Background: an optimization exercise with open tools, aiming at small area. Do not read the settings as production practice. At most, simulation tests tie the RTL to the original design; equivalence was not proved. Some runs may be left out. An edit can pass the tests and still lose a function that they never use. No functional check of the RTL was part of run 6. No activity file was given, so power comes from the tool's default toggle rates.

==> design/flow/design.v <==
module c_nand2 (input logic a, b, output logic y); assign y = ~(a & b); endmodule
module c_nand3 (input logic a, b, c, output logic y); assign y = ~(a & b & c); endmodule
module c_nand4 (input logic a, b, c, d, output logic y); assign y = ~(a & b & c & d); endmodule
module c_and4 (input logic a, b, c, d, output logic y); assign y = a & b & c & d; endmodule
module c_or3 (input logic a, b, c, output logic y); assign y = a | b | c; endmodule
module c_o21ai (input logic a1, a2, b1, output logic y); assign y = ~((a1 | a2) & b1); endmodule
module c_o22ai (input logic a1, a2, b1, b2, output logic y);
  assign y = ~((a1 | a2) & (b1 | b2));
endmodule
module c_a222oi (input logic a1, a2, b1, b2, c1, c2, output logic y);
  assign y = ~((a1 & a2) | (b1 & b2) | (c1 & c2));
endmodule
module rf_wbit (input logic q, we_n, wd_n, output logic d);
  logic h;
  c_nand2 u_h (.a(q), .b(we_n), .y(h));
  c_o21ai u_d (.a1(we_n), .a2(wd_n), .b1(h), .y(d));
endmodule
module rf_rbit (input logic [31:1] s, input logic [31:1] q, output logic y);
  logic [10:0] t;
  genvar k;
  generate
    for (k = 0; k < 10; k++) begin : g_t
      c_a222oi u (.a1(s[3*k+1]), .a2(q[3*k+1]), .b1(s[3*k+2]), .b2(q[3*k+2]),
                  .c1(s[3*k+3]), .c2(q[3*k+3]), .y(t[k]));
    end
  endgenerate
  c_nand2 u31 (.a(s[31]), .b(q[31]), .y(t[10]));
  logic p0, p1, p2;
  c_nand4 n0 (.a(t[0]), .b(t[1]), .c(t[2]), .d(t[3]), .y(p0));
  c_nand4 n1 (.a(t[4]), .b(t[5]), .c(t[6]), .d(t[7]), .y(p1));
  c_nand3 n2 (.a(t[8]), .b(t[9]), .c(t[10]), .y(p2));
  c_or3 o (.a(p0), .b(p1), .c(p2), .y(y));
endmodule
module rf_rbit_x (input logic [32:1] s, input logic [32:1] q, output logic y);
  logic [11:0] t;
  genvar k;
  generate
    for (k = 0; k < 10; k++) begin : g_t
      c_a222oi u (.a1(s[3*k+1]), .a2(q[3*k+1]), .b1(s[3*k+2]), .b2(q[3*k+2]),
                  .c1(s[3*k+3]), .c2(q[3*k+3]), .y(t[k]));
    end
  endgenerate
  c_nand2 u31 (.a(s[31]), .b(q[31]), .y(t[10]));
  c_nand2 u32 (.a(s[32]), .b(q[32]), .y(t[11]));
  logic p0, p1, p2;
  c_nand4 n0 (.a(t[0]), .b(t[1]), .c(t[2]), .d(t[3]), .y(p0));
  c_nand4 n1 (.a(t[4]), .b(t[5]), .c(t[6]), .d(t[7]), .y(p1));
  c_nand4 n2 (.a(t[8]), .b(t[9]), .c(t[10]), .d(t[11]), .y(p2));
  c_or3 o (.a(p0), .b(p1), .c(p2), .y(y));
endmodule
module add_sk #(parameter int W = 32) (
  input  logic [W-1:0] a, b,
  input  logic         ci,
  output logic [W-1:0] s, g, p,
  output logic         co
);
  logic [W-1:0] G [0:6];
  logic [W-1:0] P [0:6];
  always_comb begin
    g = a & b;
    p = a ^ b;
    G[0] = g; P[0] = p;
    G[0][0] = g[0] | (p[0] & ci);
    for (int l = 0; l < 6; l++) begin
      G[l+1] = G[l]; P[l+1] = P[l];
      for (int i = 0; i < W; i++) begin
        if (((i >> l) & 1) && (((i >> l) << l) - 1) < W) begin
          G[l+1][i] = G[l][i] | (P[l][i] & G[l][((i >> l) << l) - 1]);
          P[l+1][i] = P[l][i] & P[l][((i >> l) << l) - 1];
        end
      end
    end
  end
  assign s  = p ^ {G[6][W-2:0], ci};
  assign co = G[6][W-1];
endmodule
module inc #(parameter int W = 8) (input logic [W-1:0] a, output logic [W-1:0] s, output logic co);
  logic [W:0] c;
  assign c[0] = 1'b1;
  genvar i;
  generate
    for (i = 0; i < W; i++) begin : g_i
      assign s[i]   = a[i] ^ c[i];
      assign c[i+1] = a[i] & c[i];
    end
  endgenerate
  assign co = c[W];
endmodule
module dec #(parameter int W = 8) (input logic [W-1:0] a, output logic [W-1:0] s);
  logic [W:0] b;
  assign b[0] = 1'b1;
  genvar i;
  generate
    for (i = 0; i < W; i++) begin : g_i
      assign s[i]   = a[i] ^ b[i];
      assign b[i+1] = ~a[i] & b[i];
    end
  endgenerate
endmodule
module add_rc #(parameter int W = 8) (input logic [W-1:0] a, b, output logic [W-1:0] s, output logic co);
  logic [W:0] c;
  assign c[0] = 1'b0;
  genvar i;
  generate
    for (i = 0; i < W; i++) begin : g_i
      assign s[i]   = a[i] ^ b[i] ^ c[i];
      assign c[i+1] = (a[i] & b[i]) | (c[i] & (a[i] ^ b[i]));
    end
  endgenerate
  assign co = c[W];
endmodule
module shifter (
  input  logic [31:0] a,
  input  logic [4:0]  sh,
  input  logic        left,
  input  logic        fill,
  output logic [31:0] y
);
  logic [31:0] x [0:5];
  logic [4:0]  sh_n;
  logic        left_n, fill_n;
  assign sh_n   = ~sh;
  assign left_n = ~left;
  assign fill_n = ~fill;
  genvar i, k;
  generate
    for (i = 0; i < 32; i++) begin : g_rev
      c_o22ai u (.a1(left_n), .a2(a[31-i]), .b1(left), .b2(a[i]), .y(x[0][i]));
    end
    for (k = 0; k < 5; k++) begin : g_st
      for (i = 0; i < 32; i++) begin : g_b
        if (i + (1 << k) < 32) begin : g_in
          c_o22ai u (.a1(sh[k]), .a2(x[k][i]), .b1(sh_n[k]), .b2(x[k][i + (1 << k)]), .y(x[k+1][i]));
        end else begin : g_fill
          c_o22ai u (.a1(sh[k]), .a2(x[k][i]), .b1(sh_n[k]), .b2((k % 2 == 0) ? fill_n : fill), .y(x[k+1][i]));
        end
      end
    end
  endgenerate
  assign y = x[5];
endmodule
module lx32_system (
  input  logic        clk,
  input  logic        rst,
  output logic [31:0] pc_out,
  input  logic [31:0] instr,
  output logic [31:0] mem_addr,
  output logic [31:0] mem_wdata,
  input  logic [31:0] mem_rdata,
  output logic        mem_we
);
  logic [6:0] op;
  logic [4:0] rd, ra1, ra2;
  logic [2:0] f3;
  assign op  = instr[6:0];
  assign rd  = instr[11:7];
  assign f3  = instr[14:12];
  assign ra1 = instr[19:15];
  assign ra2 = instr[24:20];
  logic is_lui, is_auipc, is_jal, is_jalr, is_br, is_ld, is_st, is_opi, is_op, alu_op;
  assign is_lui   = (op == 7'b0110111);
  assign is_auipc = (op == 7'b0010111);
  assign is_jal   = (op == 7'b1101111);
  assign is_jalr  = (op == 7'b1100111);
  assign is_br    = (op == 7'b1100011);
  assign is_ld    = (op == 7'b0000011);
  assign is_st    = (op == 7'b0100011);
  assign is_opi   = (op == 7'b0010011);
  assign is_op    = (op == 7'b0110011);
  assign alu_op   = is_op | is_opi;
  logic is_u, sgn;
  logic [31:0] imm_a;
  assign is_u  = is_lui | is_auipc;
  assign sgn   = instr[31];
  assign imm_a[0]     = is_st ? instr[7] : ((is_u | is_jal) ? 1'b0 : instr[20]);
  assign imm_a[4:1]   = is_st ? instr[11:8] : (is_u ? 4'b0 : instr[24:21]);
  assign imm_a[10:5]  = is_u ? 6'b0 : instr[30:25];
  assign imm_a[11]    = is_u ? 1'b0 : (is_jal ? instr[20] : sgn);
  assign imm_a[19:12] = (is_u | is_jal) ? instr[19:12] : {8{sgn}};
  assign imm_a[31:20] = is_u ? instr[31:20] : {12{sgn}};
  logic [12:1] imm_b;
  assign imm_b = {instr[31], instr[7], instr[30:25], instr[11:8]};
  logic [31:1] pc;
  logic [31:1] next_pc;
  always_ff @(posedge clk or posedge rst) begin
    if (rst) pc <= '0;
    else     pc <= next_pc;
  end
  assign pc_out = {pc, 1'b0};
  logic [31:0] rf [1:31];
  logic [31:0] rf_d [1:31];
  logic [31:1] valid;
  logic [31:0] wd_n;
  logic        reg_write;
  logic [31:1] we_n;
  genvar gi, gb;
  generate
    for (gi = 1; gi < 32; gi++) begin : g_rf
      assign we_n[gi] = ~(reg_write & (rd == gi));
      for (gb = 0; gb < 32; gb++) begin : g_b
        rf_wbit u_w (.q(rf[gi][gb]), .we_n(we_n[gi]), .wd_n(wd_n[gb]), .d(rf_d[gi][gb]));
      end
      always_ff @(posedge clk) rf[gi] <= rf_d[gi];
      always_ff @(posedge clk or posedge rst) begin
        if (rst) valid[gi] <= 1'b0;
        else if (!we_n[gi]) valid[gi] <= 1'b1;
      end
    end
  endgenerate
  logic        a_pc;
  logic [32:1] s1;
  logic [31:1] s2;
  assign a_pc = is_auipc | is_jal;
  always_comb begin
    for (int i = 1; i < 32; i++) begin
      s1[i] = valid[i] & (ra1 == i) & ~(is_lui | a_pc);
      s2[i] = valid[i] & (ra2 == i);
    end
    s1[32] = a_pc;
  end
  logic [31:0] rs1, rs2;
  generate
    for (gb = 0; gb < 32; gb++) begin : g_rd
      logic [32:1] qc;
      for (gi = 1; gi < 32; gi++) begin : g_q
        assign qc[gi] = rf[gi][gb];
      end
      if (gb == 0) begin : g_pc0
        assign qc[32] = 1'b0;
        rf_rbit u_r1 (.s(s1[31:1]), .q(qc[31:1]), .y(rs1[gb]));
      end else begin : g_pcn
        assign qc[32] = pc[gb];
        rf_rbit_x u_r1 (.s(s1), .q(qc), .y(rs1[gb]));
      end
      rf_rbit u_r2 (.s(s2), .q(qc[31:1]), .y(rs2[gb]));
    end
  endgenerate
  logic        use_rs2, sub;
  logic [31:0] b, bx, sum, g, p;
  logic        cout;
  assign use_rs2 = is_op | is_br;
  assign sub     = is_br | (alu_op & (f3[2:1] == 2'b01)) | (is_op & (f3 == 3'b000) & instr[30]);
  assign b       = use_rs2 ? rs2 : imm_a;
  assign bx      = b ^ {32{sub}};
  add_sk #(.W(32)) u_add (.a(rs1), .b(bx), .ci(sub), .s(sum), .g(g), .p(p), .co(cout));
  logic lt_u, lt_s, eq;
  assign lt_u = ~cout;
  assign lt_s = p[31] ? lt_u : rs1[31];   
  assign eq   = &p;                       
  logic [31:0] sh;
  shifter u_sh (.a(rs1), .sh(b[4:0]), .left(~f3[2]), .fill(f3[2] & instr[30] & rs1[31]), .y(sh));
  logic [12:1] pc4_lo, bt_lo;
  logic [31:13] pc_hi, inc_hi, dec_hi;
  logic        c_lo, c_bt;
  assign pc_hi = pc[31:13];
  inc #(.W(11)) u_inc_lo (.a(pc[12:2]), .s(pc4_lo[12:2]), .co(c_lo));
  assign pc4_lo[1] = pc[1];
  inc #(.W(19)) u_inc_hi (.a(pc_hi), .s(inc_hi), .co());
  dec #(.W(19)) u_dec_hi (.a(pc_hi), .s(dec_hi));
  add_rc #(.W(12)) u_bt (.a(pc[12:1]), .b(imm_b), .s(bt_lo), .co(c_bt));
  logic cond, taken;
  assign cond  = f3[2] ? (f3[1] ? lt_u : lt_s) : eq;
  assign taken = cond ^ (f3[0] & (f3[2] | ~f3[1]));
  logic to_alu, to_bt, to_seq;
  assign to_alu = is_jalr | is_jal;
  assign to_bt  = is_br & taken;
  assign to_seq = ~to_alu & ~to_bt;
  logic hi_inc, hi_dec, hi_same;
  assign hi_inc  = (to_bt & c_bt & ~sgn) | (to_seq & c_lo);
  assign hi_dec  = to_bt & ~c_bt & sgn;
  assign hi_same = ~to_alu & ~hi_inc & ~hi_dec;
  always_comb begin
    next_pc[12:1]  = ({12{to_alu}} & sum[12:1]) | ({12{to_bt}} & bt_lo) | ({12{to_seq}} & pc4_lo);
    next_pc[31:13] = ({19{to_alu}} & sum[31:13]) | ({19{hi_inc}} & inc_hi)
                   | ({19{hi_dec}} & dec_hi) | ({19{hi_same}} & pc_hi);
  end
  logic sel_add, sel_p, sel_g, sel_sr, sel_sl, sel_lt, sel_ld, sel_link;
  assign reg_write = is_lui | is_auipc | is_jal | is_jalr | is_ld | alu_op;
  assign sel_add  = (alu_op & (f3 == 3'b000)) | is_lui | is_auipc;
  assign sel_p    = alu_op & (f3 == 3'b100 || f3 == 3'b110);
  assign sel_g    = alu_op & (f3 == 3'b111 || f3 == 3'b110);
  assign sel_sr   = alu_op & (f3 == 3'b101);
  assign sel_sl   = alu_op & (f3 == 3'b001);
  assign sel_lt   = alu_op & (f3[2:1] == 2'b01);
  assign sel_ld   = is_ld;
  assign sel_link = is_jal | is_jalr;
  logic sel_link_inc, sel_link_pc;
  assign sel_link_inc = sel_link & c_lo;
  assign sel_link_pc  = sel_link & ~c_lo;
  logic lt;
  assign lt = f3[0] ? lt_u : lt_s;
  generate
    for (gb = 0; gb < 32; gb++) begin : g_wd
      logic t1, t2, t3, t4;
      c_a222oi u_t1 (.a1(sel_add), .a2(sum[gb]), .b1(sel_p), .b2(p[gb]), .c1(sel_g), .c2(g[gb]), .y(t1));
      c_a222oi u_t2 (.a1(sel_sr), .a2(sh[gb]), .b1(sel_sl), .b2(sh[31-gb]), .c1(sel_ld), .c2(mem_rdata[gb]), .y(t2));
      if (gb == 0) begin : g_b0
        c_nand2 u_t3 (.a(sel_lt), .b(lt), .y(t3));
        assign t4 = 1'b1;
      end else if (gb < 13) begin : g_blo
        c_nand2 u_t3 (.a(sel_link), .b(pc4_lo[gb]), .y(t3));
        assign t4 = 1'b1;
      end else begin : g_bhi
        c_nand2 u_t3 (.a(sel_link_inc), .b(inc_hi[gb]), .y(t3));
        c_nand2 u_t4 (.a(sel_link_pc), .b(pc_hi[gb]), .y(t4));
      end
      c_and4 u_o (.a(t1), .b(t2), .c(t3), .d(t4), .y(wd_n[gb]));
    end
  endgenerate
  assign mem_addr  = sum;
  assign mem_wdata = rs2;
  assign mem_we    = is_st;
endmodule
==> design/flow/run.sh <==
#!/bin/bash
# synth_recipe.tcl (not shown) runs the flow's synth.tcl, then flattens the netlist and writes it again
# the make line also repeats each setting of config.mk as NAME=value (left out here)
make -C /OpenROAD-flow-scripts/flow DESIGN_CONFIG=/design/flow/config.mk WORK_HOME=/design/flow/orfs CLKGATE_MAP_FILE= SYNTH_SCRIPT=/design/flow/synth_recipe.tcl finish
==> design/flow/config.mk <==
export PLATFORM = sky130hd
export DESIGN_NAME = lx32_system
export DESIGN_NICKNAME = lx32_system
export VERILOG_FILES = /design/flow/design.v
export SDC_FILE = /design/flow/constraint.sdc
export NUM_CORES = 4
export LEC_CHECK = 0
export ABC_CLOCK_PERIOD_IN_PS = 11500
export CAP_MARGIN = 0
export CORE_MARGIN = 2
export CORE_UTILIZATION = 50
export CTS_CLUSTER_DIAMETER = 80
export CTS_CLUSTER_SIZE = 25
export PLACE_DENSITY = 0.55
export SETUP_SLACK_MARGIN = 0.2
export SLEW_MARGIN = 0
export SYNTH_HIERARCHICAL = 1
==> design/flow/constraint.sdc <==
create_clock -name core_clock -period 13.0 [get_ports {clk}]
set_input_delay 2.6000 -clock core_clock [delete_from_list [all_inputs] [get_ports {clk}]]
set_output_delay 2.6000 -clock core_clock [all_outputs]
set_load 0.01 [all_outputs]
==> run_1/drive_strength.png <==
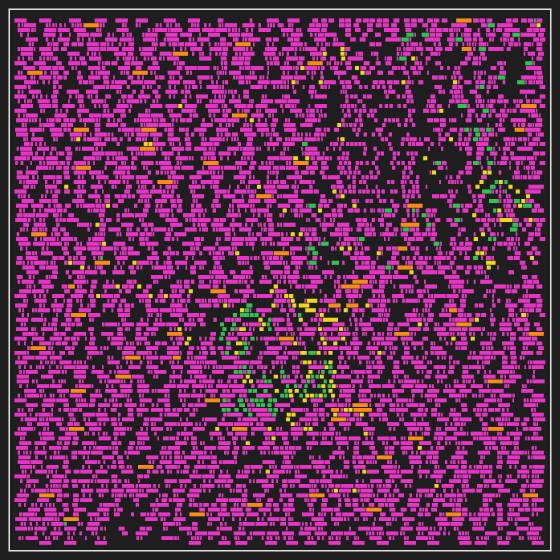
drive 2 -> green  # cells 132, most used and3_2
drive 3 to 4 -> yellow  # cells 161, most used buf_4
drive 1 or less -> magenta  # cells 5184, most used nand2_1
drive 6 and up -> orange  # cells 64, most used clkbuf_16

==> run_1/final_routing.png <==
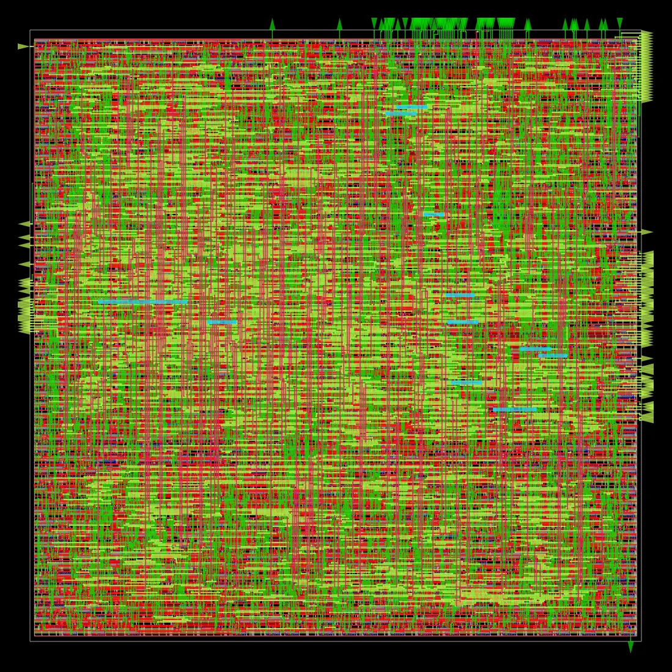
uppermost layer routed: met5
routed wire length: 222100 um

==> impl_metrics.toml, run 1 <==
[yosys]
synth_top_family_by_area = "compound AO/OA/AOI/OAI gates"
synth_top_area_share_pct = 42.62
synth_ff_type = "dfxtp_1"
ys_top_cells_by_area = "dfxtp_1, a222oi_1, o21ai_1, nand2_1, dfrtp_1"
netlist_instances = 5217
synth_simple_gate_area_share_pct = 16.91
ys_seq_elements = 1054

[critical_path]
r2r_cells = 25
ff2ff_setup_slack_ns = 5.01
critPathKind = "input port to output pin"
cpPeakStageDelay_ns = 0.99
worst-path-buf-inv = 3

[power]
power_leader = "sequential cells"
p_sw_share_pct = 27.95
p_int_mw = 4.437
p_leak_nw = 18.02

[layout]
layout_common_cells = "nand2_1, o21ai_1, dfxtp_1"
numSequentialCells = 1054
num-nonclk-inverters = 98
multi_input_area_sq_mm = 0.02475
fill_cells = 8725
multi_input_area_share_pct = 47.19
clock_area_share_pct = 2.941

[drt]
avgRoutedWirePerCell_um = 32.65
route.detailed.drc = 0
wl_met2_um = 87700
met3WireLength_um = 34370

[timing]
timing.final.crit_share_pct = 98.60
timing.fmax_mhz = 78.02
hold_viol = 0
min_period_ns = 12.82

[clock_tree]
cts_setup_buffers = 0
cts.sinks = 1054
cts_root_buffer = "clkbuf_16"

[floorplanning]
num_rows = 111
fp.dieW_um = 309.3

[global_route]
grt_max_degree = 66
gr-usage-met3_pct = 13.40
antenna_found_initial = 32
met2_usage_pct = 61.96
grt_overflow = 0

[placement]
portBuffers = 161
dp_hpwl_um = 148300

[status]
status = "complete, no violations"

[hold_path]
hold_class = "flip-flop to flip-flop"
==> run_1/registers.png <==
Other sequential cells in the stronger grey, the rest of the logic in the fainter grey.
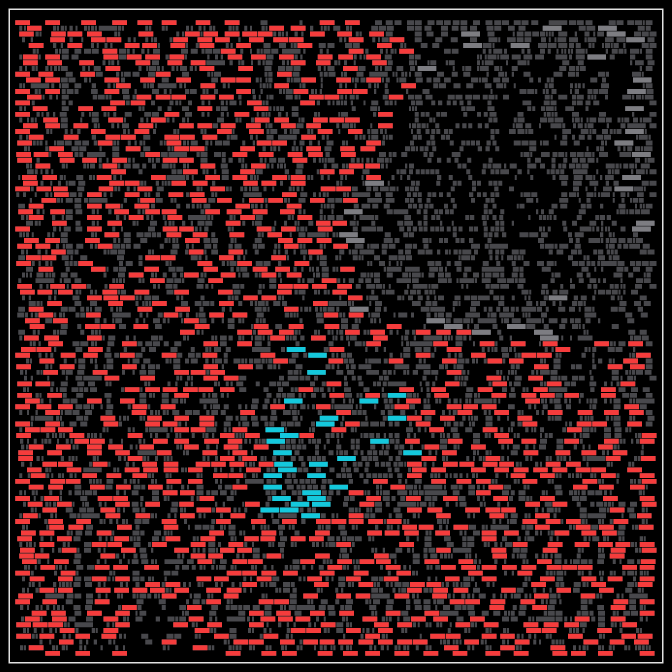
rf -> red  # sequential cells 992, where widely spread
valid -> cyan  # sequential cells 31
not coloured = 31
share of cell area taken by flip-flops and latches: 40.82%
Final Util: 57.05%
P_seq: 3.52 mW
Reg area: 0.02141 sq mm

==> run_1/met3.png <==
Cells faint in the background.
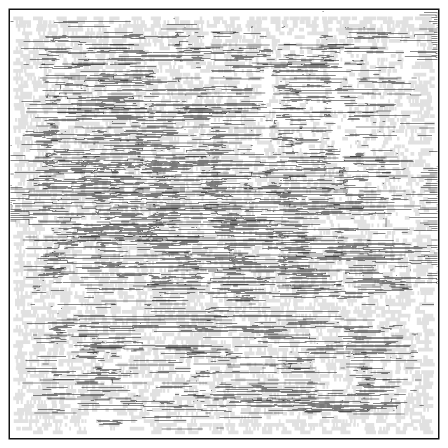
wire length on this layer = 34.4 mm
main direction = horizontal

==> run 2: changes to the inputs <==
==> design/flow/flow/run.sh (new file) <==
#!/bin/bash
# The standard layout (standard.sh: standard synthesis, then ORFS to
# finish), with one change: the port buffers are sky130_fd_sc_hd__buf_1
# instead of the flow's default pick. make's full output goes to
# standard_flow.log here; ORFS's own per-step logs are under orfs/logs/.
set -uo pipefail
export BUFFER_PORTS_ARGS="-buffer_cell sky130_fd_sc_hd__buf_1"
bash standard.sh > standard_flow.log 2>&1
==> design/flow/standard.sh (new file) <==
#!/bin/bash
# synth_recipe.tcl (not shown) runs the flow's synth.tcl, then flattens the netlist and writes it again
# the make line also repeats each setting of config.mk as NAME=value (left out here)
make -C /OpenROAD-flow-scripts/flow DESIGN_CONFIG=/design/flow/config.mk WORK_HOME=/design/flow/orfs CLKGATE_MAP_FILE= SYNTH_SCRIPT=/design/flow/synth_recipe.tcl "${@:-finish}"
--- a/design/flow/config.mk
+++ b/design/flow/config.mk
@@ -12,3 +12,3 @@
 export CTS_CLUSTER_DIAMETER = 80
-export CTS_CLUSTER_SIZE = 25
+export CTS_CLUSTER_SIZE = 30
 export PLACE_DENSITY = 0.55
removed: design/flow/run.sh
==> run_2/density.png <==
31 x 31 tiles, from black (low) to pale yellow (high), 0 to 100% covered.
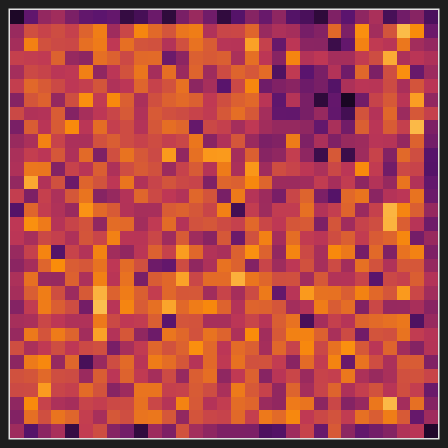
tiles over 75% full = 3.2%
fullest tile = 86%
mean over tiles = 52%
emptiest ninth of the die = top right
Final Util: 55.54%
core area: 0.09194 sq mm

==> run_2/registers.png <==
Other sequential cells in the stronger grey, the rest of the logic in the fainter grey.
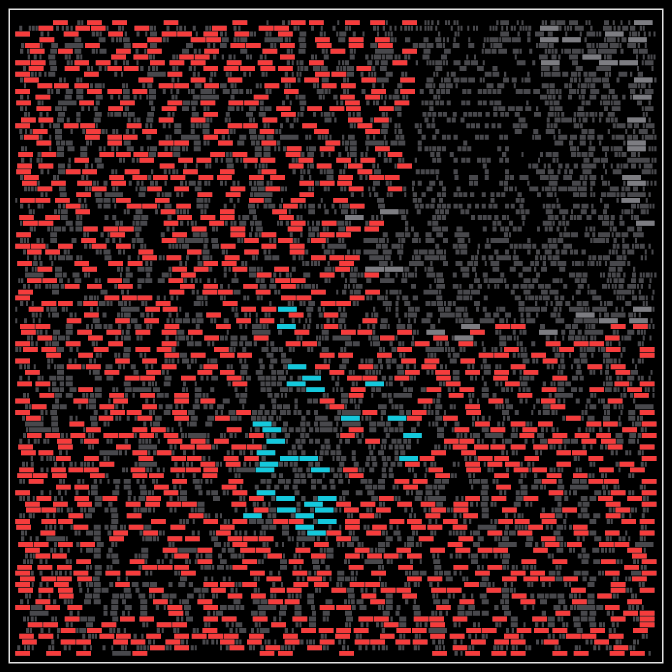
valid -> cyan  # sequential cells 31
rf -> red  # sequential cells 992, where widely spread
not coloured = 31

==> run_2/final_routing.png <==
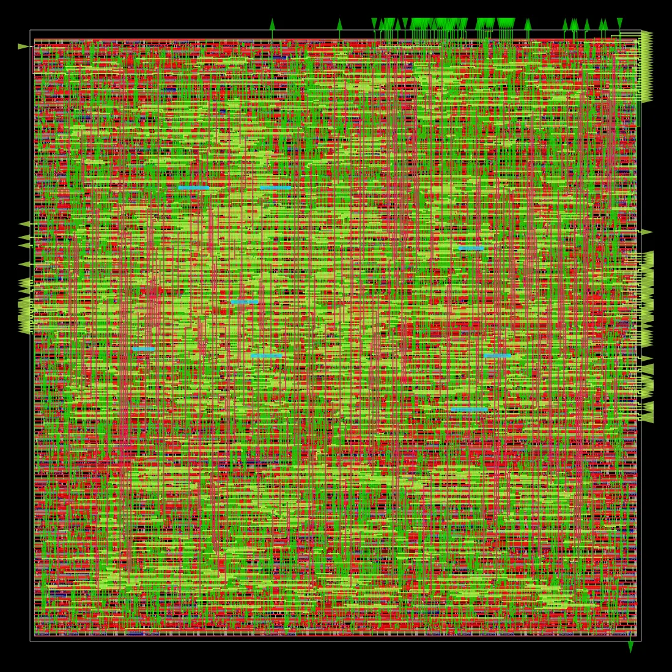
M1 WL: 81590 um
gr usage total: 43.58%
routed wire length: 217100 um
vias: 48670

==> impl_metrics.toml, run 2 <==
[layout]
multi_input_area_share_pct = 48.44
final_cells = 6761
num_antenna_cells = 12
multi_input_cells = 4004
regMostFlops = "rf"
seq_share_pct = 41.93
largest_reg_flops = 992
numSequentialCells = 1054
fill_cells = 8883
clock_area_share_pct = 2.989
layout_common_cells = "nand2_1, o21ai_1, dfxtp_1"
regArea_sq_mm = 0.02141
num-nonclk-inverters = 98
final-nonclk-buf-share_pct = 2.815
buffers = 272
multi_input_area_sq_mm = 0.02474

[power]
powerDensity_mw_per_mm2 = 118.6
seqPwrFrac_pct = 58.1
p_int_mw = 4.321
p_sw_share_pct = 28.65
power_leader = "sequential cells"
peakVddDrop_mv = 0.1394
switchingPower_mw = 1.736
p_leak_nw = 17.35
powerSeq_mw = 3.52
finalPower_mw = 6.057
pwr-share-comb_pct = 10.5

[global_route]
grt_overflow = 0
antenna_found_initial = 24
grt_pass1_wl_um = 305500
grt_pass1_vias = 42510
met2_usage_pct = 62.25
gr-usage-met3_pct = 14.10
grt_max_degree = 66

[critical_path]
ff2ff_setup_slack_ns = 4.82
crit_cells = 23
critPathArrivalTime_ns = 9.06
r2r_cells = 24
cpPeakStageDelay_ns = 1.00
critPathKind = "input port to output pin"
worst-path-buf-inv = 5

[floorplanning]
num_rows = 111
fp.dieW_um = 309.3
ios = 163
start_util_pct = 50.67

[timing]
timing.fmax_mhz = 85.79
relSlewSlack_pct = 16.81
min_period_ns = 11.66
timing.final.crit_share_pct = 89.66
hold_viol = 0

[clock_tree]
cts_setup_buffers = 0
cts_root_buffer = "clkbuf_16"
clk_pin_slew_ns = 0.11
ctsResizeCount = 0
h-tree-depth = 2
cts.sinks = 1054
cts_hold_buf = 0

[placement]
portBuffers = 161
dp_hpwl_um = 142800

[yosys]
ys_top_cells_by_area = "dfxtp_1, a222oi_1, o21ai_1, nand2_1, dfrtp_1"
netlist_instances = 5217
ys_seq_elements = 1054
synth_top_area_share_pct = 42.62
synth_simple_gate_area_share_pct = 16.91
synth-compound-area-share_pct = 31.47
synth_top_family_by_area = "compound AO/OA/AOI/OAI gates"
synth_ff_type = "dfxtp_1"

[drt]
met3WireLength_um = 32460
avgRoutedWirePerCell_um = 32.12
wl_met2_um = 88390
routed.top_layer = "met5"
route.detailed.drc = 0

[hold_path]
hold_class = "flip-flop to flip-flop"

[status]
status = "complete, no violations"
==> run 3: changes to the inputs <==
--- a/design/flow/config.mk
+++ b/design/flow/config.mk
@@ -11,4 +11,4 @@
 export CORE_UTILIZATION = 50
-export CTS_CLUSTER_DIAMETER = 80
-export CTS_CLUSTER_SIZE = 30
+export CTS_CLUSTER_DIAMETER = 100
+export CTS_CLUSTER_SIZE = 20
 export PLACE_DENSITY = 0.55
==> run_3/met3.png <==
Cells faint in the background.
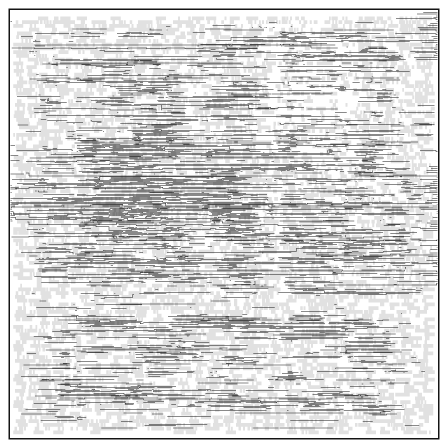
main direction = horizontal
longest straight run = 205 um
global routing usage on met3: 14.34%
vias: 48830
routed wire length: 216900 um

==> run_3/final_congestion.png <==
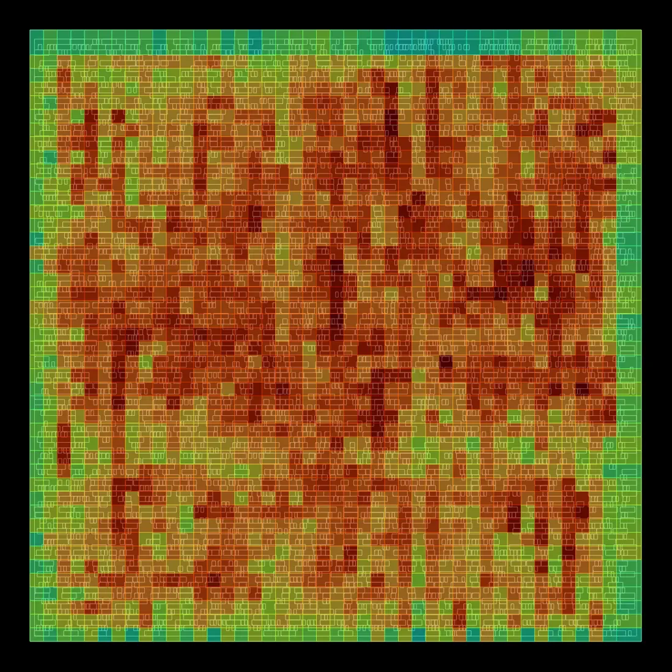
GR Layer Usage met2: 62.42%
Final Util: 55.61%
most used routing layer: met2
gr usage total: 43.64%
DR WL/cell: 32.11 um

==> run_3/density.png <==
31 x 31 tiles, from black (low) to pale yellow (high), 0 to 100% covered.
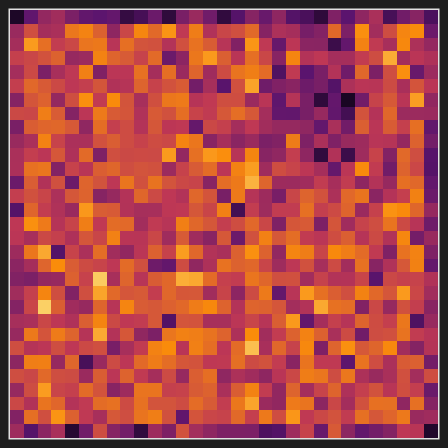
initial core utilization: 50.67%

==> impl_metrics.toml, run 3 <==
[yosys]
synthXorXnorAreaFrac_pct = 0.9775
ys_top_cells_by_area = "dfxtp_1, a222oi_1, o21ai_1, nand2_1, dfrtp_1"
synth_ff_type = "dfxtp_1"
netlist_instances = 5217
yosysMostFrequentCell = "nand2_1"
synth_simple_gate_area_share_pct = 16.91
synthTopCellsByCount = "nand2_1, o21ai_1, dfxtp_1"
synth_cell_type_count = 77
synth_top_family_by_area = "compound AO/OA/AOI/OAI gates"
syn_area_sq_mm = 0.04659
synth-compound-area-share_pct = 31.47
synth_top_area_share_pct = 42.62
ys_seq_elements = 1054

[clock_tree]
ctsResizeCount = 0
h-tree-depth = 2
clk_pin_slew_ns = 0.08
cts_hold_buf = 0
cts_tree = "yes"
cts_setup_buffers = 0
cts_root_buffer = "clkbuf_16"
cts_buffers = 59
cts.sinks = 1054

[critical_path]
crit_cells = 23
cpPeakStageDelay_ns = 0.99
worst-path-buf-inv = 5
cp_max_fo = 32
critPathKind = "input port to output pin"
ff2ff_setup_slack_ns = 4.92
r2r_cells = 24
critPathArrivalTime_ns = 9.06

[layout]
final-nonclk-buf-share_pct = 2.812
regMostFlops = "rf"
regArea_sq_mm = 0.02141
fill_cells = 8874
final_cells = 6757
multi_input_area_share_pct = 48.38
buffers = 272
layout.nets = 5650
layout_common_cells = "nand2_1, o21ai_1, dfxtp_1"
numSequentialCells = 1054
seq_share_pct = 41.87
multi_input_cells = 4004
clock_area_share_pct = 3.120
num-nonclk-inverters = 98
num_antenna_cells = 12
multi_input_area_sq_mm = 0.02474
largest_reg_flops = 992

[status]
status = "complete, no violations"

[timing]
relSlewSlack_pct = 18.32
hold_viol = 0
timing.fmax_mhz = 85.74
setup_tns_ns = 0
worstMarginPinSlew_ns = 1.221
setup_viol = 0
min_period_ns = 11.66
timing.final.crit_share_pct = 89.72

[drt]
wl_met2_um = 87960
met3WireLength_um = 32880
wl_met1_um = 81320
dr.pass1.iters = 14
routed.top_layer = "met5"
ant_nets = 0
route.detailed.drc = 0

[floorplanning]
ios = 163
fp.dieW_um = 309.3
n_tap_cell = 1243
core_area_sq_mm = 0.09194
num_rows = 111

[hold_path]
hold_class = "flip-flop to flip-flop"
holdCritStartpoint = "rf[8][30]"

[power]
powerSeq_mw = 3.51
powerDensity_mw_per_mm2 = 119.3
finalPower_mw = 6.099
p_sw_share_pct = 27.92
power_leader = "sequential cells"
p_int_mw = 4.396
p_leak_nw = 17.40
switchingPower_mw = 1.703
peakVddDrop_mv = 0.1198
seqPwrFrac_pct = 57.6
pwr-share-comb_pct = 10.4

[placement]
portBuffers = 161
dp_hpwl_um = 142800
place_ws_ns = 1.663

[global_route]
grt_pass1_wl_um = 306200
grt_max_degree = 66
antenna_found_initial = 20
grt_pass1_vias = 42730
grt_overflow = 0
==> run 4: changes to the inputs <==
--- a/design/flow/design.v
+++ b/design/flow/design.v
@@ -3,2 +3,3 @@
 module c_nand4 (input logic a, b, c, d, output logic y); assign y = ~(a & b & c & d); endmodule
+module c_and3 (input logic a, b, c, output logic y); assign y = a & b & c; endmodule
 module c_and4 (input logic a, b, c, d, output logic y); assign y = a & b & c & d; endmodule
@@ -182,9 +183,8 @@
   assign imm_b = {instr[31], instr[7], instr[30:25], instr[11:8]};
-  logic [31:1] pc;
   logic [31:1] next_pc;
   always_ff @(posedge clk or posedge rst) begin
-    if (rst) pc <= '0;
-    else     pc <= next_pc;
+    if (rst) pc_out[31:1] <= '0;
+    else     pc_out[31:1] <= next_pc;
   end
-  assign pc_out = {pc, 1'b0};
+  assign pc_out[0] = 1'b0;
   logic [31:0] rf [1:31];
@@ -231,3 +231,3 @@
       end else begin : g_pcn
-        assign qc[32] = pc[gb];
+        assign qc[32] = pc_out[gb];
         rf_rbit_x u_r1 (.s(s1), .q(qc), .y(rs1[gb]));
@@ -252,10 +252,9 @@
   logic [12:1] pc4_lo, bt_lo;
-  logic [31:13] pc_hi, inc_hi, dec_hi;
+  logic [31:13] inc_hi, dec_hi;
   logic        c_lo, c_bt;
-  assign pc_hi = pc[31:13];
-  inc #(.W(11)) u_inc_lo (.a(pc[12:2]), .s(pc4_lo[12:2]), .co(c_lo));
-  assign pc4_lo[1] = pc[1];
-  inc #(.W(19)) u_inc_hi (.a(pc_hi), .s(inc_hi), .co());
-  dec #(.W(19)) u_dec_hi (.a(pc_hi), .s(dec_hi));
-  add_rc #(.W(12)) u_bt (.a(pc[12:1]), .b(imm_b), .s(bt_lo), .co(c_bt));
+  inc #(.W(11)) u_inc_lo (.a(pc_out[12:2]), .s(pc4_lo[12:2]), .co(c_lo));
+  assign pc4_lo[1] = pc_out[1];
+  inc #(.W(19)) u_inc_hi (.a(pc_out[31:13]), .s(inc_hi), .co());
+  dec #(.W(19)) u_dec_hi (.a(pc_out[31:13]), .s(dec_hi));
+  add_rc #(.W(12)) u_bt (.a(pc_out[12:1]), .b(imm_b), .s(bt_lo), .co(c_bt));
   logic cond, taken;
@@ -274,3 +273,3 @@
     next_pc[31:13] = ({19{to_alu}} & sum[31:13]) | ({19{hi_inc}} & inc_hi)
-                   | ({19{hi_dec}} & dec_hi) | ({19{hi_same}} & pc_hi);
+                   | ({19{hi_dec}} & dec_hi) | ({19{hi_same}} & pc_out[31:13]);
   end
@@ -298,11 +297,11 @@
         c_nand2 u_t3 (.a(sel_lt), .b(lt), .y(t3));
-        assign t4 = 1'b1;
+        c_and3 u_o (.a(t1), .b(t2), .c(t3), .y(wd_n[gb]));
       end else if (gb < 13) begin : g_blo
         c_nand2 u_t3 (.a(sel_link), .b(pc4_lo[gb]), .y(t3));
-        assign t4 = 1'b1;
+        c_and3 u_o (.a(t1), .b(t2), .c(t3), .y(wd_n[gb]));
       end else begin : g_bhi
         c_nand2 u_t3 (.a(sel_link_inc), .b(inc_hi[gb]), .y(t3));
-        c_nand2 u_t4 (.a(sel_link_pc), .b(pc_hi[gb]), .y(t4));
+        c_nand2 u_t4 (.a(sel_link_pc), .b(pc_out[gb]), .y(t4));
+        c_and4 u_o (.a(t1), .b(t2), .c(t3), .d(t4), .y(wd_n[gb]));
       end
-      c_and4 u_o (.a(t1), .b(t2), .c(t3), .d(t4), .y(wd_n[gb]));
     end
--- a/design/flow/config.mk
+++ b/design/flow/config.mk
@@ -12,3 +12,3 @@
 export CTS_CLUSTER_DIAMETER = 100
-export CTS_CLUSTER_SIZE = 20
+export CTS_CLUSTER_SIZE = 25
 export PLACE_DENSITY = 0.55
==> run_4/registers.png <==
Other sequential cells in the stronger grey, the rest of the logic in the fainter grey.
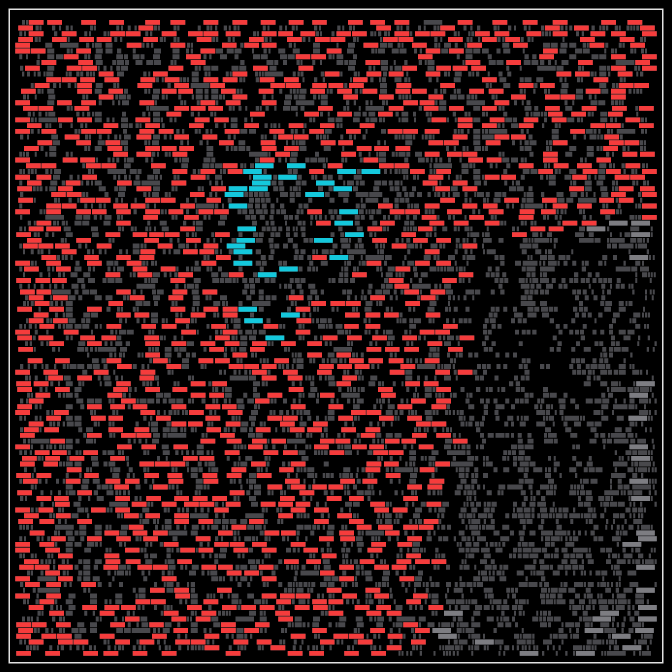
valid -> cyan  # sequential cells 31
rf -> red  # sequential cells 992, where widely spread

==> run_4/density.png <==
31 x 31 tiles, from black (low) to pale yellow (high), 0 to 100% covered.
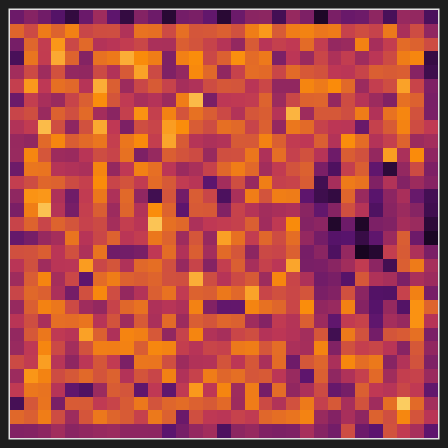
emptiest ninth of the die = right middle
fullest tile = 89%
mean over tiles = 52%
tiles over 75% full = 4.1%
Final Util: 55.37%
initial core utilization: 50.63%

==> run_4/final_routing.png <==
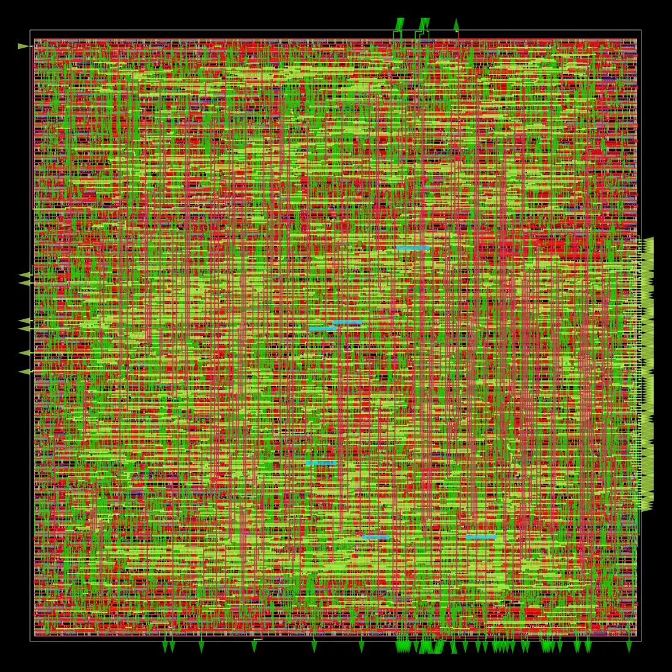
DR WL met2: 84360 um
met3 WL: 31430 um

==> impl_metrics.toml, run 4 <==
[status]
status = "complete, no violations"

[layout]
seq_share_pct = 42.06
numSequentialCells = 1054
multi_input_area_sq_mm = 0.02464
fill_cells = 8721
layout_common_cells = "nand2_1, o21ai_1, dfxtp_1"
num_antenna_cells = 17
final_cells = 6748
final-nonclk-buf-share_pct = 2.957
regMostFlops = "rf"
num-nonclk-inverters = 98
layout.nets = 5636
multi_input_area_share_pct = 48.40
buffers = 281
clock_area_share_pct = 2.723
multi_input_cells = 3991

[timing]
timing.final.crit_share_pct = 94.33
worstMarginPinSlew_ns = 1.414
setup_tns_ns = 0
min_period_ns = 12.26
timing.fmax_mhz = 81.55
hold_viol = 0

[power]
power.share.clock_pct = 31.7
p_leak_nw = 16.79
switchingPower_mw = 1.568
power_leader = "sequential cells"
powerDensity_mw_per_mm2 = 113.1
p_sw_share_pct = 27.22
peakVddDrop_mv = 0.1239
p_int_mw = 4.192
pwr-share-comb_pct = 9.4
finalPower_mw = 5.759
powerSeq_mw = 3.39

[floorplanning]
n_tap_cell = 1243
fp.dieW_um = 309.1
ios = 163
core_area_sq_mm = 0.09194

[clock_tree]
cts.sinks = 1054
cts_hold_buf = 0
h-tree-depth = 2
cts_tree = "yes"
cts_buffers = 49

[drt]
routed.top_layer = "met5"
vias = 48880
avgRoutedWirePerCell_um = 31.89
wl_met1_um = 82720
dr.pass1.iters = 12
ant_nets = 0
routed_wl_um = 215200

[critical_path]
cpPeakStageDelay_ns = 0.89
critPathArrivalTime_ns = 9.66
crit_cells = 23
critPathKind = "input port to output pin"
worst-path-buf-inv = 5
r2r_cells = 25
ff2ff_setup_slack_ns = 5.04

[global_route]
antenna_found_initial = 26
grt_pass1_vias = 42340
grt_max_degree = 66
top_usage_layer = "met2"
met2_usage_pct = 59.46
gr-usage-met3_pct = 13.26
grt_pass1_wl_um = 304000
grt_overflow = 0
track_usage_pct = 43.21

[placement]
dpl-instance-area_sq_mm = 0.04948
dp_hpwl_um = 141800
portBuffers = 161

[yosys]
synth_top_area_share_pct = 42.66
ys_top_cells_by_area = "dfxtp_1, a222oi_1, o21ai_1, nand2_1, dfrtp_1"
synthTopCellsByCount = "nand2_1, o21ai_1, dfxtp_1"
netlist_instances = 5216
synthXorXnorAreaFrac_pct = 0.9783
synth_top_family_by_area = "compound AO/OA/AOI/OAI gates"
syn_area_sq_mm = 0.04655
synth_cell_type_count = 77
synth_ff_type = "dfxtp_1"
synth-compound-area-share_pct = 31.49

[hold_path]
hold_class = "flip-flop to flip-flop"
whs_path_depth = 2
holdCritStartpoint = "rf[23][19]"
==> run 5: changes to the inputs <==
--- a/design/flow/design.v
+++ b/design/flow/design.v
@@ -6,2 +6,6 @@
 module c_or3 (input logic a, b, c, output logic y); assign y = a | b | c; endmodule
+module c_nor2 (input logic a, b, output logic y); assign y = ~(a | b); endmodule
+module c_nand2b (input logic a_n, b, output logic y); assign y = a_n | ~b; endmodule
+module c_xor2 (input logic a, b, output logic y); assign y = a ^ b; endmodule
+module c_xnor2 (input logic a, b, output logic y); assign y = ~(a ^ b); endmodule
 module c_o21ai (input logic a1, a2, b1, output logic y); assign y = ~((a1 | a2) & b1); endmodule
@@ -90,4 +94,5 @@
 module dec #(parameter int W = 8) (input logic [W-1:0] a, output logic [W-1:0] s);
-  logic [W:0] b;
-  assign b[0] = 1'b1;
+  logic [W:0] b, nb;
+  assign b[0]  = 1'b1;
+  assign s[0]  = ~a[0];
   genvar i;
@@ -95,4 +100,11 @@
     for (i = 0; i < W; i++) begin : g_i
-      assign s[i]   = a[i] ^ b[i];
-      assign b[i+1] = ~a[i] & b[i];
+      if (i == 0) begin : g_0
+        assign b[1] = ~a[0];
+      end else if (i % 2 == 0) begin : g_e
+        c_nor2 u_c (.a(a[i]), .b(nb[i]), .y(b[i+1]));
+        c_xnor2 u_s (.a(a[i]), .b(nb[i]), .y(s[i]));
+      end else begin : g_o
+        c_nand2b u_c (.a_n(a[i]), .b(b[i]), .y(nb[i+1]));
+        c_xor2 u_s (.a(a[i]), .b(b[i]), .y(s[i]));
+      end
     end
==> design/flow/flow/run.sh (replaced) <==
#!/bin/bash
set -uo pipefail
export BUFFER_PORTS_ARGS="-buffer_cell sky130_fd_sc_hd__buf_1"
export CTS_ARGS="-sink_clustering_enable -repair_clock_nets -sink_clustering_size 25 -sink_clustering_max_diameter 100 -dont_use_dummy_load"
bash standard.sh > standard_flow.log 2>&1
==> run_5/final_routing.png <==
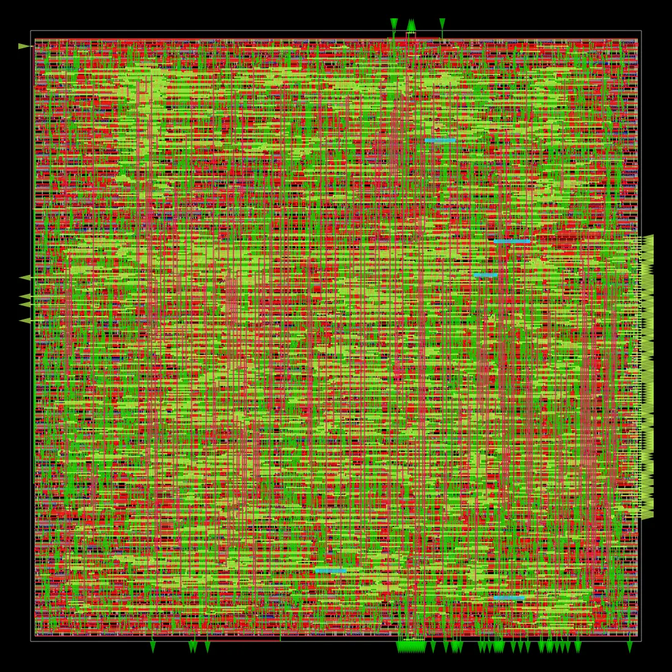
DR WL/cell: 32.17 um
gr usage total: 43.70%
routed wire length: 216500 um

==> run_5/met3.png <==
Cells faint in the background.
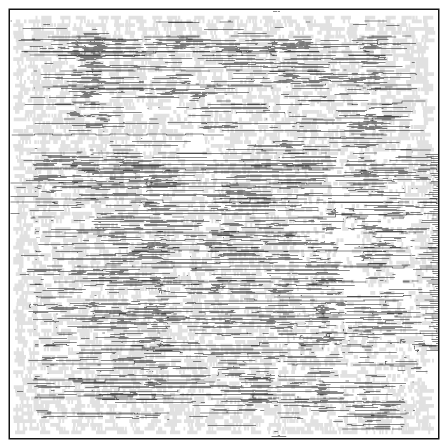
main direction = horizontal
nets with wire on the layer = 942
wire length on this layer = 31.9 mm
longest straight run = 172 um
share of all routed wire = 15%
vias: 48880
global routing usage on met3: 12.09%

==> run_5/drive_strength.png <==
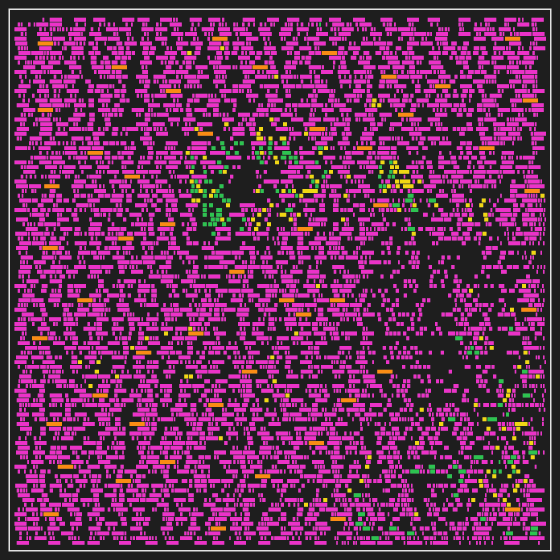
Post-Layout Inst Area: 0.05080 sq mm
area delta synth->final: 9.348%
Non-clock buffers: 299

==> impl_metrics.toml, run 5 <==
[timing]
min_period_ns = 11.88
timing.fmax_mhz = 84.14
worstMarginPinSlew_ns = 1.467
timing.final.crit_share_pct = 91.42
hold_viol = 0
setup_tns_ns = 0
fin_skew_ns = 0.1121
setup_slack_ns = 1.116

[layout]
layout_common_cells = "nand2_1, o21ai_1, dfxtp_1"
fill_cells = 8880
fin_util_pct = 55.25
num-nonclk-inverters = 64
multi_input_area_share_pct = 48.56
numSequentialCells = 1054
final_cells = 6731
num_antenna_cells = 13
multi_input_area_sq_mm = 0.02467
layout.nets = 5621
multi_input_cells = 4008
regMostFlops = "rf"
final-nonclk-buf-share_pct = 3.229

[drt]
dr.pass1.iters = 13
wl_met1_um = 82130
routed.top_layer = "met5"
met3WireLength_um = 31860
wl_met2_um = 87050
ant_nets = 0

[floorplanning]
n_tap_cell = 1243
core_area_sq_mm = 0.09194
start_util_pct = 50.53
fp.dieW_um = 308.8
ios = 163

[clock_tree]
clock_path_buffers = 3
cts_tree = "yes"
clk_pin_slew_ns = 0.04
cts_hold_buf = 0
cts.sinks = 1054
cts_setup_buffers = 0
cts_buffers = 50

[power]
powerSeq_mw = 3.40
power_leader = "sequential cells"
finalPower_mw = 5.687
powerDensity_mw_per_mm2 = 112.0
peakVddDrop_mv = 0.1061
p_leak_nw = 16.59
p_int_mw = 4.160
pwr-share-comb_pct = 9.7
p_sw_share_pct = 26.85
switchingPower_mw = 1.527

[hold_path]
whs_path_depth = 2
hold_class = "flip-flop to flip-flop"
holdCritStartpoint = "rf[21][21]"

[global_route]
grt_use_met1_pct = 58.85
grt_max_degree = 66
grt_overflow = 0
antenna_found_initial = 22
grt_pass1_wl_um = 307700
grt_pass1_vias = 42830
top_usage_layer = "met2"
met2_usage_pct = 61.54

[yosys]
ys_top_cells_by_area = "dfxtp_1, a222oi_1, o21ai_1, nand2_1, dfrtp_1"
synth_ff_type = "dfxtp_1"
synth_top_family_by_area = "compound AO/OA/AOI/OAI gates"
synthXorXnorAreaFrac_pct = 1.301
netlist_instances = 5200
synthTopCellsByCount = "nand2_1, o21ai_1, dfxtp_1"
synth_top_area_share_pct = 42.75
synth_cell_type_count = 77

[placement]
dp_hpwl_um = 144800
portBuffers = 161
dpl-instance-area_sq_mm = 0.04952

[critical_path]
ff2ff_setup_slack_ns = 5.38
worst-path-buf-inv = 5
critPathKind = "input port to output pin"
critPathArrivalTime_ns = 9.28
cpPeakStageDelay_ns = 0.97
crit_cells = 23
r2r_cells = 25

[status]
status = "complete, no violations"
--- run 6 (changed files replaced; the others as in run 5) ---
removed: design/flow/flow/run.sh
removed: design/flow/standard.sh
==> design/flow/design.v <==
`timescale 1ns / 1ps
package lx32_arch_pkg;
  parameter int XLEN = 32;
  parameter int REG_COUNT = 32;
  localparam int REG_ADDR_WIDTH = $clog2(REG_COUNT);
  parameter int PC_WIDTH = 32;
  typedef logic [XLEN-1:0] instr_t;
  typedef logic [XLEN-1:0] data_t;
  typedef logic [REG_ADDR_WIDTH-1:0] reg_idx_t;
  typedef logic [PC_WIDTH-1:0] addr_t;
  typedef addr_t pc_t;
endpackage
`timescale 1ns / 1ps
package lx32_isa_pkg;
  typedef enum logic [6:0] {
    OP_LUI       = 7'b0110111,
    OP_AUIPC     = 7'b0010111,
    OP_JAL       = 7'b1101111,
    OP_JALR      = 7'b1100111,
    OP_BRANCH    = 7'b1100011,
    OP_LOAD      = 7'b0000011,
    OP_STORE     = 7'b0100011,
    OP_OP_IMM    = 7'b0010011,  
    OP_OP        = 7'b0110011,  
    OP_INVALID   = 7'b0000000
  } opcode_t;
endpackage
`timescale 1ns / 1ps
package lx32_alu_pkg;
  typedef enum logic [3:0] {
    ALU_ADD   = 4'd0,   
    ALU_SUB   = 4'd1,   
    ALU_SLL   = 4'd2,   
    ALU_SRL   = 4'd3,   
    ALU_SRA   = 4'd4,   
    ALU_SLT   = 4'd5,   
    ALU_SLTU  = 4'd6,   
    ALU_XOR   = 4'd7,
    ALU_OR    = 4'd8,
    ALU_AND   = 4'd9
  } alu_op_e;
endpackage
`timescale 1ns / 1ps
package lx32_branch_pkg;
  typedef enum logic [2:0] {
    BR_EQ   = 3'd0,   
    BR_NE   = 3'd1,   
    BR_LT   = 3'd2,   
    BR_GE   = 3'd3,   
    BR_LTU  = 3'd4,   
    BR_GEU  = 3'd5    
  } branch_op_e;
endpackage
`timescale 1ns / 1ps
package lx32_decode_pkg;
  localparam int INSTR_WIDTH = 32;
  localparam int SIGN_BIT    = INSTR_WIDTH - 1;
  localparam int I_IMM_BITS = 12;
  localparam int S_IMM_BITS = 12;
  localparam int B_IMM_BITS = 13; 
  localparam int U_IMM_BITS = 20;
  localparam int J_IMM_BITS = 21; 
  localparam int U_LOW_BITS = INSTR_WIDTH - U_IMM_BITS;
  function automatic logic [lx32_arch_pkg::XLEN-1:0] get_i_imm(lx32_arch_pkg::instr_t instr);
    get_i_imm = {
      {(lx32_arch_pkg::XLEN - I_IMM_BITS){instr[SIGN_BIT]}},
      instr[31:20]
    };
  endfunction
  function automatic logic [lx32_arch_pkg::XLEN-1:0] get_s_imm(lx32_arch_pkg::instr_t instr);
    get_s_imm = {
      {(lx32_arch_pkg::XLEN - S_IMM_BITS){instr[SIGN_BIT]}},
      instr[31:25],
      instr[11:7]
    };
  endfunction
  function automatic logic [lx32_arch_pkg::XLEN-1:0] get_b_imm(lx32_arch_pkg::instr_t instr);
    get_b_imm = {
      {(lx32_arch_pkg::XLEN - B_IMM_BITS){instr[SIGN_BIT]}},
      instr[31],
      instr[7],
      instr[30:25],
      instr[11:8],
      1'b0
    };
  endfunction
  /*verilator lint_off UNUSEDSIGNAL*/
  function automatic logic [lx32_arch_pkg::XLEN-1:0] get_u_imm(lx32_arch_pkg::instr_t instr);
    get_u_imm = {
      instr[31:12],
      {U_LOW_BITS{1'b0}}
    };
  endfunction
  /*verilator lint_on UNUSEDSIGNAL*/
  function automatic logic [lx32_arch_pkg::XLEN-1:0] get_j_imm(lx32_arch_pkg::instr_t instr);
    get_j_imm = {
      {(lx32_arch_pkg::XLEN - J_IMM_BITS){instr[SIGN_BIT]}},
      instr[31],
      instr[19:12],
      instr[20],
      instr[30:21],
      1'b0
    };
  endfunction
endpackage
module reg_generic #(
  parameter int WIDTH = 8
) (
  input  logic                   clk,
  input  logic                   rst,
  input  logic                   en,
  input  logic [WIDTH-1:0]       data_in,
  output logic [WIDTH-1:0]       data_out
);
  always_ff @(posedge clk or posedge rst) begin
    if (rst)
      data_out <= '0;
    else if (en)
      data_out <= data_in;
  end
endmodule
module register_file (
  input  logic        clk,
  input  logic        rst,
  input  logic [4:0]  addr_rs1,
  input  logic [4:0]  addr_rs2,
  input  logic [4:0]  addr_rd,
  input  logic [31:0] data_rd,
  input  logic        we,
  output logic [31:0] data_rs1,
  output logic [31:0] data_rs2
);
  logic [31:0] regs_out [31:0];
  assign regs_out[0] = 32'h0;
  /*verilator lint_off UNUSEDSIGNAL*/
  logic [31:0] write_en;
  /*verilator lint_on UNUSEDSIGNAL*/
  assign write_en = (we && (addr_rd != 5'd0)) ? (32'b1 << addr_rd) : 32'b0;
  genvar i;
  generate
    for (i = 1; i < 32; i++) begin : gen_registers
      reg_generic #(
        .WIDTH(32)
      ) reg_inst (
        .clk      (clk),
        .rst      (rst),
        .en       (write_en[i]),
        .data_in  (data_rd),
        .data_out (regs_out[i])
      );
    end
  endgenerate
  assign data_rs1 = regs_out[addr_rs1];
  assign data_rs2 = regs_out[addr_rs2];
endmodule
module alu #(
  parameter int WIDTH = 32
) (
  input  logic [WIDTH-1:0]              src_a,
  input  logic [WIDTH-1:0]              src_b,
  input  lx32_alu_pkg::alu_op_e         alu_control,
  output logic [WIDTH-1:0]              alu_result
);
  localparam int SHAMT_WIDTH = $clog2(WIDTH);
  logic [SHAMT_WIDTH-1:0] shamt;
  assign shamt = src_b[SHAMT_WIDTH-1:0];
  always_comb begin
    alu_result = '0;
    unique case (alu_control)
      lx32_alu_pkg::ALU_ADD  : alu_result = src_a + src_b;
      lx32_alu_pkg::ALU_SUB  : alu_result = src_a - src_b;
      lx32_alu_pkg::ALU_SLL  : alu_result = src_a << shamt;
      lx32_alu_pkg::ALU_SRL  : alu_result = src_a >> shamt;
      lx32_alu_pkg::ALU_SRA  : alu_result = $signed(src_a) >>> shamt;
      lx32_alu_pkg::ALU_SLT  : alu_result = {
                              {(WIDTH-1){1'b0}},
                              ($signed(src_a) < $signed(src_b))
                            };
      lx32_alu_pkg::ALU_SLTU : alu_result = {
                              {(WIDTH-1){1'b0}},
                              (src_a < src_b)
                            };
      lx32_alu_pkg::ALU_XOR  : alu_result = src_a ^ src_b;
      lx32_alu_pkg::ALU_OR   : alu_result = src_a | src_b;
      lx32_alu_pkg::ALU_AND  : alu_result = src_a & src_b;
    endcase
  end
endmodule
module branch_unit #(
  parameter int WIDTH = 32
) (
  input  logic [WIDTH-1:0]                src_a,
  input  logic [WIDTH-1:0]                src_b,
  input  logic                            is_branch,
  input  lx32_branch_pkg::branch_op_e     branch_op,
  output logic                            branch_taken
);
  logic compare_result;
  always_comb begin
    compare_result = 1'b0;
    case (branch_op)
      lx32_branch_pkg::BR_EQ  : compare_result = (src_a == src_b);
      lx32_branch_pkg::BR_NE  : compare_result = (src_a != src_b);
      lx32_branch_pkg::BR_LT  : compare_result = ($signed(src_a) <  $signed(src_b));
      lx32_branch_pkg::BR_GE  : compare_result = ($signed(src_a) >= $signed(src_b));
      lx32_branch_pkg::BR_LTU : compare_result = ($unsigned(src_a) <  $unsigned(src_b));
      lx32_branch_pkg::BR_GEU : compare_result = ($unsigned(src_a) >= $unsigned(src_b));
      default: compare_result = 1'b0;
    endcase
  end
  assign branch_taken = is_branch & compare_result;
endmodule
module control_unit (
    input lx32_isa_pkg::opcode_t       opcode,
    input logic                  [2:0] funct3,
    input logic                        funct7_5,
    output logic                              reg_write,
    output logic                              alu_src,
    output logic                              mem_write,
    output logic                        [1:0] result_src,
    output logic                              branch,
    output logic                              jump,
    output logic                              jalr,
    output logic                              src_a_pc,
    output lx32_branch_pkg::branch_op_e       branch_op,
    output lx32_alu_pkg::alu_op_e alu_control
);
  typedef enum logic [1:0] {
    ALU_MAIN_ADD  = 2'b00,   
    ALU_MAIN_SUB  = 2'b01,   
    ALU_MAIN_FUNC = 2'b10,   
    ALU_MAIN_RSVD = 2'b11    
  } alu_main_e;
  alu_main_e alu_op_main;
  always_comb begin
    reg_write   = 1'b0;
    alu_src     = 1'b0;
    mem_write   = 1'b0;
    result_src  = 2'b00;
    branch      = 1'b0;
    jump        = 1'b0;
    jalr        = 1'b0;
    src_a_pc    = 1'b0;
    branch_op   = lx32_branch_pkg::BR_EQ;
    alu_op_main = ALU_MAIN_ADD;
    case (opcode)
      lx32_isa_pkg::OP_LOAD: begin
        reg_write  = 1'b1;
        alu_src    = 1'b1;
        result_src = 2'b01;
      end
      lx32_isa_pkg::OP_STORE: begin
        alu_src   = 1'b1;
        mem_write = 1'b1;
      end
      lx32_isa_pkg::OP_LUI: begin
        reg_write  = 1'b1;
        alu_src    = 1'b1;
        result_src = 2'b11;  
      end
      lx32_isa_pkg::OP_AUIPC: begin
        reg_write   = 1'b1;
        alu_src     = 1'b1;
        src_a_pc    = 1'b1;
        alu_op_main = ALU_MAIN_ADD;
      end
      lx32_isa_pkg::OP_JAL: begin
        reg_write  = 1'b1;
        result_src = 2'b10;  
        jump       = 1'b1;
      end
      lx32_isa_pkg::OP_JALR: begin
        reg_write  = 1'b1;
        result_src = 2'b10;  
        jump       = 1'b1;
        jalr       = 1'b1;
        alu_src    = 1'b1;
      end
      lx32_isa_pkg::OP_OP: begin
        reg_write   = 1'b1;
        alu_op_main = ALU_MAIN_FUNC;
      end
      lx32_isa_pkg::OP_OP_IMM: begin
        reg_write   = 1'b1;
        alu_src     = 1'b1;
        alu_op_main = ALU_MAIN_FUNC;
      end
      lx32_isa_pkg::OP_BRANCH: begin
        branch      = 1'b1;
        alu_op_main = ALU_MAIN_SUB;
        case (funct3)
          3'b000:  branch_op = lx32_branch_pkg::BR_EQ;
          3'b001:  branch_op = lx32_branch_pkg::BR_NE;
          3'b100:  branch_op = lx32_branch_pkg::BR_LT;
          3'b101:  branch_op = lx32_branch_pkg::BR_GE;
          3'b110:  branch_op = lx32_branch_pkg::BR_LTU;
          3'b111:  branch_op = lx32_branch_pkg::BR_GEU;
          default: branch_op = lx32_branch_pkg::BR_EQ;
        endcase
      end
      default: ;
    endcase
  end
  always_comb begin
    alu_control = lx32_alu_pkg::ALU_ADD;
    case (alu_op_main)
      ALU_MAIN_ADD: alu_control = lx32_alu_pkg::ALU_ADD;
      ALU_MAIN_SUB: alu_control = lx32_alu_pkg::ALU_SUB;
      ALU_MAIN_FUNC: begin
        case (funct3)
          3'b000: alu_control = (opcode == lx32_isa_pkg::OP_OP && funct7_5) ? lx32_alu_pkg::ALU_SUB : lx32_alu_pkg::ALU_ADD;
          3'b001: alu_control = lx32_alu_pkg::ALU_SLL;
          3'b010: alu_control = lx32_alu_pkg::ALU_SLT;
          3'b011: alu_control = lx32_alu_pkg::ALU_SLTU;
          3'b100: alu_control = lx32_alu_pkg::ALU_XOR;
          3'b101: alu_control = funct7_5 ? lx32_alu_pkg::ALU_SRA : lx32_alu_pkg::ALU_SRL;
          3'b110: alu_control = lx32_alu_pkg::ALU_OR;
          3'b111: alu_control = lx32_alu_pkg::ALU_AND;
          default: alu_control = lx32_alu_pkg::ALU_ADD;
        endcase
      end
      default: alu_control = lx32_alu_pkg::ALU_ADD;
    endcase
  end
endmodule
module imm_gen (
  input  logic [31:0] instr,
  output logic [31:0] imm
);
  lx32_isa_pkg::opcode_t opcode;
  assign opcode = lx32_isa_pkg::opcode_t'(instr[6:0]);
  always_comb begin
    imm = 32'b0;
    case (opcode)
      lx32_isa_pkg::OP_OP_IMM,
      lx32_isa_pkg::OP_LOAD,
      lx32_isa_pkg::OP_JALR: begin
        imm = lx32_decode_pkg::get_i_imm(instr);
      end
      lx32_isa_pkg::OP_STORE: begin
        imm = lx32_decode_pkg::get_s_imm(instr);
      end
      lx32_isa_pkg::OP_BRANCH: begin
        imm = lx32_decode_pkg::get_b_imm(instr);
      end
      lx32_isa_pkg::OP_LUI,
      lx32_isa_pkg::OP_AUIPC: begin
        imm = lx32_decode_pkg::get_u_imm(instr);
      end
      lx32_isa_pkg::OP_JAL: begin
        imm = lx32_decode_pkg::get_j_imm(instr);
      end
      default: begin
        imm = 32'b0;
      end
    endcase
  end
endmodule
module lsu (
  input  logic [31:0] alu_result,    
  input  logic [31:0] write_data,    
  input  logic        mem_write,     
  output logic [31:0] mem_addr,      
  output logic [31:0] mem_wdata,     
  output logic        mem_we         
);
  assign mem_addr  = alu_result;
  assign mem_wdata = write_data;
  assign mem_we    = mem_write;
endmodule
module lx32_system (
  input  logic        clk,
  input  logic        rst,
  output logic [31:0] pc_out,
  input  logic [31:0] instr,
  output logic [31:0] mem_addr,
  output logic [31:0] mem_wdata,
  input  logic [31:0] mem_rdata,
  output logic        mem_we
);
  logic [31:0] pc, next_pc;
  logic [31:0] rs1_data, rs2_data, imm_ext;
  logic [31:0] alu_a, alu_b, alu_res, rd_data;
  logic        reg_write, alu_src, mem_write;
  logic        branch_en, branch_taken, jump, jalr, src_a_pc;
  logic [1:0]  result_src;
  lx32_alu_pkg::alu_op_e     alu_control;
  lx32_branch_pkg::branch_op_e  branch_op_ctrl;  
  /*verilator lint_off SYNCASYNCNET*/
  always_ff @(posedge clk or posedge rst) begin
    if (rst) pc <= 32'h0;
    else     pc <= next_pc;
  end
  /*verilator lint_on SYNCASYNCNET*/
  assign pc_out  = pc;
  assign next_pc = jump
                 ? (jalr ? ((rs1_data + imm_ext) & 32'hFFFF_FFFE) : (pc + imm_ext))
                 : ((branch_en && branch_taken) ? (pc + imm_ext) : (pc + 4));
  control_unit ctrl (
    .opcode      (lx32_isa_pkg::opcode_t'(instr[6:0])),
    .funct3      (instr[14:12]),
    .funct7_5    (instr[30]),
    .reg_write   (reg_write),
    .alu_src     (alu_src),
    .mem_write   (mem_write),
    .result_src  (result_src),
    .branch      (branch_en),
    .jump        (jump),
    .jalr        (jalr),
    .src_a_pc    (src_a_pc),
    .branch_op   (branch_op_ctrl),  
    .alu_control (alu_control)
  );
  register_file rf (
    .clk      (clk),
    .rst      (rst),
    .addr_rs1 (instr[19:15]),
    .addr_rs2 (instr[24:20]),
    .addr_rd  (instr[11:7]),
    .data_rd  (rd_data),
    .we       (reg_write),
    .data_rs1 (rs1_data),
    .data_rs2 (rs2_data)
  );
  imm_gen igen (
    .instr (instr),
    .imm   (imm_ext)
  );
  assign alu_a = src_a_pc ? pc : rs1_data;
  assign alu_b = alu_src ? imm_ext : rs2_data;
  alu core_alu (
    .src_a       (alu_a),
    .src_b       (alu_b),
    .alu_control (alu_control),
    .alu_result  (alu_res)
  );
  branch_unit core_branch_unit (
    .src_a        (rs1_data),        
    .src_b        (rs2_data),        
    .is_branch    (branch_en),
    .branch_op    (branch_op_ctrl),  
    .branch_taken (branch_taken)
  );
  lsu core_lsu (
    .alu_result (alu_res),
    .write_data (rs2_data),
    .mem_write  (mem_write),
    .mem_addr   (mem_addr),
    .mem_wdata  (mem_wdata),
    .mem_we     (mem_we)
  );
  always_comb begin
    case (result_src)
      2'b01:   rd_data = mem_rdata;  
      2'b10:   rd_data = pc + 32'd4;  
      2'b11:   rd_data = imm_ext;     
      default: rd_data = alu_res;    
    endcase
  end
endmodule
==> design/flow/run.sh <==
#!/bin/bash
# synth_recipe.tcl (not shown) runs the flow's synth.tcl, then flattens the netlist and writes it again
# the make line also repeats each setting of config.mk as NAME=value (left out here)
make -C /OpenROAD-flow-scripts/flow DESIGN_CONFIG=/design/flow/config.mk WORK_HOME=/design/flow/orfs CLKGATE_MAP_FILE= SYNTH_SCRIPT=/design/flow/synth_recipe.tcl finish
==> design/flow/config.mk <==
export PLATFORM = sky130hd
export DESIGN_NAME = lx32_system
export DESIGN_NICKNAME = lx32_system
export VERILOG_FILES = /design/flow/design.v
export SDC_FILE = /design/flow/constraint.sdc
export NUM_CORES = 4
export LEC_CHECK = 0
export ABC_CLOCK_PERIOD_IN_PS = 11500
export CAP_MARGIN = 20
export CORE_MARGIN = 2
export CORE_UTILIZATION = 30
export PLACE_DENSITY = 0.4
export SETUP_SLACK_MARGIN = 0.2
export SLEW_MARGIN = 20
==> run_6/met3.png <==
Cells faint in the background.
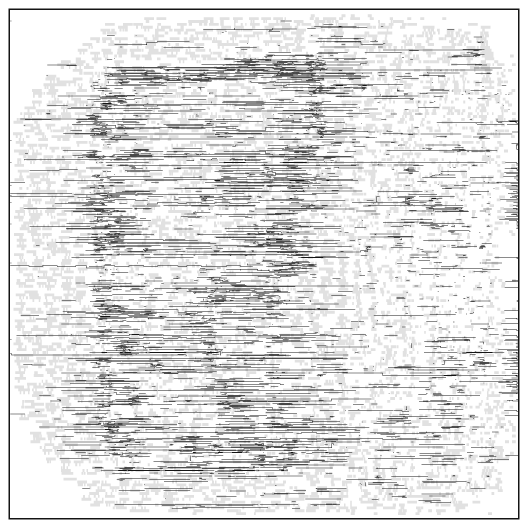
longest straight run = 234 um
wire length on this layer = 45.2 mm
share of all routed wire = 9.4%
main direction = horizontal

==> run_6/registers.png <==
Other cells in grey.
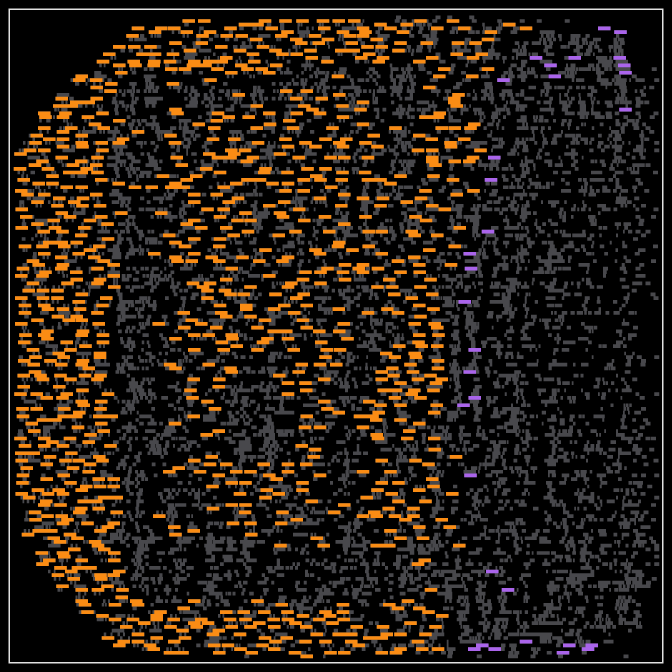
pc -> purple  # sequential cells 32, where a column on the right
rf.gen_registers.reg_inst.data_out -> orange  # sequential cells 992

==> run_6/density.png <==
24 x 24 tiles, from black (low) to pale yellow (high), 0 to 100% covered.
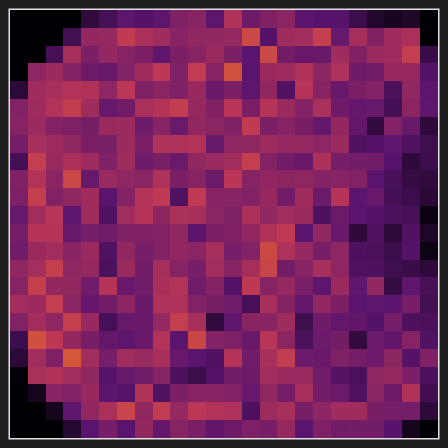
nearly empty tiles = 3.5%
mean over tiles = 33%
fullest tile = 59%
core area: 0.2251 sq mm
initial core utilization: 30.20%
Final Util: 35.40%

==> impl_metrics.toml, run 6 <==
[clock_tree]
cts.sinks = 1024
clock_path_buffers = 3

[status]
status = "complete, no violations"

[power]
powerDensity_mw_per_mm2 = 108.8
pwr-share-comb_pct = 15.5
switchingPower_mw = 2.726
finalPower_mw = 8.667
p_int_mw = 5.941

[placement]
dpl-instance-area_sq_mm = 0.07502
portBuffers = 162

[critical_path]
r2r_cells = 20
critPathKind = "input port to output pin"
ff2ff_setup_slack_ns = 5.26
worst-path-buf-inv = 3
crit_cells = 23

[global_route]
grt_use_met1_pct = 51.96
grt_pass1_wl_um = 640300
grt_overflow = 0
track_usage_pct = 40.41

[floorplanning]
fp.dieW_um = 480.0
ios = 163

[drt]
ant_nets = 0
wl_met2_um = 204900
dr.pass1.iters = 8
met3WireLength_um = 45250
routed.top_layer = "met5"
vias = 74550

[yosys]
synth_cell_type_count = 99
ys_top_cells_by_area = "dfrtp_1, nand2_1, o21ai_0, a22oi_1, and3_1"
synth_top_family_by_area = "compound AO/OA/AOI/OAI gates"
synthXorXnorAreaFrac_pct = 1.314
netlist_instances = 8275

[hold_path]
whs_path_depth = 2

[layout]
num-nonclk-inverters = 168
final-nonclk-buf-share_pct = 6.757
fill_cells = 23440
multi_input_area_sq_mm = 0.03977
num_antenna_cells = 23
layout.nets = 8543

[timing]
setup_slack_ns = 0.2932
hold_viol = 0
min_period_ns = 12.71
setup_tns_ns = 0

==> re-timing with driven ports <==
Ports are ideal in the flow. The routed layouts listed here were re-timed in OpenROAD.
Step 1 sets driving cells, clkbuf_16 on the clock port and buf_2 on the other inputs (assumed; they add their load-dependent delay and slew).
Step 2, shift: input delay + t, output delay - t, t = (earliest + latest rising clock arrival at the registers) / 2. This alone moves slack from input paths to output paths.
Slacks: ideal / step 1 / step 2; pairs: ideal / step 1.
| run | t (ns) | slack for setup (ns) | worst setup path at the end | worst slew at a driven data input, ns | cell pins on the clock port's net |
|---|---|---|---|---|---|
| run 1 | 0.782 | 0.182 / 0.154 / 0.154 | input to output | 0.16 | 1 |
| run 2 | 0.771 | 1.344 / 1.317 / 1.317 | input to output | 0.17 | 1 |
| run 3 | 0.780 | 1.336 / 1.309 / 1.309 | input to output | 0.16 | 1 |
| run 4 | 0.760 | 0.738 / 0.659 / 0.659 | input to output | 0.09 | 1 |
| run 5 | 0.736 | 1.116 / 1.087 / 1.087 | input to output | 0.09 | 1 |
| run 6 | 0.907 | 0.293 / 0.260 / 0.260 | input to output | 0.15 | 1 |
After both steps setup and hold are still met in every run listed. The setup slack of run 4, which loses most, moves by -0.079 ns with the drivers and by -0.079 ns with both steps.
